What follows belongs to an exercise in optimizing a design on an open flow for small area, a short achievable clock period and few clock cycles; a production flow would make more cautious choices. RTL that was checked went through simulation tests only; none was proved equivalent to the original. The series may have gaps, and a smaller design here may also do less where the tests do not look. No functional check of the RTL was part of runs 4 to 7 and 11 to 13.

[design/flow/constraint.sdc]
create_clock -name core_clock -period 9.0 [get_ports {clk}]
set_input_delay 1.8000 -clock core_clock [delete_from_list [all_inputs] [get_ports {clk}]]
set_output_delay 1.8000 -clock core_clock [all_outputs]
set_load 0.01 [all_outputs]
[design/flow/run.sh]
#!/bin/bash
# synth_recipe.tcl (not shown) runs the flow's synth.tcl, then flattens the netlist and writes it again
# the make line also repeats each setting of config.mk as NAME=value (left out here)
make -C /OpenROAD-flow-scripts/flow DESIGN_CONFIG=/design/flow/config.mk WORK_HOME=/design/flow/orfs CLKGATE_MAP_FILE= SYNTH_SCRIPT=/design/flow/synth_recipe.tcl finish
[design/flow/design.v]
module mult_generic #(parameter n = 18, parameter m = 36) (x, a, m1);
	input signed [n-1:0] x;
	input signed [m-1:0] a;
	output signed [59:0] m1;
	wire signed [m+n-1:0] temp;
	wire [5:0] sign_ext;	
	assign temp =  x * a;
	assign sign_ext = {6{temp[m+n-1]}};	
	assign m1 = {sign_ext, temp};
endmodule
module sum_generic #(parameter n = 60) (q, p, s);
	input signed [n-1:0] q, p;
	output signed [n-1:0] s;
	assign s = p + q;	
endmodule
module ff_gen_hab2 #(parameter n = 60) (rst, clk, hab, d, q);
	input rst, clk;
	input [1:0] hab;
	input [n-1:0] d;
	output [n-1:0] q;
	reg [n-1:0] qn, qp;
	always@* begin
		case(hab)
			0 : qn = 0; 
			1 : qn = d; 
			default : qn = qp;
		endcase
	end
	always@(posedge clk, posedge rst) begin
		if(rst)
			qp <= 0;
		else
			qp <= qn;	
	end
	assign q = qp;
endmodule
module contador #(parameter m = 6) (rst, clk, opc, n, z, i);
	input rst,clk;
	input [1:0] opc;
	input [m-1:0] n;
	output z;
	output [m-1:0] i;
	reg [m-1:0] qp, qn;
	always@*
		case(opc)
			0 : qn = 0; 
			1 : qn  = qp;
			2 : qn = qp -1;
			3 : qn = n;
			default : qn = qp;			
		endcase
	assign z = (qp == 0)? 1:0;
	always@(posedge clk, posedge rst)
		begin
			if(rst)
				qp <= 0;
			else
				qp <= qn;
		end
	assign i = qp;
endmodule
module fsm_mac (rst, clk, stf, z, lda, ldr, eof, opc);
	input rst, clk, stf, z;
	output reg [1:0] lda;
	output reg ldr, eof;
	output reg [1:0] opc;
	reg [2:0] qp, qn;
	always@(qp, stf, z) begin
		case(qp)
			0 : begin
				opc = 3; lda = 0; ldr = 0; eof = 1;
				if(stf)
					qn = 1;
				else
					qn = qp;
				end
			1 :	begin
				opc = 1; lda = 1; ldr = 0; eof = 0;
				qn = 2;
				end
			2 : begin
				opc = 1; lda = 2; ldr = 0; eof = 0;
				if(z)
					qn = 4;
				else
					qn = 3;
				end
			3 : begin
				opc = 2; lda = 2; ldr = 0; eof = 0;
				qn = 1;
				end
			4 : begin
				opc = 0; lda = 2; ldr = 1; eof = 0;
				qn = 0;
				end
			default : begin
				      opc = 0; lda = 0; ldr = 0; eof = 0; 
				      qn = 0;
					  end
		endcase
	end	
	always@(posedge rst, posedge clk) begin
		if(rst)
			qp <= 0;
		else
			qp <= qn;		
	end
endmodule
module ff_gen_hab #(parameter n  = 60) (rst, clk, hab, d, q);
	input rst, clk, hab;
	input [n-1:0] d;
	output [n-1:0] q;
	reg [n-1:0] qp;
	wire [n-1:0] qn;
	assign qn = (hab == 0) ? qp : d; 
	always@(posedge clk, posedge rst) begin
		if(rst)
			qp <= 0;
		else
			qp <= qn;
	end
	assign q = qp;
endmodule
module ajuste (r, s, y);
	input [59:0] r;
	input [5:0] s;
	output reg [17:0] y;
		always@*
		case(s)
			0 : y = r[17:0]; 
			1 : y = r[18:1]; 
			2 : y = r[19:2]; 
			3 : y = r[20:3];
			4 : y = r[21:4];
			5 :	y = r[22:5];
			6 :	y = r[23:6];
			7 : y = r[24:7];
			8 :	y = r[25:8];
			9 :	y = r[26:9];
			10 : y = r[27:10];
			11 : y = r[28:11];
			12 : y = r[29:12];
			13 : y = r[30:13];
			14 : y = r[31:14];
			15 : y = r[32:15];
			16 : y = r[33:16];
			17 : y = r[34:17];
			18 : y = r[35:18];
			19 : y = r[36:19];
			20 : y = r[37:20];
			21 : y = r[38:21];
			22 : y = r[39:22];
			23 : y = r[40:23];
			24 : y = r[41:24];
			25 : y = r[42:25];
			26 : y = r[43:26];
			27 : y = r[44:27];
			28 : y = r[45:28];
			29 : y = r[46:29];
			30 : y = r[47:30];
			31 : y = r[48:31];
			32 : y = r[49:32];
			33 : y = r[50:33];
			34 : y = r[51:34];
			35 : y = r[52:35];
			36 : y = r[53:36];
			37 : y = r[54:37];
			38 : y = r[55:38];
			39 : y = r[56:39];
			40 : y = r[57:40];
			41 : y = r[58:41];
			42 : y = r[59:42]; 
			default y = r[59:42];
		endcase
endmodule
module top_mac(rst, clk, stf, x, a, n, s, eof, i, y);
	input rst, clk, stf;
	input [17:0] x;
	input [35:0] a;
	input [5:0] n;
	input [5:0] s;
	output eof;
	output [5:0] i;
	output [17:0] y;
	wire [59:0] p, q, u, r;
	wire ldr, z;
	wire [1:0] opc, lda;
	mult_generic #(.n(18), .m(36)) mod_mult_generic (x, a, p);
	sum_generic  #(.n(60))         mod_sum_generic  (q, p, u); 
	ff_gen_hab2  #(.n(60))		   mod_ff_gen_hab2	(rst, clk, lda, u, q);
	contador	 #(.m(6))		   mod_contador     (rst, clk, opc, n, z, i);
	fsm_mac		 				   mod_fsm_mac      (rst, clk, stf, z, lda, ldr, eof, opc); 
	ff_gen_hab   #(.n(60))		   mod_ff_gen_hab   (rst, clk, ldr, q, r);
	ajuste      				   mod_ajuste       (r, s, y);
endmodule
[design/flow/config.mk]
export PLATFORM = sky130hd
export DESIGN_NAME = top_mac
export DESIGN_NICKNAME = top_mac
export VERILOG_FILES = /design/flow/design.v
export SDC_FILE = /design/flow/constraint.sdc
export NUM_CORES = 8
export LEC_CHECK = 0
export CAP_MARGIN = 20
export CORE_MARGIN = 2
export CORE_UTILIZATION = 40
export PLACE_DENSITY = 0.45
export SLEW_MARGIN = 20
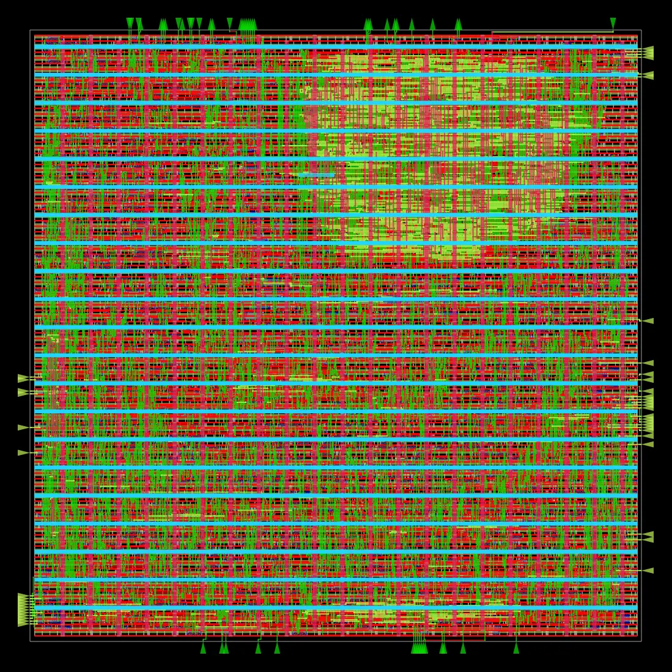
Figure 1: run 1, final layout.
full die area: 0.0879 mm2
Final Routed Wirelength: 124000 um
die height: 296 um
FP Rows: 107
Finished Cell Area: 0.0379 mm2

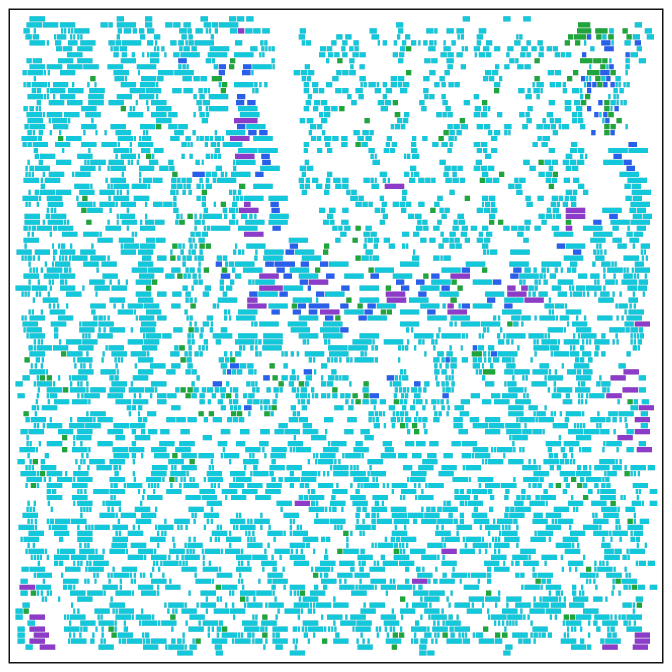
Figure 2: run 1, cell sizes after repair.
| size | colour | cells | share |
|---|---|---|---|
| drive 2 | blue | 105 | 2.7% |
| drive 1 or less | cyan | 3490 | 91% |
| drive 3 to 4 | green | 188 | 4.9% |
| drive 6 and up | purple | 49 | 1.3% |

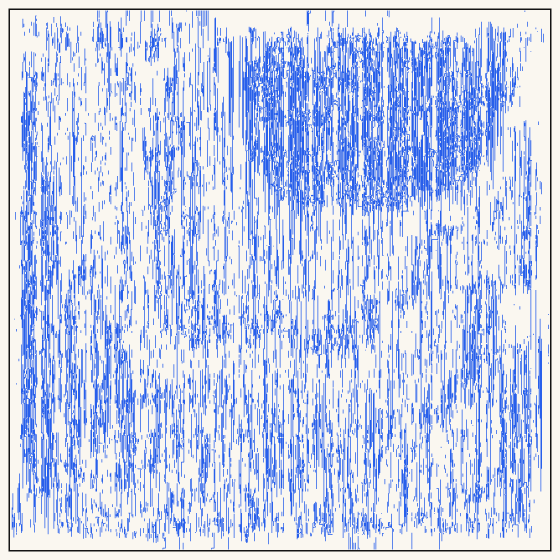
Figure 3: run 1, the metal 2 layer.
nets with wire on the layer: 3970
main direction: vertical
longest straight run: 83.6 um
wire length on this layer: 57.0 mm

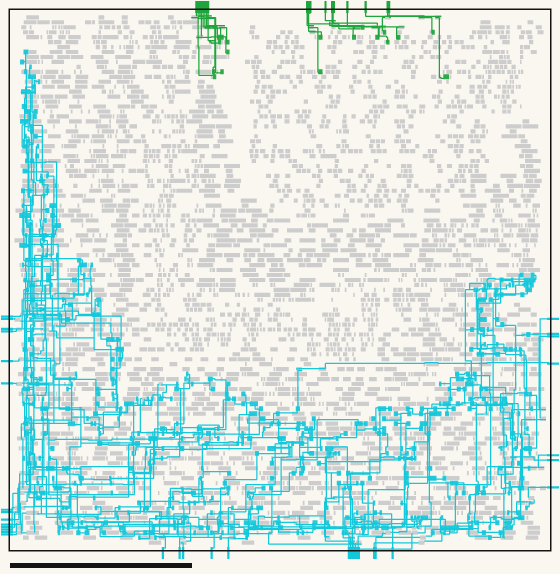
Figure 4: run 1, wires at chosen ports, followed through buffers.
Scale bar: 100 um.
| port | colour | bits | direction | end cells | wire |
|---|---|---|---|---|---|
| y | green | 18 | output | 18 | 717 um |
| a | cyan | 36 | input | 648 | 11900 um |

==> out/metrics.cfg, run 1 <==
[final_layout]
clkCellAreaFrac = 0.0157
ff_latch_area_mm2 = 0.00323
area.share.sequential = 0.0853
layout_commonest_cell = fa_1
design.seq.count = 129
buffers = 289
largest_cell_class = multi-input gates
buf_share = 0.0710
final_cell_count_no_fill = 4979

[critical_path]
critPathLaunch = x[10]
rrSetupSlack_ns = 3.30
endpoint_kind = register
r2r_end = mod_ff_gen_hab2.qp[52]
cp-endpoint = mod_ff_gen_hab2.qp[52]
slowest_stage = clkdlybuf4s50_1
worstPathArrival_ns = 8.88
startpoint_type = primary input

[clock_network]
cts-resized-gates = 0
ctsHoldBuffers = 0
cts_setup_buffers = 0
cts_sinks = 129

[detailed_routing]
dr.pass1.iters = 8
wl_per_cell_um = 25.0
post-route-drc-count = 0
avgViaCountPerCell = 5.81

[hold_path]
min_from = mod_ff_gen_hab.qp[41]
hold_depth = 1

[status]
outcome = timing/DRC/antenna clean

[logic_synthesis]
syn_area_mm2 = 0.0342
synth-compound-area-share = 0.139
yosysUniqueCellTypes = 75
ys_seq_area_frac = 0.0944
async_flop_share = 1.00
synth_area_leaders = fa_1 (41%), dfrtp_1 (9.4%), inv_1 (7.3%)
synth-adder-area-share = 0.468
synth_edf_count = 0
ys_ff_latch = 129

[sta]
post-route-min-period_ns = 8.58
worst_pin_slew_ns = 1.37
slew_headroom = 0.0864
timing.final.ws_setup_ns = 0.418
hold_viol = 0

[floorplanning]
core-area_mm2 = 0.0850
initial_utilization = 0.402
io_pins = 94

[grt]
grt_pass1_wl_um = 196000
use_met2 = 0.471

Testbench counts for the RTL of run 1, summed over its fixed seeds: cycles 97,730.
Figure 5. Sequential cells coloured by netlist name (run 1).
Scale bar: 100 um.
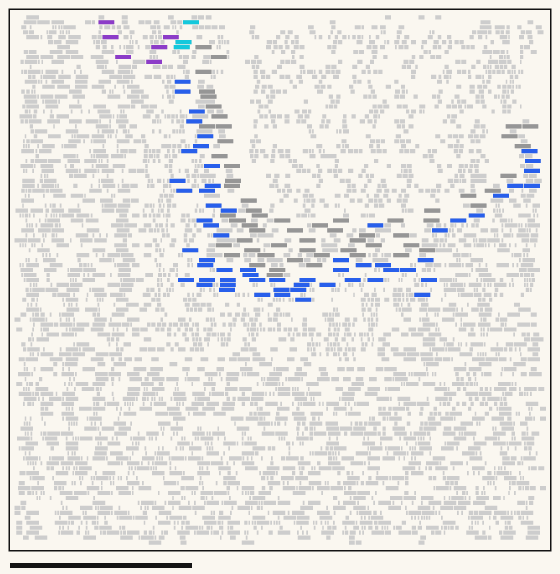

==> run 2: too many edits to list; what changed since run 1 <==
design/flow/design.v: 195 -> 1689 lines; modules unchanged: 0
  mult_generic: edited, 10 -> 1619 lines
  sum_generic: edited, 5 -> 5 lines
  ajuste: edited, 52 -> 8 lines
  top_mac: edited, 20 -> 57 lines
  removed: ff_gen_hab2, contador, fsm_mac, ff_gen_hab
==> module sum_generic as of run 2 <==
module sum_generic (q, p, s);
	input [59:0] q, p;
	output [59:0] s;
	assign s = p + q;
endmodule
==> module ajuste as of run 2 <==
module ajuste (r, s, y);
	input [59:0] r;
	input [5:0] s;
	output [17:0] y;
	wire big = (s > 6'd42);
	wire [59:0] sh = r >> s;
	assign y = big ? r[59:42] : sh[17:0];
endmodule
==> module top_mac as of run 2 <==
module top_mac(rst, clk, stf, x, a, n, s, eof, i, y);
	input rst, clk, stf;
	input [17:0] x;
	input [35:0] a;
	input [5:0] n;
	input [5:0] s;
	output eof;
	output [5:0] i;
	output [17:0] y;
	localparam [59:0] M1 = 60'h095ffffffffffff;
	reg eof_q, init_q;
	reg [5:0] i_q;
	reg [59:0] q0;
	wire [59:0] q1, d0, d1, r;
	wire en = ~eof_q | stf;
	wire keep = ~(eof_q & (stf | init_q));
	mult_generic mod_mult (.x(x), .a(a), .en(en), .keep(keep), .q0(q0), .q1(q1), .d0(d0), .d1(d1));
	always @(posedge clk)
		q0 <= d0;
	genvar g;
	generate
		for (g = 0; g < 60; g = g + 1) begin : acc1
			if (M1[g]) begin : ff
				reg b;
				always @(posedge clk)
					b <= d1[g];
				assign q1[g] = b;
			end else begin : zero
				assign q1[g] = 1'b0;
			end
		end
	endgenerate
	always @(posedge clk, posedge rst) begin
		if (rst) begin
			eof_q <= 1'b1;
			init_q <= 1'b1;
			i_q <= 6'd0;
		end else begin
			init_q <= 1'b0;
			if (eof_q) begin
				if (stf && n != 6'd0) begin
					eof_q <= 1'b0;
					i_q <= n;
				end
			end else if (i_q == 6'd1) begin
				eof_q <= 1'b1;
				i_q <= 6'd0;
			end else begin
				i_q <= i_q - 6'd1;
			end
		end
	end
	sum_generic mod_sum (.q(q0), .p(q1), .s(r));
	ajuste mod_ajuste (.r(r), .s(s), .y(y));
	assign eof = eof_q;
	assign i = i_q;
endmodule
--- a/design/flow/config.mk
+++ b/design/flow/config.mk
@@ -6,7 +6,9 @@
 export NUM_CORES = 8
 export LEC_CHECK = 0
+export ABC_CLOCK_PERIOD_IN_PS = 4500
 export CAP_MARGIN = 20
 export CORE_MARGIN = 2
 export CORE_UTILIZATION = 40
 export PLACE_DENSITY = 0.45
+export SETUP_SLACK_MARGIN = 4.0
 export SLEW_MARGIN = 20
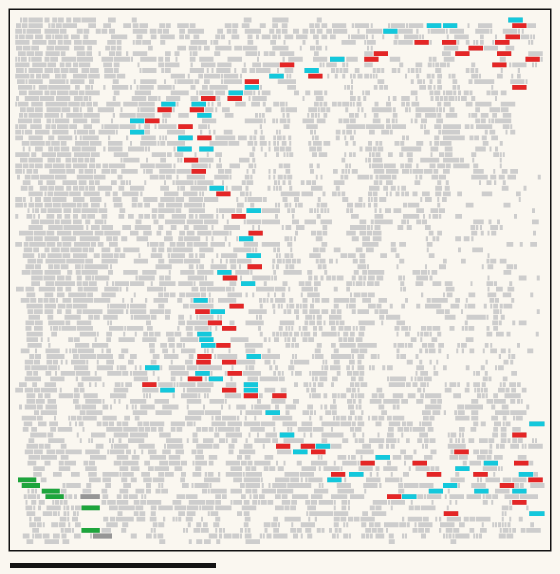
Figure 6: run 2, sequential cells coloured by netlist name.
Scale bar: 100 um.
| netlist name | colour | placed flops |
|---|---|---|
| q0 | red | 60 |
| acc1.ff.b | cyan | 52 |
| i_q | green | 6 |

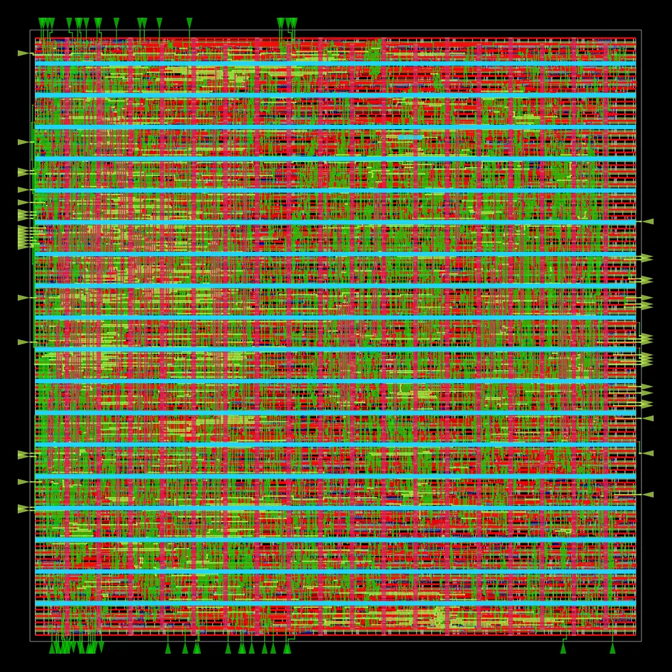
Figure 7: run 2, final layout.
die height: 262 um
I/O pin cnt: 94
FP Rows: 94
full die area: 0.0686 mm2
Final Routed Wirelength: 122000 um

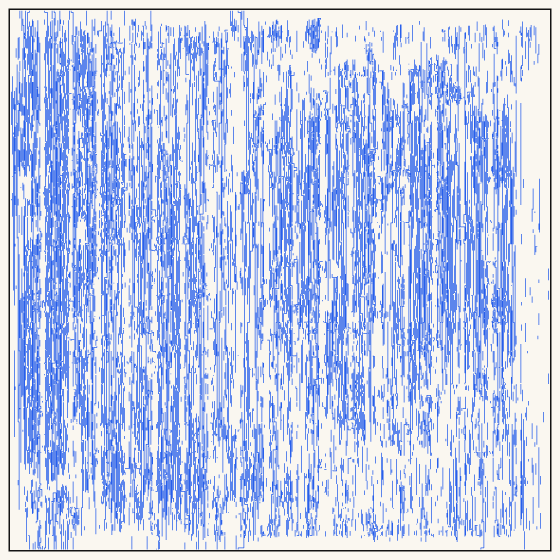
Figure 8: run 2, the metal 2 layer.
grt met2 use: 0.540
via count: 25.9k

==> run 2 against run 1 <==
  * First-iteration DRC count shrank 17%
  * Via count shrank 10%
  * Die area shrank 22%
  * Still clean
  * Routed wire length shrank 2.1%
  * Design area shrank 8.2%
  * Register-to-register slack gained 0.84 ns
  * Final cell count shrank 16%
  * Sequential share of layout area shrank 1.5 points
  * Core utilization grew 8.4 points
  * Count of clock-buffer cells in the layout grew 3
==> out/metrics.cfg, run 2 <==
[final_layout]
stdcell_area_mm2 = 0.0348  ; -8.2%
ff_latch_area_mm2 = 0.00245  ; -24%
buffers = 378  ; +31%
clkCellAreaFrac = 0.0171  ; +0.00136
layout_commonest_cell = nand2_1
final_cell_count_no_fill = 4181  ; -16%
largest_cell_class = multi-input gates
buf_share = 0.130  ; +0.0586
design.seq.count = 120  ; -7.0%
area.share.sequential = 0.0704  ; -0.0149

[detailed_routing]
dr.pass1.iters = 6  ; -2
wl_per_cell_um = 29.1  ; +17%
avgViaCountPerCell = 6.19  ; +6.6%

[sta]
hold_viol = 0  ; unchanged
worst_pin_slew_ns = 1.19  ; -0.185 ns
slew_headroom = 0.210  ; +0.123
timing.final.ws_setup_ns = 2.43  ; +2.01 ns
post-route-min-period_ns = 6.57  ; -2.01 ns

[logic_synthesis]
ys_seq_area_frac = 0.0919  ; -0.00247
synth_edf_count = 0  ; unchanged
yosysUniqueCellTypes = 105  ; +40%
async_flop_share = 0.0667  ; -0.933
synth-compound-area-share = 0.223  ; +0.0843
syn_area_mm2 = 0.0266  ; -22%

[critical_path]
critPathLaunch = q0[0]
r2r_end = acc1[38].ff.b
worstPathArrival_ns = 4.77  ; -4.11 ns
slowest_stage = clkdlybuf4s50_1

[clock_network]
ctsHoldBuffers = 0  ; unchanged
cts_sinks = 120  ; -7.0%

[status]
outcome = timing/DRC/antenna clean

[floorplanning]
initial_utilization = 0.405  ; +0.00229
core-area_mm2 = 0.0657  ; -23%

[hold_path]
min_from = i_q[4]
hold_depth = 1  ; unchanged

[grt]
grt_pass1_wl_um = 172000  ; -12%

Testbench counts for the RTL of run 2, summed over its fixed seeds: cycles 32,262.
==> run 2 -> run 3 <==
==> design/flow/config.mk (replaced) <==
export PLATFORM = sky130hd
export DESIGN_NAME = top_mac
export DESIGN_NICKNAME = top_mac
export VERILOG_FILES = /design/flow/design.v
export SDC_FILE = /design/flow/constraint.sdc
export NUM_CORES = 8
export LEC_CHECK = 0
export CAP_MARGIN = 20
export CORE_MARGIN = 2
export CORE_UTILIZATION = 40
export PLACE_DENSITY = 0.45
export SLEW_MARGIN = 20
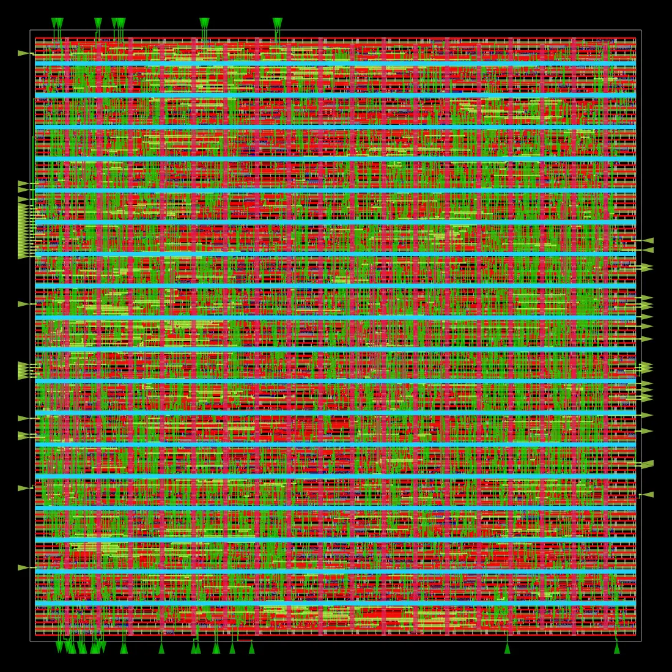
Figure 9: run 3, final layout.
Final Routed Wirelength: 106000 um
DIE WIDTH: 262 um
final non-filler cell total: 3950
Final Util: 0.433

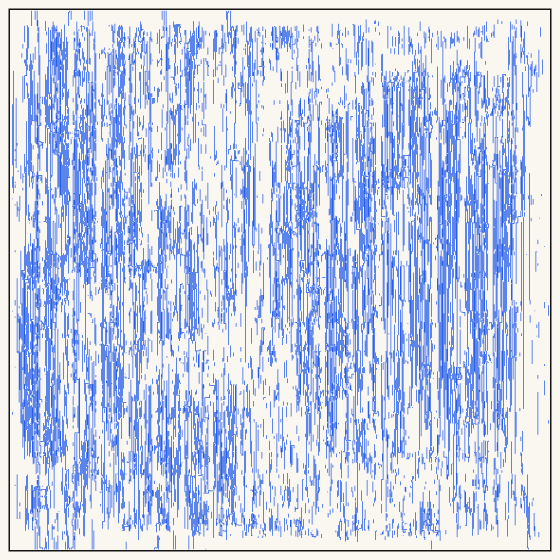
Figure 10: run 3, the metal 2 layer.
nets with wire on the layer: 2947
longest straight run: 94.2 um
main direction: vertical
grt met2 use: 0.511
via count: 24.1k

==> run 3 against run 2 <==
  * Critical path depth decreased by 2
  * Hold slack improved by 0.0050 ns
  * Core utilization shrank 9.6 points
  * Synthesized cell count stayed put
  * Global-route usage is 2.7 points lower
  * Routed wire length down 13%
  * First-iteration DRC count fell by 25%
==> out/metrics.cfg, run 3 <==
[status]
outcome = timing/DRC/antenna clean

[final_layout]
clkCellAreaFrac = 0.0203  ; +0.00325
largest_cell_class = multi-input gates
stdcell_area_mm2 = 0.0285  ; -18%
buf_share = 0.0471  ; -0.0825
buffers = 150  ; -60%
area.share.sequential = 0.0859  ; +0.0155

[detailed_routing]
wl_per_cell_um = 26.9  ; -7.7%
dr.pass1.iters = 6  ; unchanged

[sta]
hold_viol = 0  ; unchanged
post-route-min-period_ns = 7.83  ; +1.26 ns
worst_pin_slew_ns = 1.25  ; +0.0663 ns

[floorplanning]
io_pins = 94  ; unchanged
core-area_mm2 = 0.0657  ; unchanged
initial_utilization = 0.405  ; unchanged

[logic_synthesis]
syn_area_mm2 = 0.0266  ; unchanged
async_flop_share = 0.0667  ; unchanged
yosysUniqueCellTypes = 105  ; unchanged
synth_edf_count = 0  ; unchanged
synth-compound-area-share = 0.223  ; unchanged

[critical_path]
slowest_stage = a31oi_1
critPathLaunch = acc1[2].ff.b
worstPathArrival_ns = 6.03  ; +1.26 ns

[clock_network]
cts_sinks = 120  ; unchanged
ctsHoldBuffers = 0  ; unchanged

[grt]
grt_pass1_wl_um = 161000  ; -6.6%

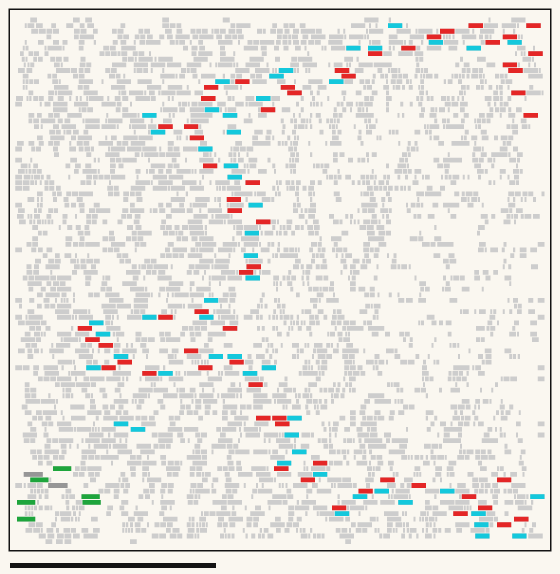
Figure 11: run 3, sequential cells coloured by netlist name.
Scale bar: 100 um.
| netlist name | colour | placed flops | where |
|---|---|---|---|
| acc1.ff.b | cyan | 52 | all over the die |
| i_q | green | 6 | bottom left |
| q0 | red | 60 | all over the die |
not coloured: 2

--- run 4: outline of the changes from run 3 ---
design/flow/design.v: 1689 -> 1617 lines; modules unchanged: 0
  mult_generic: edited, 1619 -> 1257 lines
  sum_generic: edited, 5 -> 286 lines
  ajuste: edited, 8 -> 17 lines
  top_mac: edited, 57 -> 57 lines
==> module top_mac as of run 4 <==
module top_mac(rst, clk, stf, x, a, n, s, eof, i, y);
	input rst, clk, stf;
	input [17:0] x;
	input [35:0] a;
	input [5:0] n;
	input [5:0] s;
	output eof;
	output [5:0] i;
	output [17:0] y;
	localparam [59:0] M1 = 60'h095ffffffffffff;
	reg busy_q, run_q;
	reg [5:0] i_q;
	reg [59:0] q0;
	wire [59:0] q1, d0, d1, r;
	wire en = busy_q | stf;
	wire keep = busy_q | (run_q & ~stf);
	mult_generic mod_mult (.x(x), .a(a), .en(en), .keep(keep), .q0(q0), .q1(q1), .d0(d0), .d1(d1));
	always @(posedge clk)
		q0 <= d0;
	genvar g;
	generate
		for (g = 0; g < 60; g = g + 1) begin : acc1
			if (M1[g]) begin : ff
				reg b;
				always @(posedge clk)
					b <= d1[g];
				assign q1[g] = b;
			end else begin : zero
				assign q1[g] = 1'b0;
			end
		end
	endgenerate
	always @(posedge clk, posedge rst) begin
		if (rst) begin
			busy_q <= 1'b0;
			run_q <= 1'b0;
			i_q <= 6'd0;
		end else begin
			run_q <= 1'b1;
			if (!busy_q) begin
				if (stf && n != 6'd0) begin
					busy_q <= 1'b1;
					i_q <= n;
				end
			end else if (i_q == 6'd1) begin
				busy_q <= 1'b0;
				i_q <= 6'd0;
			end else begin
				i_q <= i_q - 6'd1;
			end
		end
	end
	sum_generic mod_sum (.q(q0), .p(q1), .s(r));
	ajuste mod_ajuste (.r(r), .s(s), .y(y));
	assign eof = ~busy_q;
	assign i = i_q;
endmodule
==> module sum_generic as of run 4 <==
module sum_generic (q, p, s);
	input [59:0] q, p;
	output [59:0] s;
	wire [59:0] g0 = q & p;
	wire [59:0] p0 = q ^ p;
	wire gg1 = g0[1] | (p0[1] & g0[0]);
	wire pp1 = p0[1] & p0[0];
	wire gg2 = g0[3] | (p0[3] & g0[2]);
	wire pp2 = p0[3] & p0[2];
	wire gg3 = g0[5] | (p0[5] & g0[4]);
	wire pp3 = p0[5] & p0[4];
	wire gg4 = g0[7] | (p0[7] & g0[6]);
	wire pp4 = p0[7] & p0[6];
	wire gg5 = g0[9] | (p0[9] & g0[8]);
	wire pp5 = p0[9] & p0[8];
	wire gg6 = g0[11] | (p0[11] & g0[10]);
	wire pp6 = p0[11] & p0[10];
	wire gg7 = g0[13] | (p0[13] & g0[12]);
	wire pp7 = p0[13] & p0[12];
	wire gg8 = g0[15] | (p0[15] & g0[14]);
	wire pp8 = p0[15] & p0[14];
	wire gg9 = g0[17] | (p0[17] & g0[16]);
	wire pp9 = p0[17] & p0[16];
	wire gg10 = g0[19] | (p0[19] & g0[18]);
	wire pp10 = p0[19] & p0[18];
	wire gg11 = g0[21] | (p0[21] & g0[20]);
	wire pp11 = p0[21] & p0[20];
	wire gg12 = g0[23] | (p0[23] & g0[22]);
	wire pp12 = p0[23] & p0[22];
	wire gg13 = g0[25] | (p0[25] & g0[24]);
	wire pp13 = p0[25] & p0[24];
	wire gg14 = g0[27] | (p0[27] & g0[26]);
	wire pp14 = p0[27] & p0[26];
	wire gg15 = g0[29] | (p0[29] & g0[28]);
	wire pp15 = p0[29] & p0[28];
	wire gg16 = g0[31] | (p0[31] & g0[30]);
	wire pp16 = p0[31] & p0[30];
	wire gg17 = g0[33] | (p0[33] & g0[32]);
	wire pp17 = p0[33] & p0[32];
	wire gg18 = g0[35] | (p0[35] & g0[34]);
	wire pp18 = p0[35] & p0[34];
	wire gg19 = g0[37] | (p0[37] & g0[36]);
	wire pp19 = p0[37] & p0[36];
	wire gg20 = g0[39] | (p0[39] & g0[38]);
	wire pp20 = p0[39] & p0[38];
	wire gg21 = g0[41] | (p0[41] & g0[40]);
	wire pp21 = p0[41] & p0[40];
	wire gg22 = g0[43] | (p0[43] & g0[42]);
	wire pp22 = p0[43] & p0[42];
	wire gg23 = g0[45] | (p0[45] & g0[44]);
	wire pp23 = p0[45] & p0[44];
	wire gg24 = g0[47] | (p0[47] & g0[46]);
	wire pp24 = p0[47] & p0[46];
	wire gg25 = g0[49] | (p0[49] & g0[48]);
	wire pp25 = p0[49] & p0[48];
	wire gg26 = g0[51] | (p0[51] & g0[50]);
	wire pp26 = p0[51] & p0[50];
	wire gg27 = g0[53] | (p0[53] & g0[52]);
	wire pp27 = p0[53] & p0[52];
	wire gg28 = g0[55] | (p0[55] & g0[54]);
	wire pp28 = p0[55] & p0[54];
	wire gg29 = g0[57] | (p0[57] & g0[56]);
	wire pp29 = p0[57] & p0[56];
	wire gg30 = g0[59] | (p0[59] & g0[58]);
	wire pp30 = p0[59] & p0[58];
	wire gg31 = gg2 | (pp2 & gg1);
	wire pp31 = pp2 & pp1;
	wire gg32 = gg4 | (pp4 & gg3);
	wire pp32 = pp4 & pp3;
	wire gg33 = gg6 | (pp6 & gg5);
	wire pp33 = pp6 & pp5;
	wire gg34 = gg8 | (pp8 & gg7);
	wire pp34 = pp8 & pp7;
	wire gg35 = gg10 | (pp10 & gg9);
	wire pp35 = pp10 & pp9;
	wire gg36 = gg12 | (pp12 & gg11);
	wire pp36 = pp12 & pp11;
	wire gg37 = gg14 | (pp14 & gg13);
	wire pp37 = pp14 & pp13;
	wire gg38 = gg16 | (pp16 & gg15);
	wire pp38 = pp16 & pp15;
	wire gg39 = gg18 | (pp18 & gg17);
	wire pp39 = pp18 & pp17;
	wire gg40 = gg20 | (pp20 & gg19);
	wire pp40 = pp20 & pp19;
	wire gg41 = gg22 | (pp22 & gg21);
	wire pp41 = pp22 & pp21;
	wire gg42 = gg24 | (pp24 & gg23);
	wire pp42 = pp24 & pp23;
	wire gg43 = gg26 | (pp26 & gg25);
	wire pp43 = pp26 & pp25;
	wire gg44 = gg28 | (pp28 & gg27);
	wire pp44 = pp28 & pp27;
	wire gg45 = gg30 | (pp30 & gg29);
	wire pp45 = pp30 & pp29;
	wire gg46 = gg32 | (pp32 & gg31);
	wire pp46 = pp32 & pp31;
	wire gg47 = gg34 | (pp34 & gg33);
	wire pp47 = pp34 & pp33;
	wire gg48 = gg36 | (pp36 & gg35);
	wire pp48 = pp36 & pp35;
	wire gg49 = gg38 | (pp38 & gg37);
	wire pp49 = pp38 & pp37;
	wire gg50 = gg40 | (pp40 & gg39);
	wire pp50 = pp40 & pp39;
	wire gg51 = gg42 | (pp42 & gg41);
	wire pp51 = pp42 & pp41;
	wire gg52 = gg44 | (pp44 & gg43);
	wire pp52 = pp44 & pp43;
	wire gg53 = gg47 | (pp47 & gg46);
	wire pp53 = pp47 & pp46;
	wire gg54 = gg49 | (pp49 & gg48);
	wire pp54 = pp49 & pp48;
	wire gg55 = gg51 | (pp51 & gg50);
	wire pp55 = pp51 & pp50;
	wire gg56 = gg54 | (pp54 & gg53);
	wire pp56 = pp54 & pp53;
	wire gg57 = gg55 | (pp55 & gg56);
	wire pp57 = pp55 & pp56;
	wire gg58 = gg48 | (pp48 & gg53);
	wire pp58 = pp48 & pp53;
	wire gg59 = gg50 | (pp50 & gg56);
	wire pp59 = pp50 & pp56;
	wire gg60 = gg52 | (pp52 & gg57);
	wire pp60 = pp52 & pp57;
	wire gg61 = gg33 | (pp33 & gg46);
	wire pp61 = pp33 & pp46;
	wire gg62 = gg35 | (pp35 & gg53);
	wire pp62 = pp35 & pp53;
	wire gg63 = gg37 | (pp37 & gg58);
	wire pp63 = pp37 & pp58;
	wire gg64 = gg39 | (pp39 & gg56);
	wire pp64 = pp39 & pp56;
	wire gg65 = gg41 | (pp41 & gg59);
	wire pp65 = pp41 & pp59;
	wire gg66 = gg43 | (pp43 & gg57);
	wire pp66 = pp43 & pp57;
	wire gg67 = gg45 | (pp45 & gg60);
	wire pp67 = pp45 & pp60;
	wire gg68 = gg3 | (pp3 & gg31);
	wire pp68 = pp3 & pp31;
	wire gg69 = gg5 | (pp5 & gg46);
	wire pp69 = pp5 & pp46;
	wire gg70 = gg7 | (pp7 & gg61);
	wire pp70 = pp7 & pp61;
	wire gg71 = gg9 | (pp9 & gg53);
	wire pp71 = pp9 & pp53;
	wire gg72 = gg11 | (pp11 & gg62);
	wire pp72 = pp11 & pp62;
	wire gg73 = gg13 | (pp13 & gg58);
	wire pp73 = pp13 & pp58;
	wire gg74 = gg15 | (pp15 & gg63);
	wire pp74 = pp15 & pp63;
	wire gg75 = gg17 | (pp17 & gg56);
	wire pp75 = pp17 & pp56;
	wire gg76 = gg19 | (pp19 & gg64);
	wire pp76 = pp19 & pp64;
	wire gg77 = gg21 | (pp21 & gg59);
	wire pp77 = pp21 & pp59;
	wire gg78 = gg23 | (pp23 & gg65);
	wire pp78 = pp23 & pp65;
	wire gg79 = gg25 | (pp25 & gg57);
	wire pp79 = pp25 & pp57;
	wire gg80 = gg27 | (pp27 & gg66);
	wire pp80 = pp27 & pp66;
	wire gg81 = gg29 | (pp29 & gg60);
	wire pp81 = pp29 & pp60;
	wire gg82 = g0[2] | (p0[2] & gg1);
	wire pp82 = p0[2] & pp1;
	wire gg83 = g0[4] | (p0[4] & gg31);
	wire pp83 = p0[4] & pp31;
	wire gg84 = g0[6] | (p0[6] & gg68);
	wire pp84 = p0[6] & pp68;
	wire gg85 = g0[8] | (p0[8] & gg46);
	wire pp85 = p0[8] & pp46;
	wire gg86 = g0[10] | (p0[10] & gg69);
	wire pp86 = p0[10] & pp69;
	wire gg87 = g0[12] | (p0[12] & gg61);
	wire pp87 = p0[12] & pp61;
	wire gg88 = g0[14] | (p0[14] & gg70);
	wire pp88 = p0[14] & pp70;
	wire gg89 = g0[16] | (p0[16] & gg53);
	wire pp89 = p0[16] & pp53;
	wire gg90 = g0[18] | (p0[18] & gg71);
	wire pp90 = p0[18] & pp71;
	wire gg91 = g0[20] | (p0[20] & gg62);
	wire pp91 = p0[20] & pp62;
	wire gg92 = g0[22] | (p0[22] & gg72);
	wire pp92 = p0[22] & pp72;
	wire gg93 = g0[24] | (p0[24] & gg58);
	wire pp93 = p0[24] & pp58;
	wire gg94 = g0[26] | (p0[26] & gg73);
	wire pp94 = p0[26] & pp73;
	wire gg95 = g0[28] | (p0[28] & gg63);
	wire pp95 = p0[28] & pp63;
	wire gg96 = g0[30] | (p0[30] & gg74);
	wire pp96 = p0[30] & pp74;
	wire gg97 = g0[32] | (p0[32] & gg56);
	wire pp97 = p0[32] & pp56;
	wire gg98 = g0[34] | (p0[34] & gg75);
	wire pp98 = p0[34] & pp75;
	wire gg99 = g0[36] | (p0[36] & gg64);
	wire pp99 = p0[36] & pp64;
	wire gg100 = g0[38] | (p0[38] & gg76);
	wire pp100 = p0[38] & pp76;
	wire gg101 = g0[40] | (p0[40] & gg59);
	wire pp101 = p0[40] & pp59;
	wire gg102 = g0[42] | (p0[42] & gg77);
	wire pp102 = p0[42] & pp77;
	wire gg103 = g0[44] | (p0[44] & gg65);
	wire pp103 = p0[44] & pp65;
	wire gg104 = g0[46] | (p0[46] & gg78);
	wire pp104 = p0[46] & pp78;
	wire gg105 = g0[48] | (p0[48] & gg57);
	wire pp105 = p0[48] & pp57;
	wire gg106 = g0[50] | (p0[50] & gg79);
	wire pp106 = p0[50] & pp79;
	wire gg107 = g0[52] | (p0[52] & gg66);
	wire pp107 = p0[52] & pp66;
	wire gg108 = g0[54] | (p0[54] & gg80);
	wire pp108 = p0[54] & pp80;
	wire gg109 = g0[56] | (p0[56] & gg60);
	wire pp109 = p0[56] & pp60;
	wire gg110 = g0[58] | (p0[58] & gg81);
	wire pp110 = p0[58] & pp81;
	assign s[0] = p0[0];
	assign s[1] = p0[1] ^ g0[0];
	assign s[2] = p0[2] ^ gg1;
	assign s[3] = p0[3] ^ gg82;
	assign s[4] = p0[4] ^ gg31;
	assign s[5] = p0[5] ^ gg83;
	assign s[6] = p0[6] ^ gg68;
	assign s[7] = p0[7] ^ gg84;
	assign s[8] = p0[8] ^ gg46;
	assign s[9] = p0[9] ^ gg85;
	assign s[10] = p0[10] ^ gg69;
	assign s[11] = p0[11] ^ gg86;
	assign s[12] = p0[12] ^ gg61;
	assign s[13] = p0[13] ^ gg87;
	assign s[14] = p0[14] ^ gg70;
	assign s[15] = p0[15] ^ gg88;
	assign s[16] = p0[16] ^ gg53;
	assign s[17] = p0[17] ^ gg89;
	assign s[18] = p0[18] ^ gg71;
	assign s[19] = p0[19] ^ gg90;
	assign s[20] = p0[20] ^ gg62;
	assign s[21] = p0[21] ^ gg91;
	assign s[22] = p0[22] ^ gg72;
	assign s[23] = p0[23] ^ gg92;
	assign s[24] = p0[24] ^ gg58;
	assign s[25] = p0[25] ^ gg93;
	assign s[26] = p0[26] ^ gg73;
	assign s[27] = p0[27] ^ gg94;
	assign s[28] = p0[28] ^ gg63;
	assign s[29] = p0[29] ^ gg95;
	assign s[30] = p0[30] ^ gg74;
	assign s[31] = p0[31] ^ gg96;
	assign s[32] = p0[32] ^ gg56;
	assign s[33] = p0[33] ^ gg97;
	assign s[34] = p0[34] ^ gg75;
	assign s[35] = p0[35] ^ gg98;
	assign s[36] = p0[36] ^ gg64;
	assign s[37] = p0[37] ^ gg99;
	assign s[38] = p0[38] ^ gg76;
	assign s[39] = p0[39] ^ gg100;
	assign s[40] = p0[40] ^ gg59;
	assign s[41] = p0[41] ^ gg101;
	assign s[42] = p0[42] ^ gg77;
	assign s[43] = p0[43] ^ gg102;
	assign s[44] = p0[44] ^ gg65;
	assign s[45] = p0[45] ^ gg103;
	assign s[46] = p0[46] ^ gg78;
	assign s[47] = p0[47] ^ gg104;
	assign s[48] = p0[48] ^ gg57;
	assign s[49] = p0[49] ^ gg105;
	assign s[50] = p0[50] ^ gg79;
	assign s[51] = p0[51] ^ gg106;
	assign s[52] = p0[52] ^ gg66;
	assign s[53] = p0[53] ^ gg107;
	assign s[54] = p0[54] ^ gg80;
	assign s[55] = p0[55] ^ gg108;
	assign s[56] = p0[56] ^ gg60;
	assign s[57] = p0[57] ^ gg109;
	assign s[58] = p0[58] ^ gg81;
	assign s[59] = p0[59] ^ gg110;
endmodule
==> module ajuste as of run 4 <==
module ajuste (r, s, y);
	input [59:0] r;
	input [5:0] s;
	output [17:0] y;
	wire big = s[4] | (s[3] & (s[2] | (s[1] & s[0])));
	wire [48:0] t5 = s[5] ? {4'd0, r[59:32]} : r[48:0];
	wire e4 = s[4] & ~(s[5] & big);
	wire e3 = s[3] | (s[5] & big);
	wire e2 = s[2] & ~(s[5] & big);
	wire e1 = s[1] | (s[5] & big);
	wire e0 = s[0] & ~(s[5] & big);
	wire [32:0] t4 = e4 ? t5[48:16] : t5[32:0];
	wire [24:0] t3 = e3 ? t4[32:8] : t4[24:0];
	wire [20:0] t2 = e2 ? t3[24:4] : t3[20:0];
	wire [18:0] t1 = e1 ? t2[20:2] : t2[18:0];
	assign y = e0 ? t1[18:1] : t1[17:0];
endmodule
--- a/design/flow/config.mk
+++ b/design/flow/config.mk
@@ -6,7 +6,9 @@
 export NUM_CORES = 8
 export LEC_CHECK = 0
+export ABC_CLOCK_PERIOD_IN_PS = 5000
 export CAP_MARGIN = 20
 export CORE_MARGIN = 2
 export CORE_UTILIZATION = 40
 export PLACE_DENSITY = 0.45
+export SETUP_SLACK_MARGIN = 3.5
 export SLEW_MARGIN = 20
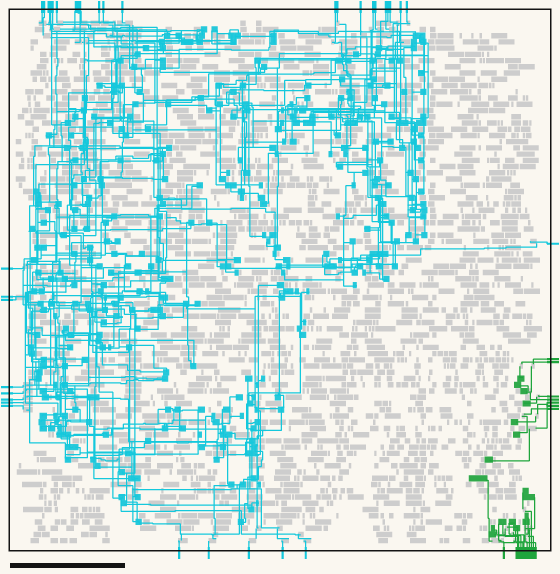
Figure 12: run 4, wires at chosen ports, followed through buffers.
Scale bar: 50 um.
| port | colour | bits | direction | end cells | wire |
|---|---|---|---|---|---|
| a | cyan | 36 | input | 369 | 12800 um |
| y | green | 18 | output | 18 | 398 um |

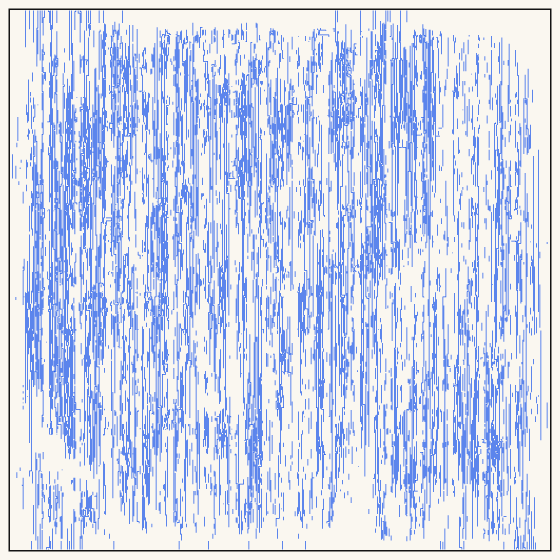
Figure 13: run 4, the metal 2 layer.
share of all routed wire: 46%
longest straight run: 117 um
nets with wire on the layer: 2332
main direction: vertical
wire length on this layer: 37.3 mm
grt met2 use: 0.446
via count: 17.5k
Final Routed Wirelength: 81900 um

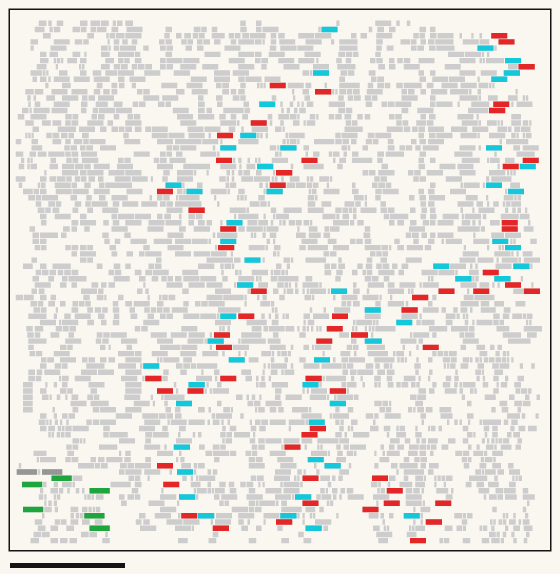
Figure 14: run 4, sequential cells coloured by netlist name.
Scale bar: 50 um.
| netlist name | colour | placed flops |
|---|---|---|
| acc1.ff.b | cyan | 52 |
| q0 | red | 60 |
| i_q | green | 6 |
not coloured: 2
Final Util: 0.485

==> run 4 against run 3 <==
  * Still clean on timing, DRC and antenna
  * Maximum frequency up 18%
  * Critical path depth up 8
  * Final cell count down 23%
  * Non-clock buffer count up 78
  * Critical path type unchanged
  * Largest cell class unchanged
==> out/metrics.cfg, run 4 <==
[logic_synthesis]
syn_area_mm2 = 0.0215  ; -19%
async_flop_share = 0.0667  ; unchanged
yosysUniqueCellTypes = 56  ; -47%

[sta]
worst_pin_slew_ns = 1.18  ; -0.0739 ns
hold_viol = 0  ; unchanged
post-route-min-period_ns = 6.64  ; -1.19 ns

[floorplanning]
initial_utilization = 0.407  ; +0.00200
core-area_mm2 = 0.0528  ; -20%
io_pins = 94  ; unchanged
die_x_um = 236  ; -10%

[final_layout]
clkCellAreaFrac = 0.0220  ; +0.00174
area.share.sequential = 0.0955  ; +0.00962
buffers = 228  ; +52%
stdcell_area_mm2 = 0.0256  ; -10%
largest_cell_class = multi-input gates
buf_share = 0.101  ; +0.0536
final_cell_count_no_fill = 3061  ; -23%

[hold_path]
min_path_type = reg2reg

[critical_path]
slowest_stage = fa_2
critPathLaunch = acc1[0].ff.b

[clock_network]
cts_sinks = 120  ; unchanged
ctsHoldBuffers = 0  ; unchanged

[detailed_routing]
ant_nets = 0
dr.pass1.iters = 5  ; -1

[grt]
grt_pass1_wl_um = 118000  ; -27%

[status]
outcome = timing/DRC/antenna clean

==> run 4 -> run 5 <==
--- a/design/flow/config.mk
+++ b/design/flow/config.mk
@@ -10,5 +10,4 @@
 export CORE_MARGIN = 2
 export CORE_UTILIZATION = 40
 export PLACE_DENSITY = 0.45
-export SETUP_SLACK_MARGIN = 3.5
 export SLEW_MARGIN = 20
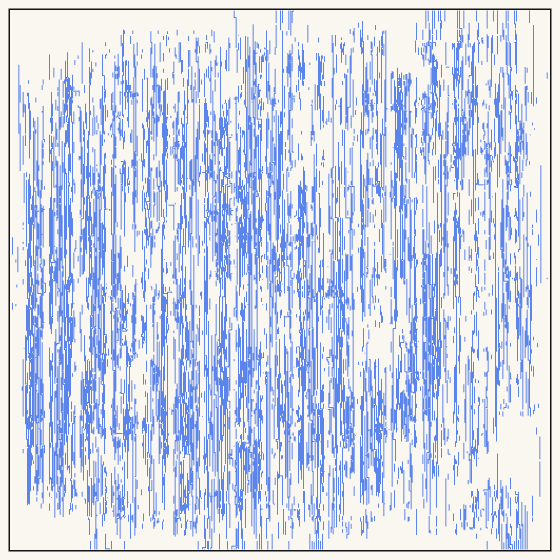
Figure 15: run 5, the metal 2 layer.
grt met2 use: 0.478
via count: 16.9k
Final Routed Wirelength: 76400 um

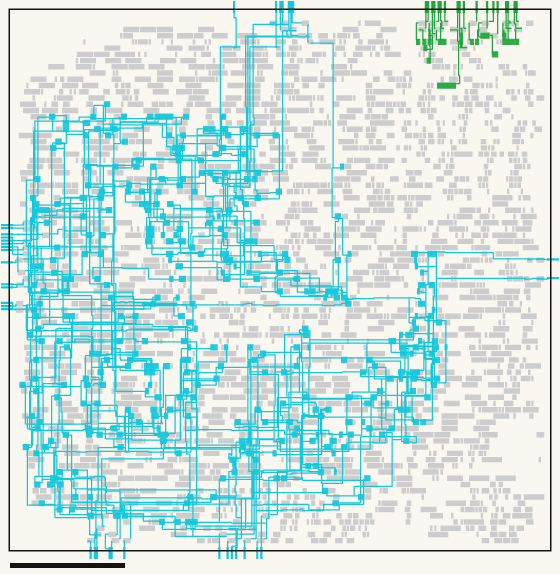
Figure 16: run 5, wires at chosen ports, followed through buffers.
Scale bar: 50 um.
| port | colour | bits | direction | end cells | wire |
|---|---|---|---|---|---|
| a | cyan | 36 | input | 369 | 12800 um |
| y | green | 18 | output | 18 | 308 um |
port bufs: 93

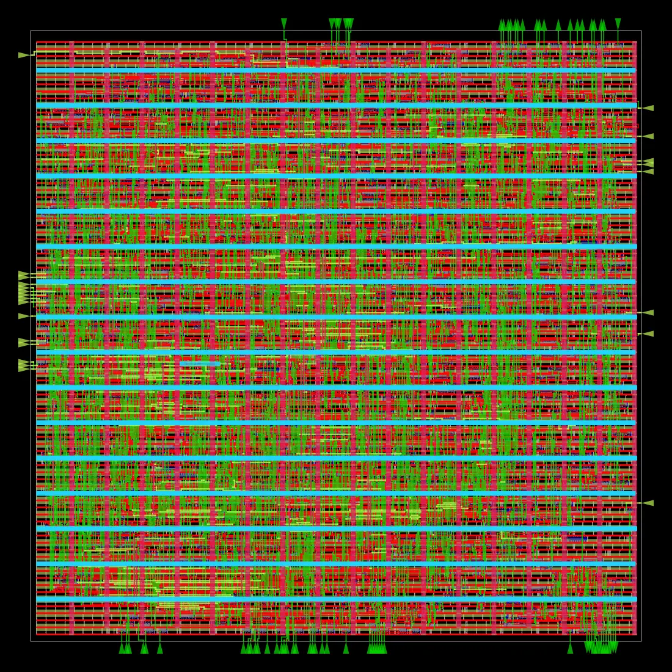
Figure 17: run 5, final layout.
Finished Cell Area: 0.0235 mm2
Final Util: 0.445
DIE WIDTH: 236 um
final non-filler cell total: 2965
full die area: 0.0555 mm2

==> run 5 against run 4 <==
  * Count of clock-buffer cells in the layout grew 2
  * Highest routed layer is now met5
  * Design area fell by 8.4%
  * Critical path type unchanged
  * Largest cell class unchanged
  * Hold slack better by 0.012 ns
  * Critical endpoint is now y[6]
==> out/metrics.cfg, run 5 <==
[critical_path]
cp_top_family = compound AO/OA/AOI/OAI gates
worstSetupPathDepth = 19
worstPathArrival_ns = 5.71
slowest_stage = fa_1
critPathLaunch = acc1[0].ff.b

[grt]
grt_pass1_wl_um = 118000  ; +0.18%
busiest_layer = met2
grt_pass1_vias = 18200

[logic_synthesis]
yosysMostFrequentCell = fa_1
synth_xor_area_frac = 0.152
yosysTopAreaCell = fa_1
yosysUniqueCellTypes = 56  ; unchanged
ys_seq_area_frac = 0.114
yosysTopAreaCellShare = 0.348
syn_area_per_cell_um2 = 9.26
syn_area_mm2 = 0.0215  ; unchanged
async_flop_share = 0.0667  ; unchanged
synth_top_family_by_area = adder cells
synth-adder-area-share = 0.391

[sta]
setup_viol = 0
worst_pin_slew_ns = 1.15  ; -0.0275 ns
timing.final.ws_setup_ns = 1.49
post-route-min-period_ns = 7.51  ; +0.867 ns
period_share = 0.834
hold_viol = 0  ; unchanged

[detailed_routing]
routed.top_layer = met5
dr.pass1.iters = 6  ; +1
ant_nets = 0  ; unchanged

[clock_network]
cts_sinks = 120  ; unchanged
numCtsBuffers = 17
ctsHoldBuffers = 0  ; unchanged
insertion_delay_ns = 0.49
clkTransAtPathRegs_ns = 0.06
cts-resized-gates = 0

[final_layout]
buffers = 136  ; -40%
largest_cell_class = multi-input gates
drive_gt1_frac = 0.0553
area.share.sequential = 0.104  ; +0.00864
clkCellAreaFrac = 0.0269  ; +0.00490
fillCellCount = 5165
n_antenna_cell = 0
final_cell_mix = fa_1 (373), xnor2_1 (317), a22oi_1 (281), nand2_1 (226), inv_1 (194)
fin_nets = 2780
multi_input_area_share = 0.748
buf_share = 0.0533  ; -0.0473
inverters_excl_clock = 195

[hold_path]
min_path_type = reg2reg
hold_depth = 1
min_from = i_q[4]

[floorplanning]
io_pins = 94  ; unchanged
initial_utilization = 0.407  ; unchanged
core-area_mm2 = 0.0528  ; unchanged

[status]
outcome = timing/DRC/antenna clean

==> run 5 -> run 6 <==
==> design/flow/flow/run.sh (new file) <==
#!/bin/bash
# Layout flow: the standard flow, with every input and output port buffered by a
# sky130_fd_sc_hd__buf_4 (which the resizer may then size) instead of the buffer that
# buffer_ports picks by itself.
set -euo pipefail
export BUFFER_PORTS_ARGS="-buffer_cell sky130_fd_sc_hd__buf_4"
bash standard.sh > standard_flow.log 2>&1
==> design/flow/standard.sh (new file) <==
#!/bin/bash
# synth_recipe.tcl (not shown) runs the flow's synth.tcl, then flattens the netlist and writes it again
# the make line also repeats each setting of config.mk as NAME=value (left out here)
make -C /OpenROAD-flow-scripts/flow DESIGN_CONFIG=/design/flow/config.mk WORK_HOME=/design/flow/orfs CLKGATE_MAP_FILE= SYNTH_SCRIPT=/design/flow/synth_recipe.tcl "${@:-finish}"
--- a/design/flow/config.mk
+++ b/design/flow/config.mk
@@ -10,4 +10,5 @@
 export CORE_MARGIN = 2
 export CORE_UTILIZATION = 40
 export PLACE_DENSITY = 0.45
+export SETUP_SLACK_MARGIN = 3.5
 export SLEW_MARGIN = 20
removed: design/flow/run.sh
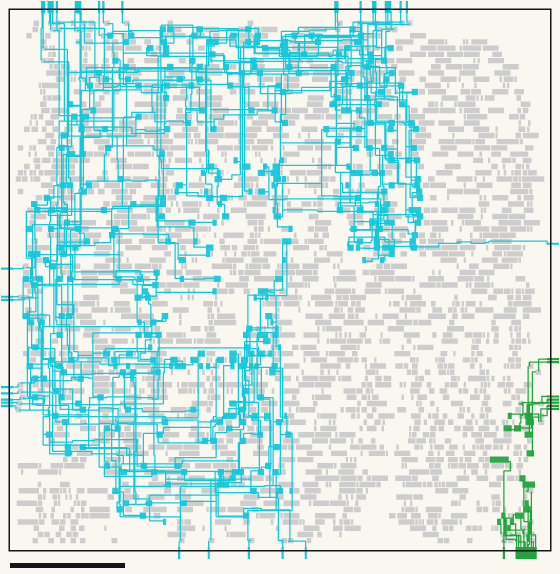
Figure 18: run 6, wires at chosen ports, followed through buffers.
Scale bar: 50 um.
| port | colour | bits | direction | end cells | wire |
|---|---|---|---|---|---|
| a | cyan | 36 | input | 369 | 12500 um |
| y | green | 18 | output | 18 | 461 um |

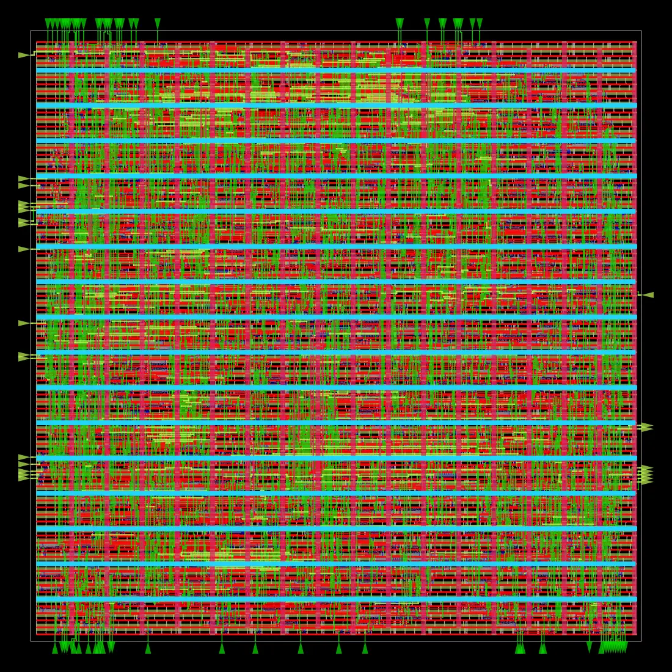
Figure 19: run 6, final layout.
Final Routed Wirelength: 72200 um
Finished Cell Area: 0.0243 mm2
die height: 236 um

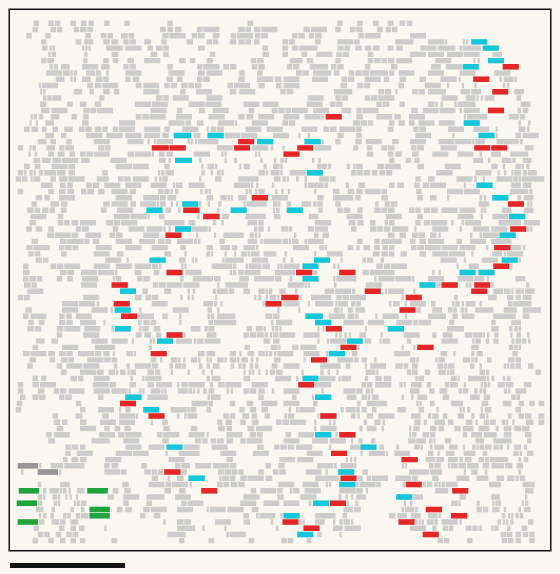
Figure 20: run 6, sequential cells coloured by netlist name.
Scale bar: 50 um.
register area: 0.00245 mm2
fraction of area in registers: 0.101
Final Util: 0.461

==> run 6 against run 5 <==
  * Still clean
  * Synthesized cell count is the same
  * Routed wire length shrank 5.5%
  * Count of clock-buffer cells in the layout shrank 2
  * Critical path type unchanged
  * Largest cell class unchanged
==> out/metrics.cfg, run 6 <==
[sta]
period_share = 0.748  ; -0.0866
hold_viol = 0  ; unchanged
post-route-min-period_ns = 6.73  ; -0.779 ns
slew_violations = 0
worst_pin_slew_ns = 1.15  ; -0.000505 ns
timing.final.ws_setup_ns = 2.27  ; +0.779 ns

[floorplanning]
dieArea_mm2 = 0.0555  ; unchanged
die_x_um = 236  ; unchanged
io_pins = 94  ; unchanged
initial_utilization = 0.407  ; unchanged
core-area_mm2 = 0.0528  ; unchanged

[critical_path]
startpoint_type = register
path_common_cell = buf_6
worstSetupPathDepth = 23  ; +4
worstPathArrival_ns = 4.93  ; -0.78 ns
slowest_stage = fa_2

[clock_network]
cts-resized-gates = 127  ; +127
ctsHoldBuffers = 0  ; unchanged
insertion_delay_ns = 0.47  ; -0.02 ns
clkTransAtPathRegs_ns = 0.06  ; about the same
cts_sinks = 120  ; unchanged

[logic_synthesis]
syn_area_per_cell_um2 = 9.26  ; unchanged
yosysMostFrequentCell = fa_1
synth-adder-area-share = 0.391  ; unchanged
syn_area_mm2 = 0.0215  ; unchanged
yosysTopAreaCell = fa_1
yosysUniqueCellTypes = 56  ; unchanged
async_flop_share = 0.0667  ; unchanged
yosysTopAreaCellShare = 0.348  ; unchanged
ys_seq_area_frac = 0.114  ; unchanged
synth_top_family_by_area = adder cells

[detailed_routing]
wl_met1_um = 31500
vias = 16800  ; -0.47%
dr.pass1.iters = 6  ; unchanged
avgViaCountPerCell = 5.62

[hold_path]
min_from = i_q[4]
hold_depth = 1  ; unchanged
min_path_type = reg2reg

[placement]
routabilityCongestion = 0.862
port-buffer-count = 93  ; unchanged

[final_layout]
design.seq.count = 120
multi_input_area_share = 0.753  ; +0.00547
inverters_excl_clock = 195  ; unchanged
final_cell_count_no_fill = 2990  ; +0.84%
buf_share = 0.0556  ; +0.00227
clkCellAreaFrac = 0.0247  ; -0.00219
buffers = 157  ; +15%
top_register = q0
n_antenna_cell = 3  ; +3

[status]
outcome = timing/DRC/antenna clean

[grt]
use_met2 = 0.426  ; -0.0512
grt_pass1_vias = 17600  ; -3.3%
grt_pass1_wl_um = 111000  ; -6.1%

==> run 6 -> run 7 <==
--- a/design/flow/config.mk
+++ b/design/flow/config.mk
@@ -5,7 +5,7 @@
 export SDC_FILE = /design/flow/constraint.sdc
 export NUM_CORES = 8
 export LEC_CHECK = 0
-export ABC_CLOCK_PERIOD_IN_PS = 5000
+export ABC_AREA = 1
 export CAP_MARGIN = 20
 export CORE_MARGIN = 2
 export CORE_UTILIZATION = 40
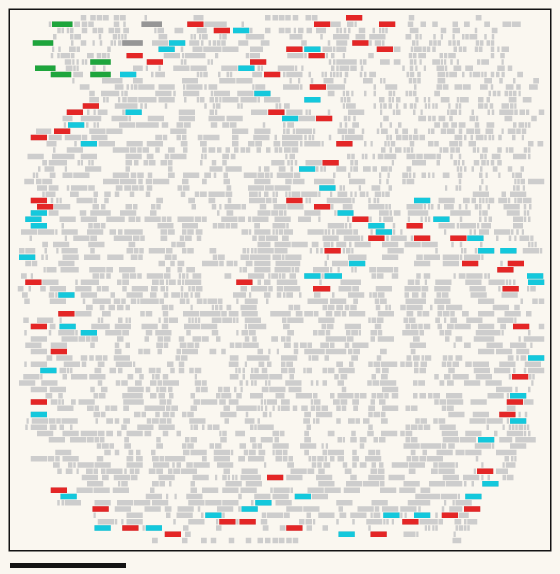
Figure 21: run 7, sequential cells coloured by netlist name.
Scale bar: 50 um.
| netlist name | colour | placed flops | where |
|---|---|---|---|
| i_q | green | 6 | top left |
| acc1.ff.b | cyan | 52 | all over the die |
| q0 | red | 60 | all over the die |
not coloured: 2
Final Util: 0.469

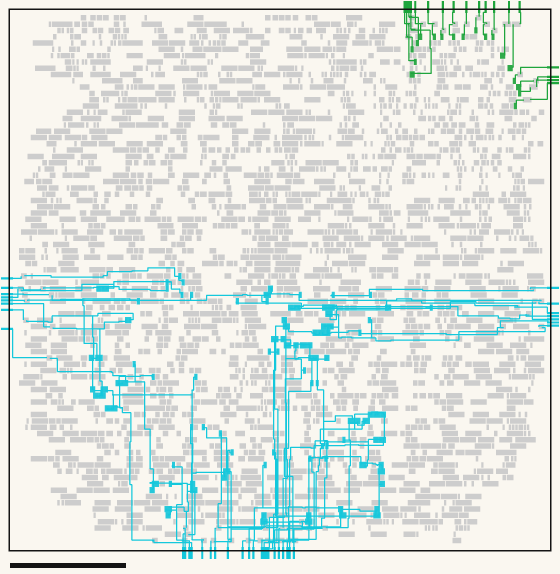
Figure 22: run 7, wires at chosen ports, followed through buffers.
Scale bar: 50 um.

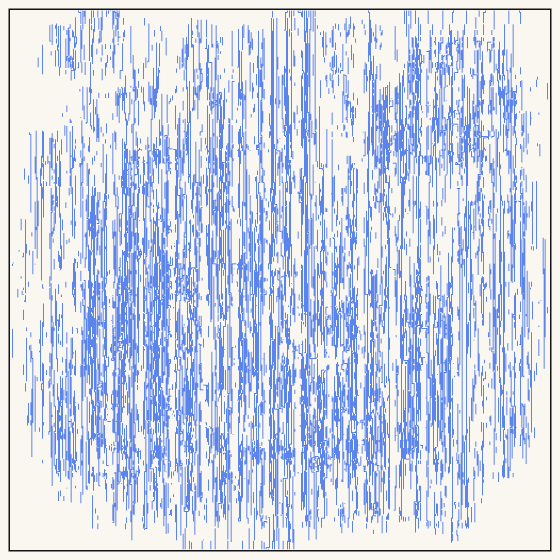
Figure 23: run 7, the metal 2 layer.
nets with wire on the layer: 2445
longest straight run: 165 um
share of all routed wire: 46%
Final Routed Wirelength: 81600 um
grt met2 use: 0.468
via count: 18.1k

==> run 7 against run 6 <==
  * Die area shrank 2.0%
  * Maximum frequency grew 15%
  * Count of clock-buffer cells in the layout grew 2
  * Routed wire length grew 13%
  * Register-to-register slack is essentially flat
  * Clock skew grew 0.0038 ns
  * Sequential share of layout area shrank 0.099 points
  * Largest cell class unchanged
==> out/metrics.cfg, run 7 <==
[hold_path]
min_path_type = reg2reg
hold_depth = 2  ; +1
min_from = i_q[5]

[floorplanning]
die_x_um = 233  ; -1.0%
core-area_mm2 = 0.0522  ; -1.0%
initial_utilization = 0.402  ; -0.00429
fp.dieH_um = 233  ; -1.0%
io_pins = 94  ; unchanged

[logic_synthesis]
async_flop_share = 0.0667  ; unchanged
yosysMostFrequentCell = fa_1
syn_area_mm2 = 0.0210  ; -2.0%
synth-adder-area-share = 0.399  ; +0.00815
synthMuxAreaShare = 0
yosysTopAreaCellShare = 0.355  ; +0.00725
synth_common_cells = fa_1 (373), nand2_1 (321), xor2_1 (313)
ys_ff_latch = 120
yosysUniqueCellTypes = 43  ; -23%
synth_top_family_by_area = adder cells
ys_seq_area_frac = 0.116  ; +0.00237
yosysTopAreaCell = fa_1

[detailed_routing]
avgViaCountPerCell = 5.81  ; +3.3%
dr.pass1.iters = 7  ; +1
wl_met1_um = 35000  ; +11%

[critical_path]
worstPathArrival_ns = 4.04  ; -0.89 ns
rrSetupSlack_ns = 4.51
slowest_stage = dfxtp_1
required_ns = 7.20
worstSetupPathDepth = 18  ; -22%
cp_top_family = simple AND/OR/NAND/NOR gates

[clock_network]
clkTransAtPathRegs_ns = 0.06  ; about the same
cts_sinks = 120  ; unchanged
htree_levels = 4
insertion_delay_ns = 0.50  ; +0.03 ns
clock_path_buffers = 2
cts-resized-gates = 123  ; -3.1%

[final_layout]
multi_input_area_share = 0.728  ; -0.0254
top_register = q0
buf_share = 0.0624  ; +0.00673
design.seq.count = 120  ; unchanged
inverters_excl_clock = 308  ; +58%
largest_registers = q0 (60), acc1.ff.b (52), i_q (6)
n_antenna_cell = 0  ; -3
buffers = 156  ; -0.64%
ff_latch_area_mm2 = 0.00244  ; -0.15%
clkCellAreaFrac = 0.0243  ; -0.000460

[placement]
routabilityCongestion = 0.893  ; +3.6%
port-buffer-count = 93  ; unchanged
dp.cells = 3040

[sta]
period_share = 0.649  ; -0.0987
post-route-min-period_ns = 5.84  ; -0.889 ns
hold_viol = 0  ; unchanged
worst_pin_slew_ns = 0.831  ; -0.318 ns
timing.final.ws_setup_ns = 3.16  ; +0.889 ns

[grt]
grt_pass1_vias = 18300  ; +4.0%
grt_pass1_wl_um = 119000  ; +7.3%

[status]
outcome = timing/DRC/antenna clean

==> run 8: too many edits to list; what changed since run 7 <==
design/flow/design.v: 1617 -> 1741 lines; modules unchanged: 3
  sum_generic: edited, 286 -> 410 lines
--- a/design/flow/config.mk
+++ b/design/flow/config.mk
@@ -6,5 +6,5 @@
 export NUM_CORES = 8
 export LEC_CHECK = 0
-export ABC_AREA = 1
+export ABC_CLOCK_PERIOD_IN_PS = 5000
 export CAP_MARGIN = 20
 export CORE_MARGIN = 2
==> run 8 against run 7 <==
  * Sequential cell count did not move
  * Sequential share of layout area is 0.92 points lower
  * Via count grew 16%
  * Design area up 10%
  * Hold slack got worse by 0.035 ns
  * Count of clock-buffer cells in the layout unchanged
  * Die area increased by 11%
  * Largest cell class unchanged
==> out/metrics.cfg, run 8 <==
[placement]
routabilityCongestion = 0.975  ; +9.2%
pre_cts_slack_ns = 2.09
port-buffer-count = 93  ; unchanged

[sta]
period_share = 0.697  ; +0.0483
timing.final.ws_setup_ns = 2.73  ; -0.435 ns
hold_viol = 0  ; unchanged
worst_pin_slew_ns = 0.941  ; +0.110 ns

[final_layout]
design.seq.count = 120  ; unchanged
inverters_excl_clock = 232  ; -25%
largest_registers = q0 (60), acc1.ff.b (52), i_q (6)
clkCellAreaFrac = 0.0228  ; -0.00153
n_antenna_cell = 1  ; +1
buf_share = 0.0659  ; +0.00353
top_register = q0

[critical_path]
rrSetupSlack_ns = 4.06  ; -0.45 ns
slowest_stage = mux4_2
required_ns = 7.20  ; about the same
worstSetupPathDepth = 17  ; -1
cp_top_family = compound AO/OA/AOI/OAI gates

[detailed_routing]
wl_met1_um = 41900  ; +20%
avgViaCountPerCell = 6.06  ; +4.3%
dr.pass1.iters = 6  ; -1

[hold_path]
min_path_type = reg2reg
min_from = i_q[5]
hold_depth = 2  ; unchanged

[logic_synthesis]
async_flop_share = 0.0667  ; unchanged
yosysUniqueCellTypes = 84  ; +95%
synth_top_family_by_area = adder cells
yosysMostFrequentCell = fa_1
synth-adder-area-share = 0.339  ; -0.0603
yosysTopAreaCell = fa_1
ys_seq_area_frac = 0.104  ; -0.0117
syn_area_mm2 = 0.0234  ; +11%
synth_common_cells = fa_1 (351), xnor2_1 (315), a22oi_1 (285)
yosysTopAreaCellShare = 0.301  ; -0.0547

[clock_network]
clkTransAtPathRegs_ns = 0.07  ; about the same
cts_sinks = 120  ; unchanged
clock_path_buffers = 2  ; unchanged
htree_levels = 4  ; unchanged
cts-resized-gates = 146  ; +19%

[floorplanning]
io_pins = 94  ; unchanged
initial_utilization = 0.405  ; +0.00286

[status]
outcome = timing/DRC/antenna clean

[grt]
grt_pass1_vias = 21500  ; +17%
use_met2 = 0.474  ; +0.00600

Testbench counts for the RTL of run 8, summed over its fixed seeds: cycles 32,262.
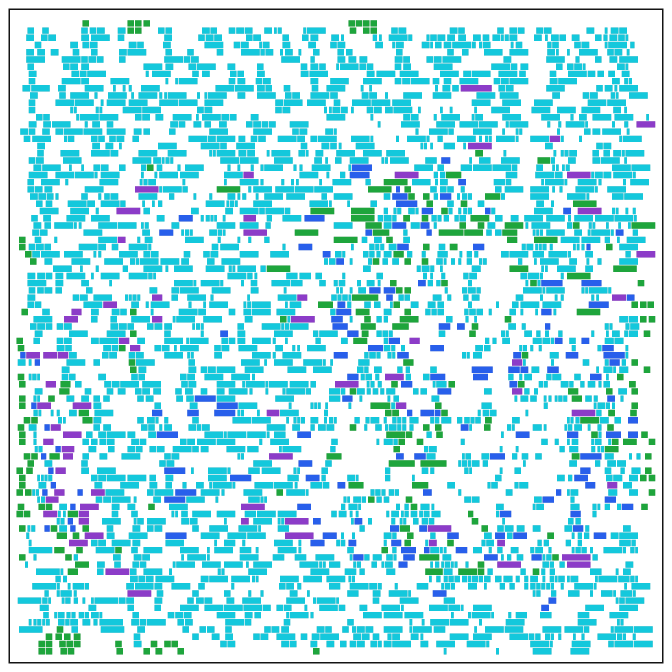
Figure 24: run 8, cell sizes after repair.
Non-clock buffers: 205
Finished Cell Area: 0.0270 mm2

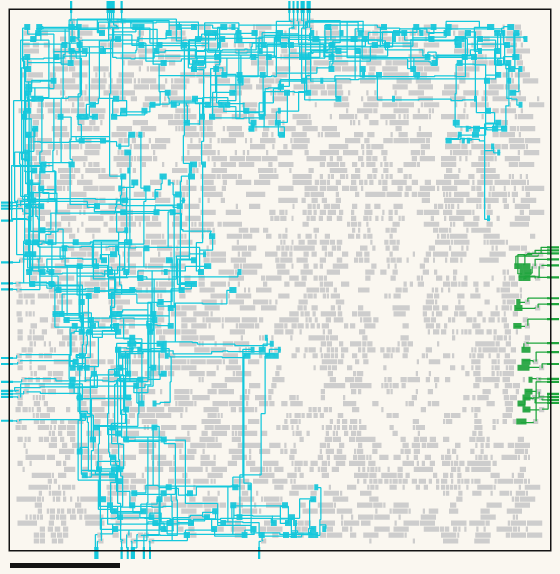
Figure 25: run 8, wires at chosen ports, followed through buffers.
Scale bar: 50 um.
| port | colour | bits | direction | end cells | wire |
|---|---|---|---|---|---|
| a | cyan | 36 | input | 369 | 12500 um |
| y | green | 18 | output | 18 | 282 um |

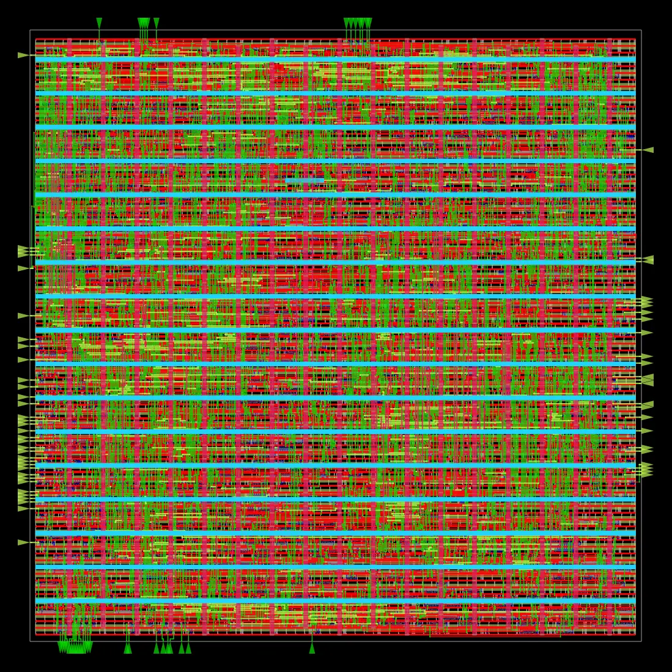
Figure 26: run 8, final layout.
die height: 246 um
DIE WIDTH: 246 um
Final Routed Wirelength: 91400 um

==> run 8 -> run 9 <==
--- a/design/flow/config.mk
+++ b/design/flow/config.mk
@@ -5,7 +5,7 @@
 export SDC_FILE = /design/flow/constraint.sdc
 export NUM_CORES = 8
 export LEC_CHECK = 0
-export ABC_CLOCK_PERIOD_IN_PS = 5000
+export ABC_AREA = 1
 export CAP_MARGIN = 20
 export CORE_MARGIN = 2
 export CORE_UTILIZATION = 40
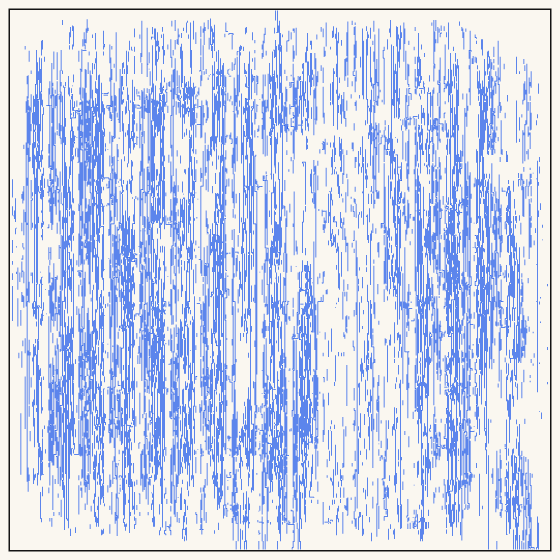
Figure 27: run 9, the metal 2 layer.
longest straight run: 112 um
share of all routed wire: 44%

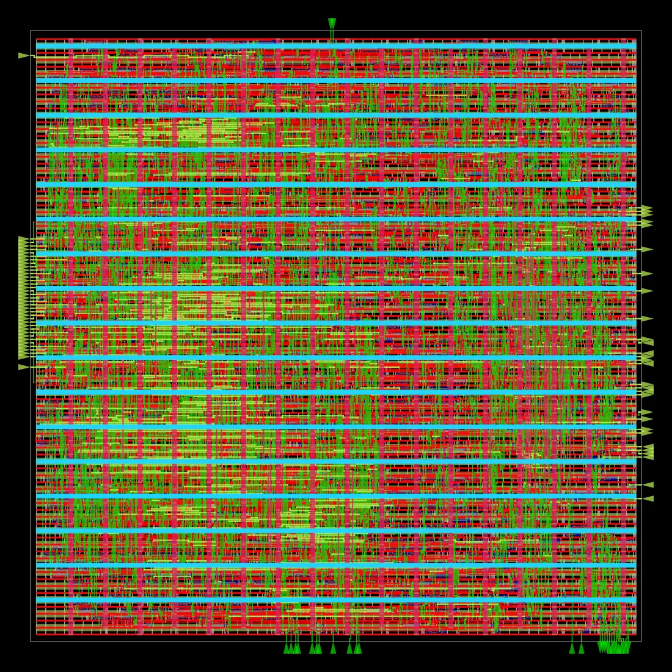
Figure 28: run 9, final layout.
Final Routed Wirelength: 87000 um
Finished Cell Area: 0.0257 mm2
final non-filler cell total: 3606
die height: 240 um
DIE WIDTH: 240 um

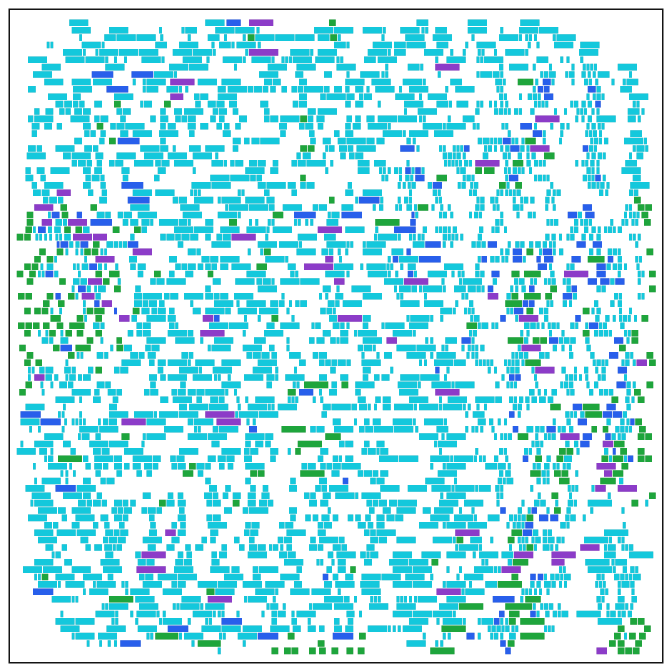
Figure 29: run 9, cell sizes after repair.
| size | colour | cells | share |
|---|---|---|---|
| drive 3 to 4 | green | 230 | 8.0% |
| drive 1 or less | cyan | 2433 | 85% |
| drive 2 | blue | 136 | 4.8% |
| drive 6 and up | purple | 59 | 2.1% |

==> run 9 against run 8 <==
  * Still clean on timing, DRC and antenna
  * Count of clock-buffer cells in the layout increased by 1
  * Design area decreased by 5.1%
  * Highest routed layer is now met4
  * Core utilization decreased by 0.28 points
  * Via count decreased by 3.6%
  * Maximum frequency increased by 15%
  * Non-clock buffer count decreased by 19
  * Sequential share of layout area increased by 0.54 points
  * Clock skew about the same
  * Critical path depth decreased by 2
==> out/metrics.cfg, run 9 <==
[hold_path]
min_path_type = reg2reg
hold_depth = 2  ; unchanged
min_from = i_q[5]

[status]
outcome = timing/DRC/antenna clean

[sta]
timing.final.ws_setup_ns = 3.53  ; +0.801 ns
period_share = 0.608  ; -0.0890

[logic_synthesis]
yosysTopAreaCell = fa_1
synth_top_family_by_area = adder cells
yosysUniqueCellTypes = 51  ; -39%
syn_area_mm2 = 0.0223  ; -4.7%
synth_common_cells = nand2_1 (443), inv_1 (394), fa_1 (351)
yosysTopAreaCellShare = 0.315  ; +0.0149
synth-adder-area-share = 0.356  ; +0.0168
yosysMostFrequentCell = nand2_1

[clock_network]
clkTransAtPathRegs_ns = 0.06  ; about the same
clock_path_buffers = 2  ; unchanged
cts-resized-gates = 80  ; -45%
cts_sinks = 120  ; unchanged

[detailed_routing]
wl_met1_um = 38500  ; -8.3%
avgViaCountPerCell = 5.60  ; -7.5%
dr.pass1.iters = 5  ; -1

[placement]
routabilityCongestion = 0.905  ; -7.2%
pre_cts_slack_ns = 2.13  ; +0.0424 ns

[critical_path]
rrSetupSlack_ns = 4.39  ; +0.33 ns
cp_top_family = adder cells
required_ns = 9.37  ; +2.17 ns
slowest_stage = fa_1
worstSetupPathDepth = 15  ; -2

[final_layout]
n_antenna_cell = 0  ; -1
inverters_excl_clock = 424  ; +83%
clkCellAreaFrac = 0.0246  ; +0.00185
buffers = 186  ; -9.3%
buf_share = 0.0634  ; -0.00246

[grt]
grt_pass1_vias = 20300  ; -5.6%

[floorplanning]
io_pins = 94  ; unchanged

==> run 9 -> run 10 <==
==> design/flow/config.mk (replaced) <==
export PLATFORM = sky130hd
export DESIGN_NAME = top_mac
export DESIGN_NICKNAME = top_mac
export VERILOG_FILES = /design/flow/design.v
export SDC_FILE = /design/flow/constraint.sdc
export NUM_CORES = 8
export LEC_CHECK = 0
export ABC_CLOCK_PERIOD_IN_PS = 5000
export CAP_MARGIN = 20
export CORE_MARGIN = 2
export CORE_UTILIZATION = 60
export PLACE_DENSITY = 0.65
export SETUP_SLACK_MARGIN = 3.5
export SLEW_MARGIN = 20
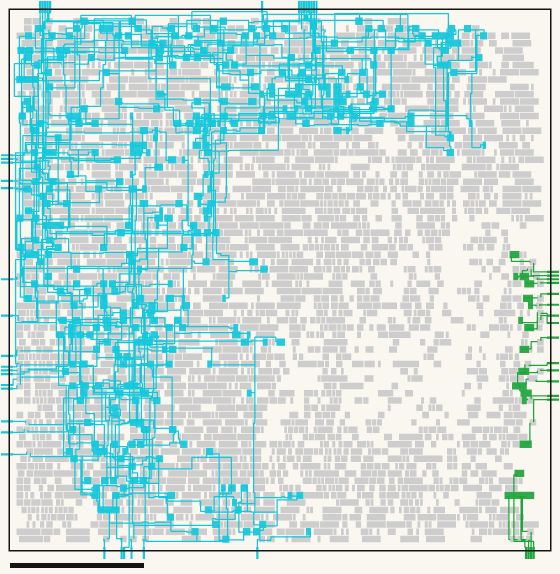
Figure 30: run 10, wires at chosen ports, followed through buffers.
Scale bar: 50 um.
| port | colour | bits | direction | end cells | wire |
|---|---|---|---|---|---|
| y | green | 18 | output | 18 | 289 um |
| a | cyan | 36 | input | 369 | 10900 um |

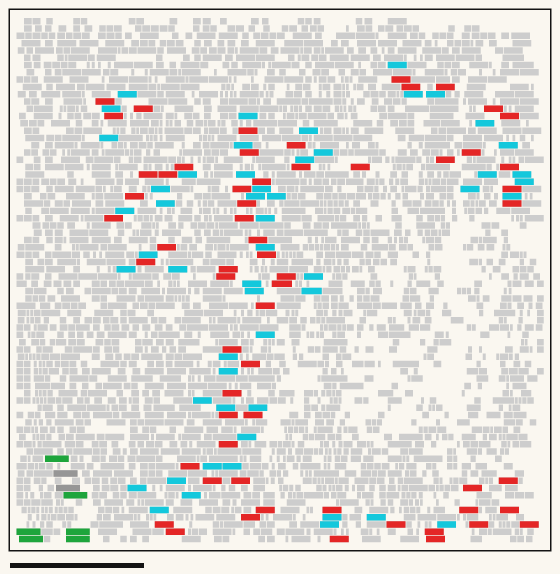
Figure 31: run 10, sequential cells coloured by netlist name.
Scale bar: 50 um.
| netlist name | colour | placed flops | where |
|---|---|---|---|
| i_q | green | 6 | bottom left |
| q0 | red | 60 | all over the die |
| acc1.ff.b | cyan | 52 | all over the die |
not coloured: 2
fraction of area in registers: 0.0910
register area: 0.00244 mm2
Final Util: 0.696

==> run 10 against run 9 <==
  * Still clean on timing, DRC and antenna
  * Final cell count decreased by 11%
  * Global-route usage increased by 11 points
  * Highest routed layer unchanged
==> out/metrics.cfg, run 10 <==
[logic_synthesis]
synthMuxAreaShare = 0.0219
synth_common_cells = fa_1 (351), xnor2_1 (315), a22oi_1 (285)
synth_top_family_by_area = adder cells
yosysTopAreaCellShare = 0.301  ; -0.0149
yosys_warnings = 1
yosysUniqueCellTypes = 84  ; +65%
synth-adder-area-share = 0.339  ; -0.0168
yosysMostFrequentCell = fa_1
syn_area_mm2 = 0.0234  ; +4.9%
yosysTopAreaCell = fa_1

[clock_network]
clock_path_buffers = 2  ; unchanged
clkTransAtPathRegs_ns = 0.07  ; about the same
htree_levels = 4
cts_sinks = 120  ; unchanged
cts-resized-gates = 144  ; +80%

[sta]
timing.final.ws_setup_ns = 2.76  ; -0.765 ns
skew_ns = 0.0163
hold_viol = 0
period_share = 0.693  ; +0.0850
slew_violations = 0

[critical_path]
worst-setup-path-type = reg2out
startpoint_type = register
worstSetupPathDepth = 15  ; unchanged
rrSetupSlack_ns = 3.93  ; -0.46 ns
required_ns = 7.20  ; -2.17 ns
r2r-start = busy_q
r2r_end = acc1[38].ff.b
cp_top_family = compound AO/OA/AOI/OAI gates
slowest_stage = mux4_2

[floorplanning]
io_pins = 94  ; unchanged
fp.dieH_um = 201  ; -16%
die_x_um = 201  ; -16%

[placement]
dp.cells = 3097
pre_cts_slack_ns = 2.02  ; -0.115 ns
port-buffer-count = 93
routabilityCongestion = 0.984  ; +8.7%

[final_layout]
stdcell_area_mm2 = 0.0269  ; +4.6%
clkCellAreaFrac = 0.0224  ; -0.00225
fin_nets = 3182
area_growth_pct = 14.9
final_cell_count_no_fill = 3221  ; -11%
buf_share = 0.0703  ; +0.00689
n_antenna_cell = 0  ; unchanged
inverters_excl_clock = 233  ; -45%
buffers = 212  ; +14%

[detailed_routing]
wl_um = 86400  ; -0.65%
avgViaCountPerCell = 6.82  ; +22%
drt-initial-drc-count = 2740
dr.pass1.iters = 6  ; +1

[hold_path]
min_path_type = reg2reg
min_from = i_q[5]
hold_path_end = i_q[5]
hold_depth = 2  ; unchanged

[status]
outcome = timing/DRC/antenna clean

[grt]
grt_pass1_vias = 21500  ; +6.1%

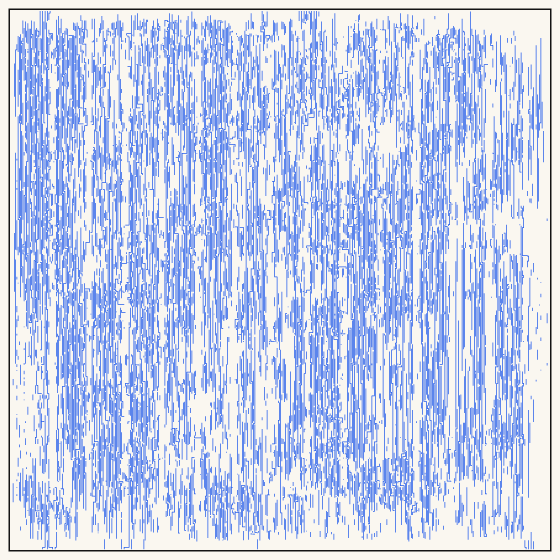
Figure 32: run 10, the metal 2 layer.
wire length on this layer: 37.7 mm
main direction: vertical
share of all routed wire: 44%
nets with wire on the layer: 2767
longest straight run: 97.9 um

--- run 11: outline of the changes from run 10 ---
design/flow/design.v: 1741 -> 1753 lines; modules unchanged: 3
  sum_generic: edited, 410 -> 422 lines
==> design/flow/flow/run.sh (replaced) <==
#!/bin/bash
# Layout flow: the standard flow (standard.sh) with these changes:
#  - every input and output port is buffered by sky130_fd_sc_hd__buf_4 (then sized by the
#    resizer) instead of the buffer that buffer_ports picks by itself;
#  - after the standard synthesis, flow/polopt.py chooses the polarity of the full adders and
#    swaps simple gates for their complement cells to remove inverters (registers untouched);
#  - clock tree synthesis without dummy loads.
# Each step's output goes to a log file of its own in this folder.
set -euo pipefail
export BUFFER_PORTS_ARGS="-buffer_cell sky130_fd_sc_hd__buf_4"
export CTS_ARGS="-sink_clustering_enable -repair_clock_nets -dont_use_dummy_load"
R=orfs/results/${FLOW_PLATFORM:-sky130hd}/top_mac/base
LIB=$FLOW_HOME/platforms/sky130hd/lib/sky130_fd_sc_hd__tt_025C_1v80.lib
bash standard.sh synth > flow_synth.log 2>&1
cp $R/1_2_yosys.v standard_1_2_yosys.v
python3 flow/polopt.py $LIB standard_1_2_yosys.v $R/1_2_yosys.v > flow_polopt.log 2>&1
bash standard.sh do-1_synth > flow_synth_odb.log 2>&1
bash standard.sh > flow_layout.log 2>&1
==> design/flow/flow/polopt.py (new file) <==
#!/usr/bin/env python3
"""Polarity optimisation of a mapped sky130hd netlist (the Yosys netlist of the standard
synthesis), done before placement.

Yosys' extract_fa picks each full adder's polarity from the gate netlist around it and
leaves inverters between adders, and between adders and the gates around them. This pass:
  - collapses chains of inverters (except inverters that drive a port),
  - chooses for each full adder whether to use it on inverted inputs (FA is self-dual:
    FA(~a,~b,~c) = (~sum,~carry)),
  - chooses for each simple gate whether to replace it by its complement cell
    (nand2 <-> and2, xor2 <-> xnor2, a21oi <-> a21o, ...),
  - puts back one inv_1 per signal that some load needs inverted,
minimising total cell area by simulated annealing. Registers are not touched.

usage: polopt.py LIBERTY IN.v OUT.v
"""
import re, sys, random, math
from collections import defaultdict

lib = open(sys.argv[1]).read()
AREA, OUTPIN = {}, {}
for m in re.finditer(r'cell\s*\(\s*"(sky130_fd_sc_hd__\w+)"\s*\)\s*\{', lib):
    name = m.group(1)
    seg = lib[m.end():m.end() + 200000]
    nxt = re.search(r'\n\s*cell\s*\(', seg)
    if nxt:
        seg = seg[:nxt.start()]
    a = re.search(r'\barea\s*:\s*([\d.]+)', seg)
    AREA[name] = float(a.group(1)) if a else 0.0
    outs = re.findall(r'pin\s*\(\s*"(\w+)"\s*\)\s*\{[^{}]*?direction\s*:\s*"?output', seg)
    OUTPIN[name] = outs

PAIRS = [('xor2', 'xnor2'), ('xor3', 'xnor3'), ('nand2', 'and2'), ('nand3', 'and3'),
         ('nand4', 'and4'), ('nor2', 'or2'), ('nor3', 'or3'), ('nor4', 'or4'),
         ('nand2b', 'and2b'), ('nand3b', 'and3b'), ('nand4b', 'and4b'), ('nand4bb', 'and4bb'),
         ('nor2b', 'or2b'), ('nor3b', 'or3b'), ('nor4b', 'or4b'), ('nor4bb', 'or4bb'),
         ('a21oi', 'a21o'), ('a22oi', 'a22o'), ('a211oi', 'a211o'), ('a221oi', 'a221o'),
         ('a311oi', 'a311o'), ('a31oi', 'a31o'), ('a32oi', 'a32o'), ('a41oi', 'a41o'),
         ('a2111oi', 'a2111o'), ('a21boi', 'a21bo'), ('a2bb2oi', 'a2bb2o'),
         ('o21ai', 'o21a'), ('o22ai', 'o22a'), ('o211ai', 'o211a'), ('o221ai', 'o221a'),
         ('o311ai', 'o311a'), ('o31ai', 'o31a'), ('o32ai', 'o32a'), ('o41ai', 'o41a'),
         ('o2111ai', 'o2111a'), ('o21bai', 'o21ba'), ('o2bb2ai', 'o2bb2a'), ('mux2i', 'mux2')]
COMP = {}
for p, q in PAIRS:
    COMP[p] = q
    COMP[q] = p
P = 'sky130_fd_sc_hd__'
def complement(t):
    base, drv = t[len(P):].rsplit('_', 1)
    if base not in COMP:
        return None
    cb = COMP[base]
    cands = sorted(int(n[len(P) + len(cb) + 1:]) for n in AREA
                   if n.startswith(P + cb + '_') and n[len(P) + len(cb) + 1:].isdigit())
    if not cands:
        return None
    d = int(drv)
    pick = next((c for c in cands if c >= d), cands[-1])
    return f'{P}{cb}_{pick}'

src = open(sys.argv[2]).read()
m = re.search(r'^module\s+(\S+)\s*\(', src, re.M)
body_start = src.index(';', m.end()) + 1
end = src.rindex('endmodule')
head, body = src[:body_start], src[body_start:end]
inst_re = re.compile(r'^\s*(sky130_fd_sc_hd__\w+)\s+(\S+)\s*\((.*?)\);\s*$', re.S | re.M)
pin_re = re.compile(r'\.(\w+)\(\s*(.*?)\s*\)\s*(?:,|$)', re.S)
decls, cells, pos = [], [], 0
for mm in inst_re.finditer(body):
    decls.append(body[pos:mm.start()])
    pos = mm.end()
    cells.append([mm.group(1), mm.group(2), [(p, n.strip()) for p, n in pin_re.findall(mm.group(3))]])
decl_text = ''.join(decls) + body[pos:]
assert 'assign' not in decl_text

ports_out = set(mm.group(2) for mm in re.finditer(r'^\s*output\s+(\[[^\]]*\]\s*)?(\S+?)\s*;', src, re.M))
def is_port_net(n):
    return n.split('[')[0].strip().lstrip('\\') in ports_out or n.split('[')[0].strip() in ports_out
def outs(t):
    return set(OUTPIN.get(t, []))
def is_inv(t):
    return re.match(P + r'(clk)?inv_\d+$', t) is not None
def is_fa(t):
    return re.match(P + r'fa_\d+$', t) is not None

driver = {}
for ci, (t, nm, pl) in enumerate(cells):
    for p, n in pl:
        if p in outs(t):
            driver[n] = ci
removable = set(ci for ci, c in enumerate(cells) if is_inv(c[0]) and not is_port_net(dict(c[2])['Y']))
def base_of(n):
    par = 0
    while n in driver and driver[n] in removable:
        n = dict(cells[driver[n]][2])['A']
        par ^= 1
    return n, par

# flippable: FAs (inputs and outputs) and complementable gates (output only); none driving a port
kind = {}
comp = {}
for ci, (t, nm, pl) in enumerate(cells):
    if ci in removable:
        continue
    onets = [n for p, n in pl if p in outs(t)]
    if any(is_port_net(n) for n in onets):
        continue
    if is_fa(t):
        kind[ci] = 'fa'
    elif len(onets) == 1:
        c = complement(t)
        if c:
            kind[ci] = 'g'
            comp[ci] = c
loads = []
for ci, (t, nm, pl) in enumerate(cells):
    if ci in removable:
        continue
    for p, n in pl:
        if p in outs(t) or n.startswith("1'") or n == '':
            continue
        b, par = base_of(n)
        loads.append((ci, p, b, par))
by_base = defaultdict(list)
for k, l in enumerate(loads):
    by_base[l[2]].append(k)
touch = defaultdict(set)
for ci in kind:
    for p, n in cells[ci][2]:
        if p in outs(cells[ci][0]):
            touch[ci].add(n)
for k, (ci, p, b, par) in enumerate(loads):
    if kind.get(ci) == 'fa':
        touch[ci].add(b)

INV = AREA[P + 'inv_1']
flip = set()
def need(ci, b, par):
    q = par
    if ci in flip and kind[ci] == 'fa':
        q ^= 1
    d = driver.get(b)
    if d is not None and d in flip:
        q ^= 1
    return q
def cost_base(b):
    return INV if any(need(loads[k][0], b, loads[k][3]) for k in by_base[b]) else 0.0
def gate_cost(ci):
    if ci in flip and kind[ci] == 'g':
        return AREA[comp[ci]] - AREA[cells[ci][0]]
    return 0.0

init = sum(cost_base(b) for b in by_base)
cur = init
var = sorted(kind)
rng = random.Random(1)
best, best_flip = cur, set(flip)
N = int(sys.argv[4]) if len(sys.argv) > 4 else 600000
for step in range(N):
    T = 3.0 * (1 - step / N) + 0.05
    ci = var[rng.randrange(len(var))]
    bs = touch[ci]
    before = sum(cost_base(b) for b in bs) + gate_cost(ci)
    flip ^= {ci}
    after = sum(cost_base(b) for b in bs) + gate_cost(ci)
    d = after - before
    if d <= 0 or rng.random() < math.exp(-d / T):
        cur += d
        if cur < best - 1e-9:
            best, best_flip = cur, set(flip)
    else:
        flip ^= {ci}
flip = best_flip
nfa = sum(1 for c in flip if kind[c] == 'fa')
sys.stderr.write(f'polopt: {len(removable)} inverters, {sum(1 for k in kind.values() if k=="fa")} adders, '
                 f'{sum(1 for k in kind.values() if k=="g")} gates; inverter+swap area {init:.1f} -> {best:.1f}; '
                 f'{nfa} adders and {len(flip)-nfa} gates flipped\n')

inv_net, new_cells, newwires = {}, [], []
def inv_of(b):
    if b not in inv_net:
        k = len(inv_net)
        inv_net[b] = f'polopt_n{k}'
        newwires.append(inv_net[b])
        new_cells.append([P + 'inv_1', f'polopt_i{k}', [('A', b), ('Y', inv_net[b])]])
    return inv_net[b]
load_map = {(ci, p): (b, par) for (ci, p, b, par) in loads}
res = []
for ci, (t, nm, pl) in enumerate(cells):
    if ci in removable:
        continue
    nt = t
    if ci in flip and kind[ci] == 'g':
        nt = comp[ci]
    oo, no = outs(t), outs(nt)
    npl = []
    for p, n in pl:
        if (ci, p) in load_map:
            b, par = load_map[(ci, p)]
            n = inv_of(b) if need(ci, b, par) else b
        if p in oo and nt != t:
            p = next(iter(no))
        npl.append((p, n))
    res.append([nt, nm, npl])
res += new_cells
def emit(c):
    t, nm, pl = c
    return f'  {t} {nm} (\n' + ',\n'.join(f'    .{p}({n}' + (' ' if n.startswith('\\') else '') + ')' for p, n in pl) + '\n  );\n'
open(sys.argv[3], 'w').write(head + '\n' + ''.join(f'  wire {w};\n' for w in newwires)
                              + decl_text.rstrip() + '\n' + ''.join(emit(c) for c in res) + 'endmodule\n')
--- a/design/flow/config.mk
+++ b/design/flow/config.mk
@@ -6,9 +6,9 @@
 export NUM_CORES = 8
 export LEC_CHECK = 0
-export ABC_CLOCK_PERIOD_IN_PS = 5000
+export ABC_AREA = 1
 export CAP_MARGIN = 20
 export CORE_MARGIN = 2
-export CORE_UTILIZATION = 60
-export PLACE_DENSITY = 0.65
+export CORE_UTILIZATION = 40
+export PLACE_DENSITY = 0.45
 export SETUP_SLACK_MARGIN = 3.5
 export SLEW_MARGIN = 20
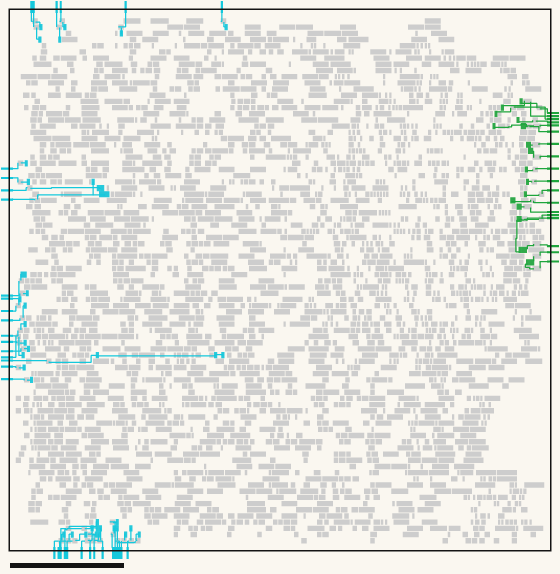
Figure 33: run 11, wires at chosen ports, followed through buffers.
Scale bar: 50 um.

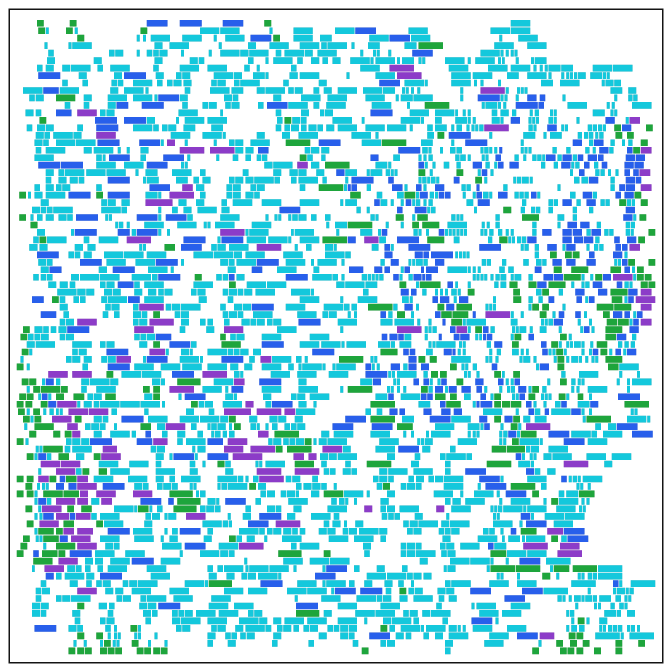
Figure 34: run 11, cell sizes after repair.
final setup margin: 3.53 ns
Area Growth Syn to Fin: 24.1%
Non-clock buffers: 240
Finished Cell Area: 0.0270 mm2

==> run 11 against run 10 <==
  * Maximum frequency rose by 14%
  * Routed wire length increased by 12%
  * Synthesized cell count down 5.4%
  * Core utilization decreased by 19 points
  * Register-to-register slack improved by 0.33 ns
==> out/metrics.cfg, run 11 <==
[sta]
skew_ns = 0.0185  ; +0.00229 ns
slew_violations = 0  ; unchanged
hold_viol = 0  ; unchanged

[final_layout]
final_cell_count_no_fill = 3357  ; +4.2%
inverters_excl_clock = 308  ; +32%
area.share.sequential = 0.0939  ; +0.00288
buf_share = 0.0946  ; +0.0243
fin_util = 0.502  ; -0.194
fin_nets = 3179  ; -0.094%
largest_registers = q0 (60), acc1.ff.b (52), i_q (6)
ff_latch_area_mm2 = 0.00254  ; +3.8%

[critical_path]
rrSetupSlack_ns = 4.26  ; +0.33 ns
worst-setup-path-type = in2reg
slowest_stage = fa_1
startpoint_type = primary input
r2r-start = busy_q
r2r_end = acc1[20].ff.b
cp_top_family = adder cells
worstSetupPathDepth = 15  ; unchanged

[grt]
grt_pass1_vias = 20100  ; -6.6%

[clock_network]
cts-resized-gates = 252  ; +75%
htree_levels = 4  ; unchanged
clock_path_buffers = 2  ; unchanged

[hold_path]
min_path_type = reg2reg
hold_path_end = q0[58]
min_from = q0[58]

[placement]
port-buffer-count = 93  ; unchanged
dp.cells = 3208  ; +3.6%

[status]
outcome = timing/DRC/antenna clean

[detailed_routing]
avgViaCountPerCell = 5.97  ; -12%
dr.pass1.iters = 5  ; -1
drt-initial-drc-count = 2021  ; -26%

[floorplanning]
io_pins = 94  ; unchanged
die_x_um = 237  ; +18%

[logic_synthesis]
yosys_warnings = 1  ; unchanged

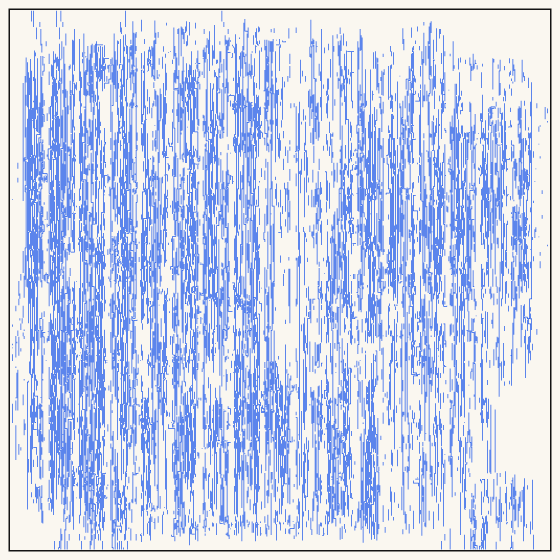
Figure 35: run 11, the metal 2 layer.
Final Routed Wirelength: 96700 um
grt met2 use: 0.500

==> run 11 -> run 12 <==
--- a/design/flow/config.mk
+++ b/design/flow/config.mk
@@ -10,5 +10,6 @@
 export CORE_MARGIN = 2
 export CORE_UTILIZATION = 40
 export PLACE_DENSITY = 0.45
-export SETUP_SLACK_MARGIN = 3.5
+export SETUP_SLACK_MARGIN = 3.6
 export SLEW_MARGIN = 20
+export TNS_END_PERCENT = 10
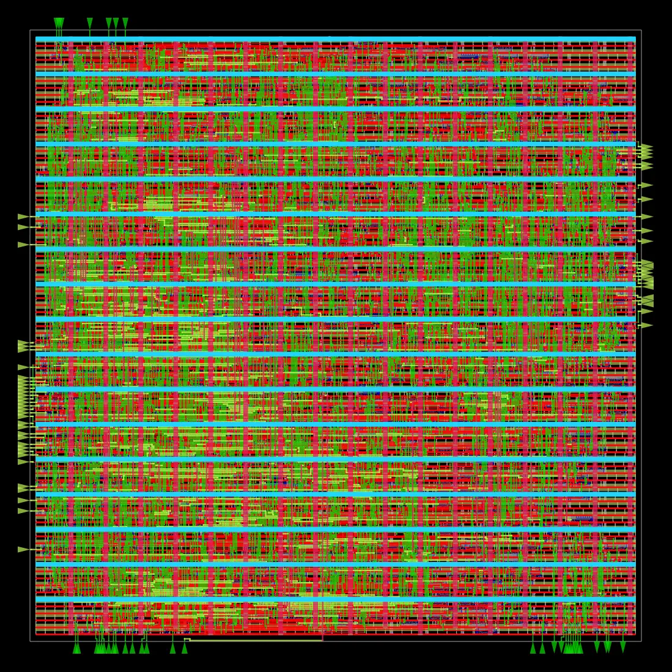
Figure 36: run 12, final layout.
DIE WIDTH: 237 um
die height: 237 um

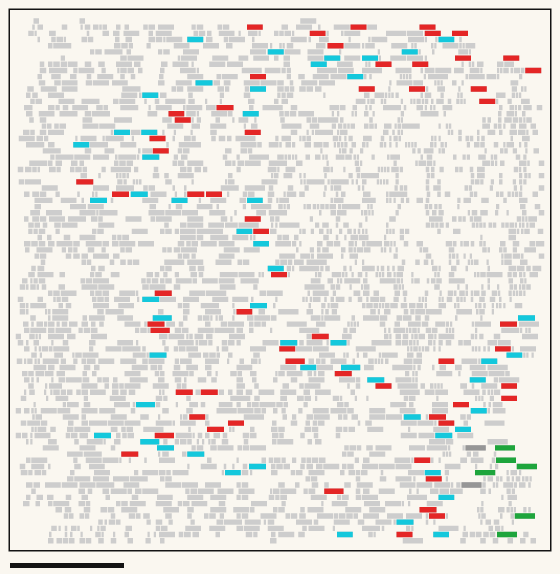
Figure 37: run 12, sequential cells coloured by netlist name.
Scale bar: 50 um.
fraction of area in registers: 0.0980
Final Util: 0.476

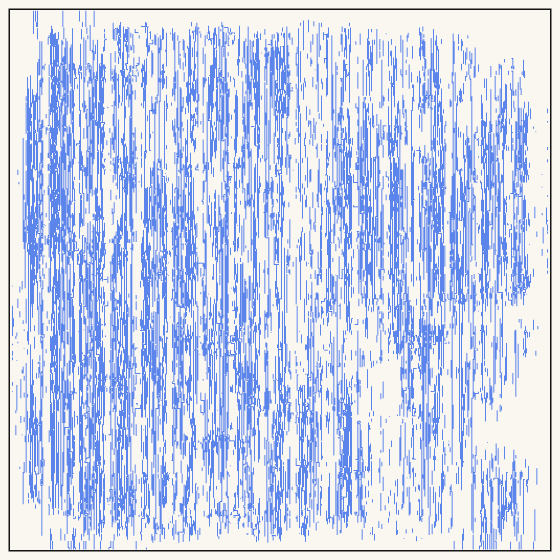
Figure 38: run 12, the metal 2 layer.
nets with wire on the layer: 2556
longest straight run: 119 um
main direction: vertical
Final Routed Wirelength: 91600 um
via count: 19.5k

==> run 12 against run 11 <==
  * Still clean on timing, DRC and antenna
  * First-iteration DRC count decreased by 6.5%
  * Critical path depth is 3 lower
  * Routed wire length is 5.3% lower
  * Sequential share of layout area up 0.41 points
==> out/metrics.cfg, run 12 <==
[hold_path]
hold_path_end = q0[58]
min_from = q0[58]
min_path_type = reg2reg

[final_layout]
stdcell_area_mm2 = 0.0256  ; -5.2%
area_growth_pct = 17.6
inverters_excl_clock = 305  ; -0.97%
ff_latch_area_mm2 = 0.00251  ; -1.0%
largest_registers = q0 (60), acc1.ff.b (52), i_q (6)
buffers = 191  ; -20%

[critical_path]
cp_top_family = adder cells
worst-setup-path-type = in2reg
slowest_stage = fa_1
r2r-start = busy_q

[sta]
timing.final.ws_setup_ns = 3.47  ; -0.0507 ns
hold_viol = 0  ; unchanged
skew_ns = 0.0151  ; -0.00348 ns

[placement]
dp.cells = 3211  ; +0.094%
port-buffer-count = 93  ; unchanged

[clock_network]
cts-resized-gates = 263  ; +4.4%
clock_path_buffers = 2  ; unchanged

[status]
outcome = timing/DRC/antenna clean

[grt]
use_met2 = 0.515  ; +0.0156

[logic_synthesis]
yosys_warnings = 1  ; unchanged

==> run 13: too many edits to list; what changed since run 12 <==
design/flow/design.v: 1753 -> 1755 lines; modules unchanged: 3
  mult_generic: edited, 1257 -> 1259 lines
--- a/design/flow/config.mk
+++ b/design/flow/config.mk
@@ -11,5 +11,4 @@
 export CORE_UTILIZATION = 40
 export PLACE_DENSITY = 0.45
-export SETUP_SLACK_MARGIN = 3.6
+export SETUP_SLACK_MARGIN = 3.5
 export SLEW_MARGIN = 20
-export TNS_END_PERCENT = 10
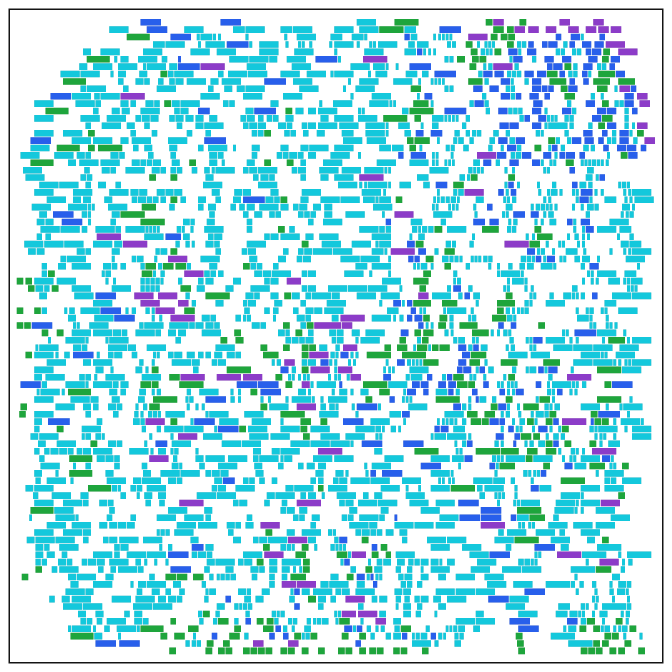
Figure 39: run 13, cell sizes after repair.
| size | colour | cells | share |
|---|---|---|---|
| drive 2 | blue | 271 | 10% |
| drive 6 and up | purple | 79 | 2.9% |
| drive 3 to 4 | green | 309 | 12% |
| drive 1 or less | cyan | 2019 | 75% |
final setup margin: 3.49 ns
Finished Cell Area: 0.0266 mm2
Non-clock buffers: 212
Area Growth Syn to Fin: 19.6%

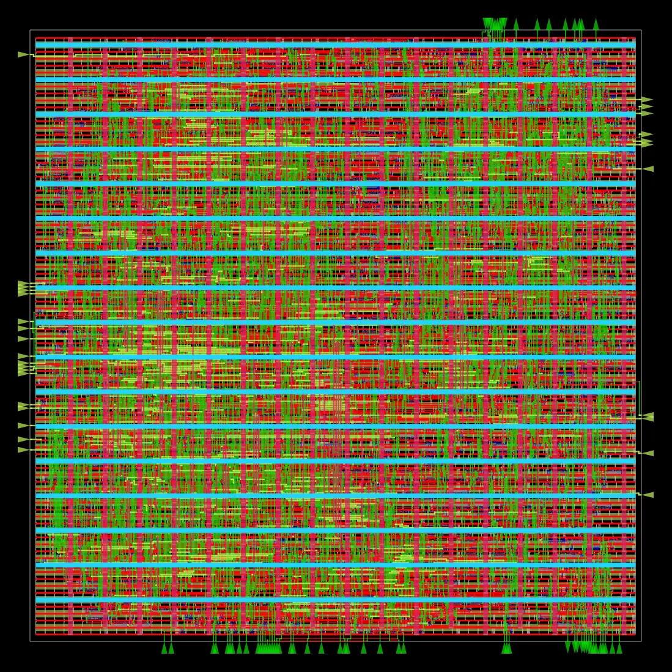
Figure 40: run 13, final layout.
FP Rows: 86
DIE WIDTH: 240 um
Final Routed Wirelength: 92100 um
die height: 240 um
Final Util: 0.484

==> run 13 against run 12 <==
  * Hold slack better by 0.058 ns
  * Clock skew rose by 0.016 ns
  * Worst setup slack gained 0.016 ns
  * Critical path depth rose by 3
  * Design area rose by 3.8%
  * Maximum frequency is 0.28% higher
==> out/metrics.cfg, run 13 <==
[sta]
hold_viol = 0  ; unchanged
skew_ns = 0.0316  ; +0.0165 ns

[hold_path]
hold_path_end = q0[59]
min_path_type = reg2reg
min_from = q0[59]

[clock_network]
htree_levels = 4
clock_path_buffers = 2  ; unchanged

[placement]
dp.cells = 3312  ; +3.1%
port-buffer-count = 93  ; unchanged

[final_layout]
largest_registers = q0 (60), acc1.ff.b (52), i_q (6)
inverters_excl_clock = 263  ; -14%
ff_latch_area_mm2 = 0.00254  ; +1.2%
comb.multi_input.count = 2066
area.share.sequential = 0.0956  ; -0.00242

[critical_path]
slowest_stage = fa_1
r2r-start = busy_q
cp_top_family = adder cells

[grt]
use_met2 = 0.515  ; about the same

[detailed_routing]
routed.top_layer = met4
dr.pass1.iters = 5
vias = 20000  ; +3.0%
wl_met1_um = 39600

[status]
outcome = timing/DRC/antenna clean

[logic_synthesis]
yosys_warnings = 1  ; unchanged
syn_area_mm2 = 0.0222

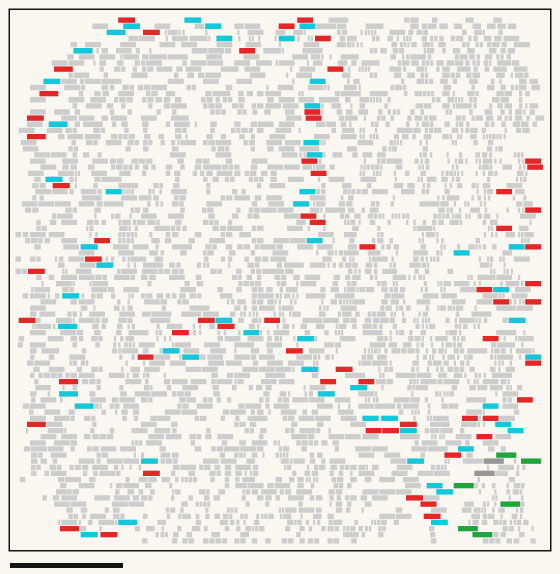
Figure 41: run 13, sequential cells coloured by netlist name.
Scale bar: 50 um.
| netlist name | colour | placed flops | where |
|---|---|---|---|
| i_q | green | 6 | bottom right |
| q0 | red | 60 | all over the die |
| acc1.ff.b | cyan | 52 | all over the die |
not coloured: 2


==> gallery <==
Final layout.
image #1
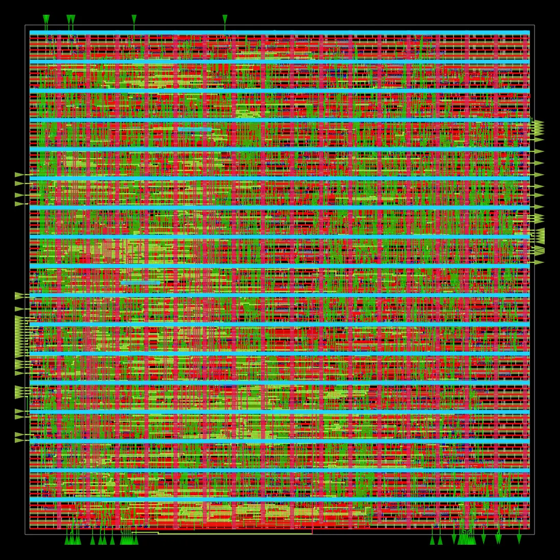
image #2
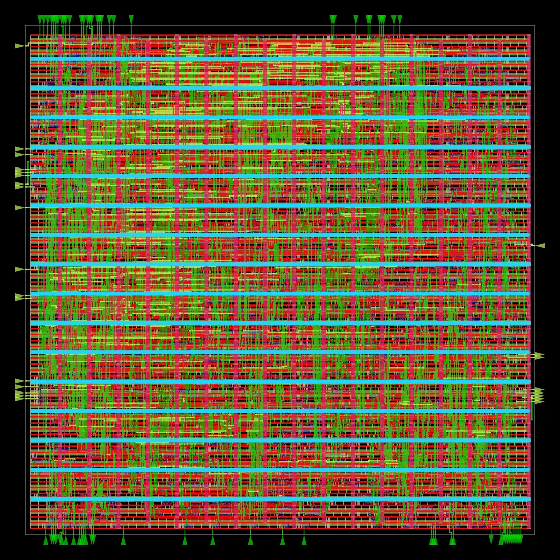
image #3
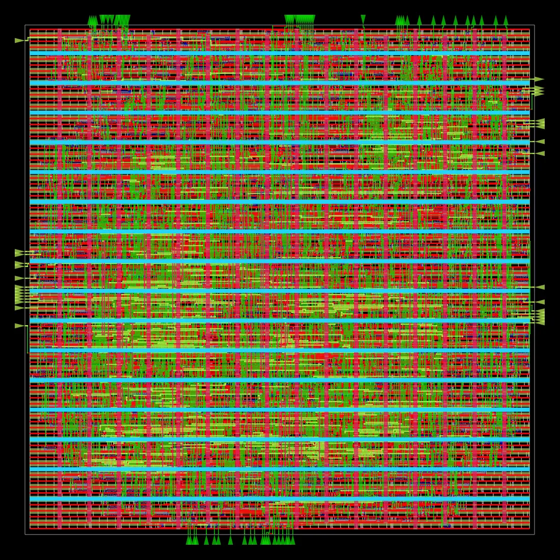
image #4
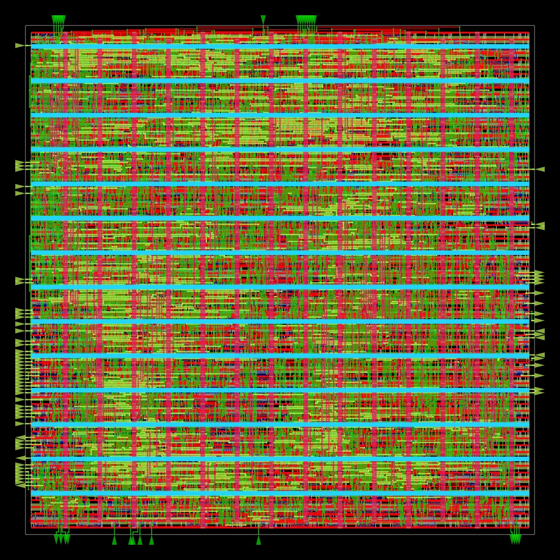
Of these, smallest die: image #4
Of these, highest utilization: image #4
run 11: image #1
run 10: image #4
run 7: image #3
run 4: image #2


==> gallery <==
Wires at chosen ports, followed through buffers.
(a)
Scale bar: 100 um.
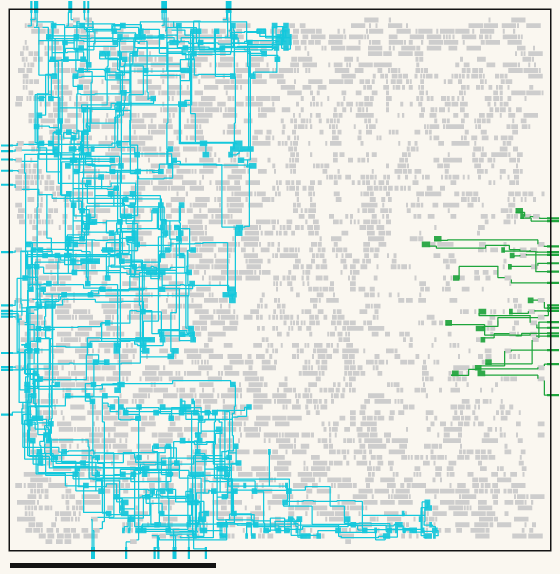
(b)
Scale bar: 50 um.
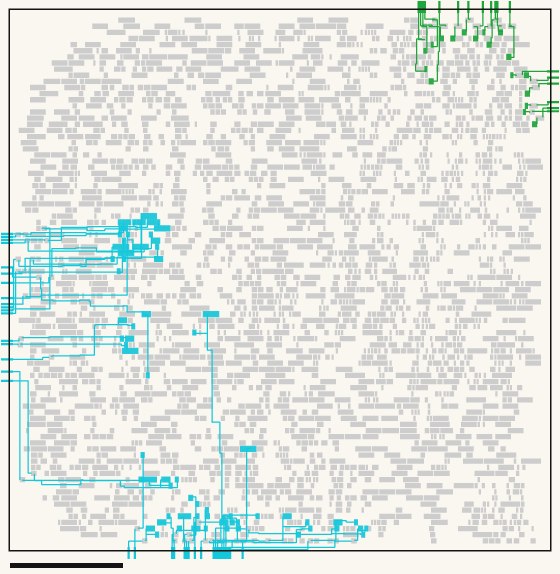
(c)
Scale bar: 50 um.
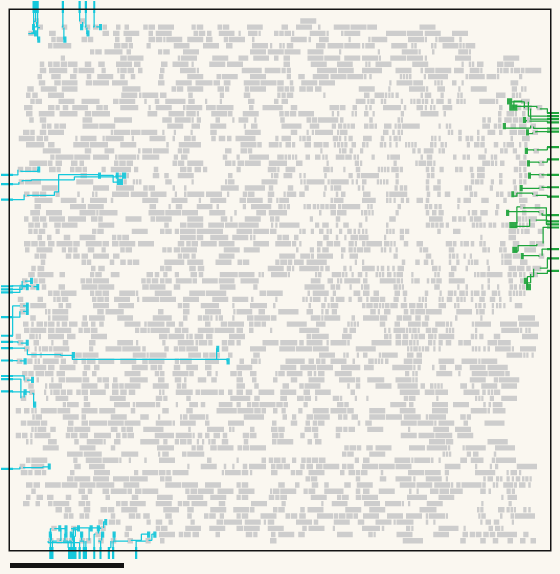
(d)
Scale bar: 50 um.
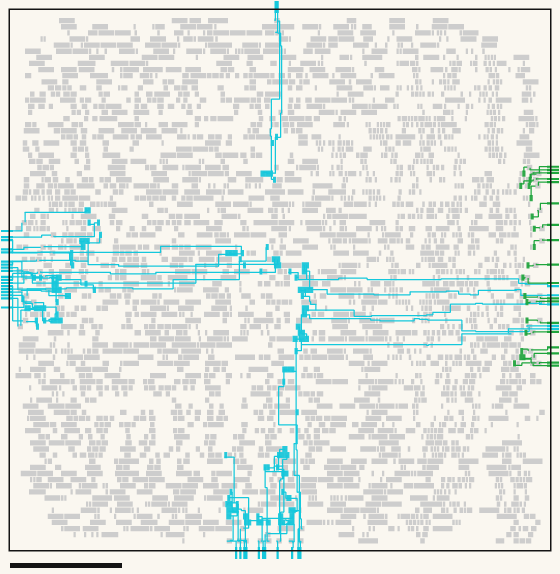
The one with the largest die is (a).
Run 12 is (c).
Run 13 is (b).
Run 3 is (a).
Run 9 is (d).

afterwards: timing with drivers on the ports:
Ports are ideal in the flow. The routed layouts listed here were re-timed in OpenROAD. Step 1 (the two cells are an assumption about what drives the block):
set clk [get_ports {clk}]
set_driving_cell -lib_cell sky130_fd_sc_hd__clkbuf_16 $clk
set_driving_cell -lib_cell sky130_fd_sc_hd__buf_2 [delete_from_list [all_inputs] $clk]
Step 2, shift: input delay + t, output delay - t, t = (earliest + latest rising clock arrival at the registers) / 2. This alone moves slack from input paths to output paths. Three values: no drivers, after step 1, after step 2; two values: the first two.
run | t (ns) | slack for setup (ns) | worst hold slack (ns) | worst data-port slew with drivers (ns)
run 1 | 0.479 | 0.418 / 0.445 / -0.033 | 0.511 / 0.511 / 0.511 | 0.12
run 2 | 0.547 | 2.429 / 2.359 / 2.515 | 0.567 / 0.567 / 0.567 | 0.06
run 3 | 0.540 | 1.170 / 1.102 / 1.642 | 0.572 / 0.572 / 0.572 | 0.06
run 4 | 0.547 | 2.360 / 2.297 / 2.410 | 0.547 / 0.547 / 0.547 | 0.04
run 5 | 0.550 | 1.492 / 1.431 / 1.765 | 0.559 / 0.559 / 0.559 | 0.09
run 6 | 0.526 | 2.272 / 2.211 / 2.605 | 0.554 / 0.554 / 0.554 | 0.09
run 7 | 0.552 | 3.160 / 3.099 / 3.073 | 0.570 / 0.570 / 0.570 | 0.04
run 8 | 0.546 | 2.726 / 2.656 / 2.772 | 0.535 / 0.535 / 0.535 | 0.06
run 9 | 0.550 | 3.527 / 3.534 / 3.009 | 0.552 / 0.552 / 0.552 | 0.08
run 10 | 0.524 | 2.762 / 2.699 / 2.779 | 0.534 / 0.534 / 0.534 | 0.07
run 11 | 0.510 | 3.525 / 3.533 / 3.023 | 0.552 / 0.552 / 0.552 | 0.06
run 12 | 0.522 | 3.475 / 3.499 / 2.982 | 0.549 / 0.549 / 0.549 | 0.05
run 13 | 0.541 | 3.490 / 3.440 / 2.984 | 0.607 / 0.607 / 0.607 | 0.12
With both steps, setup timing fails in run 1, where it was met with ideal ports. For run 9, which loses most, drivers alone change the setup slack by +0.007 ns; drivers and shift together by -0.518 ns.
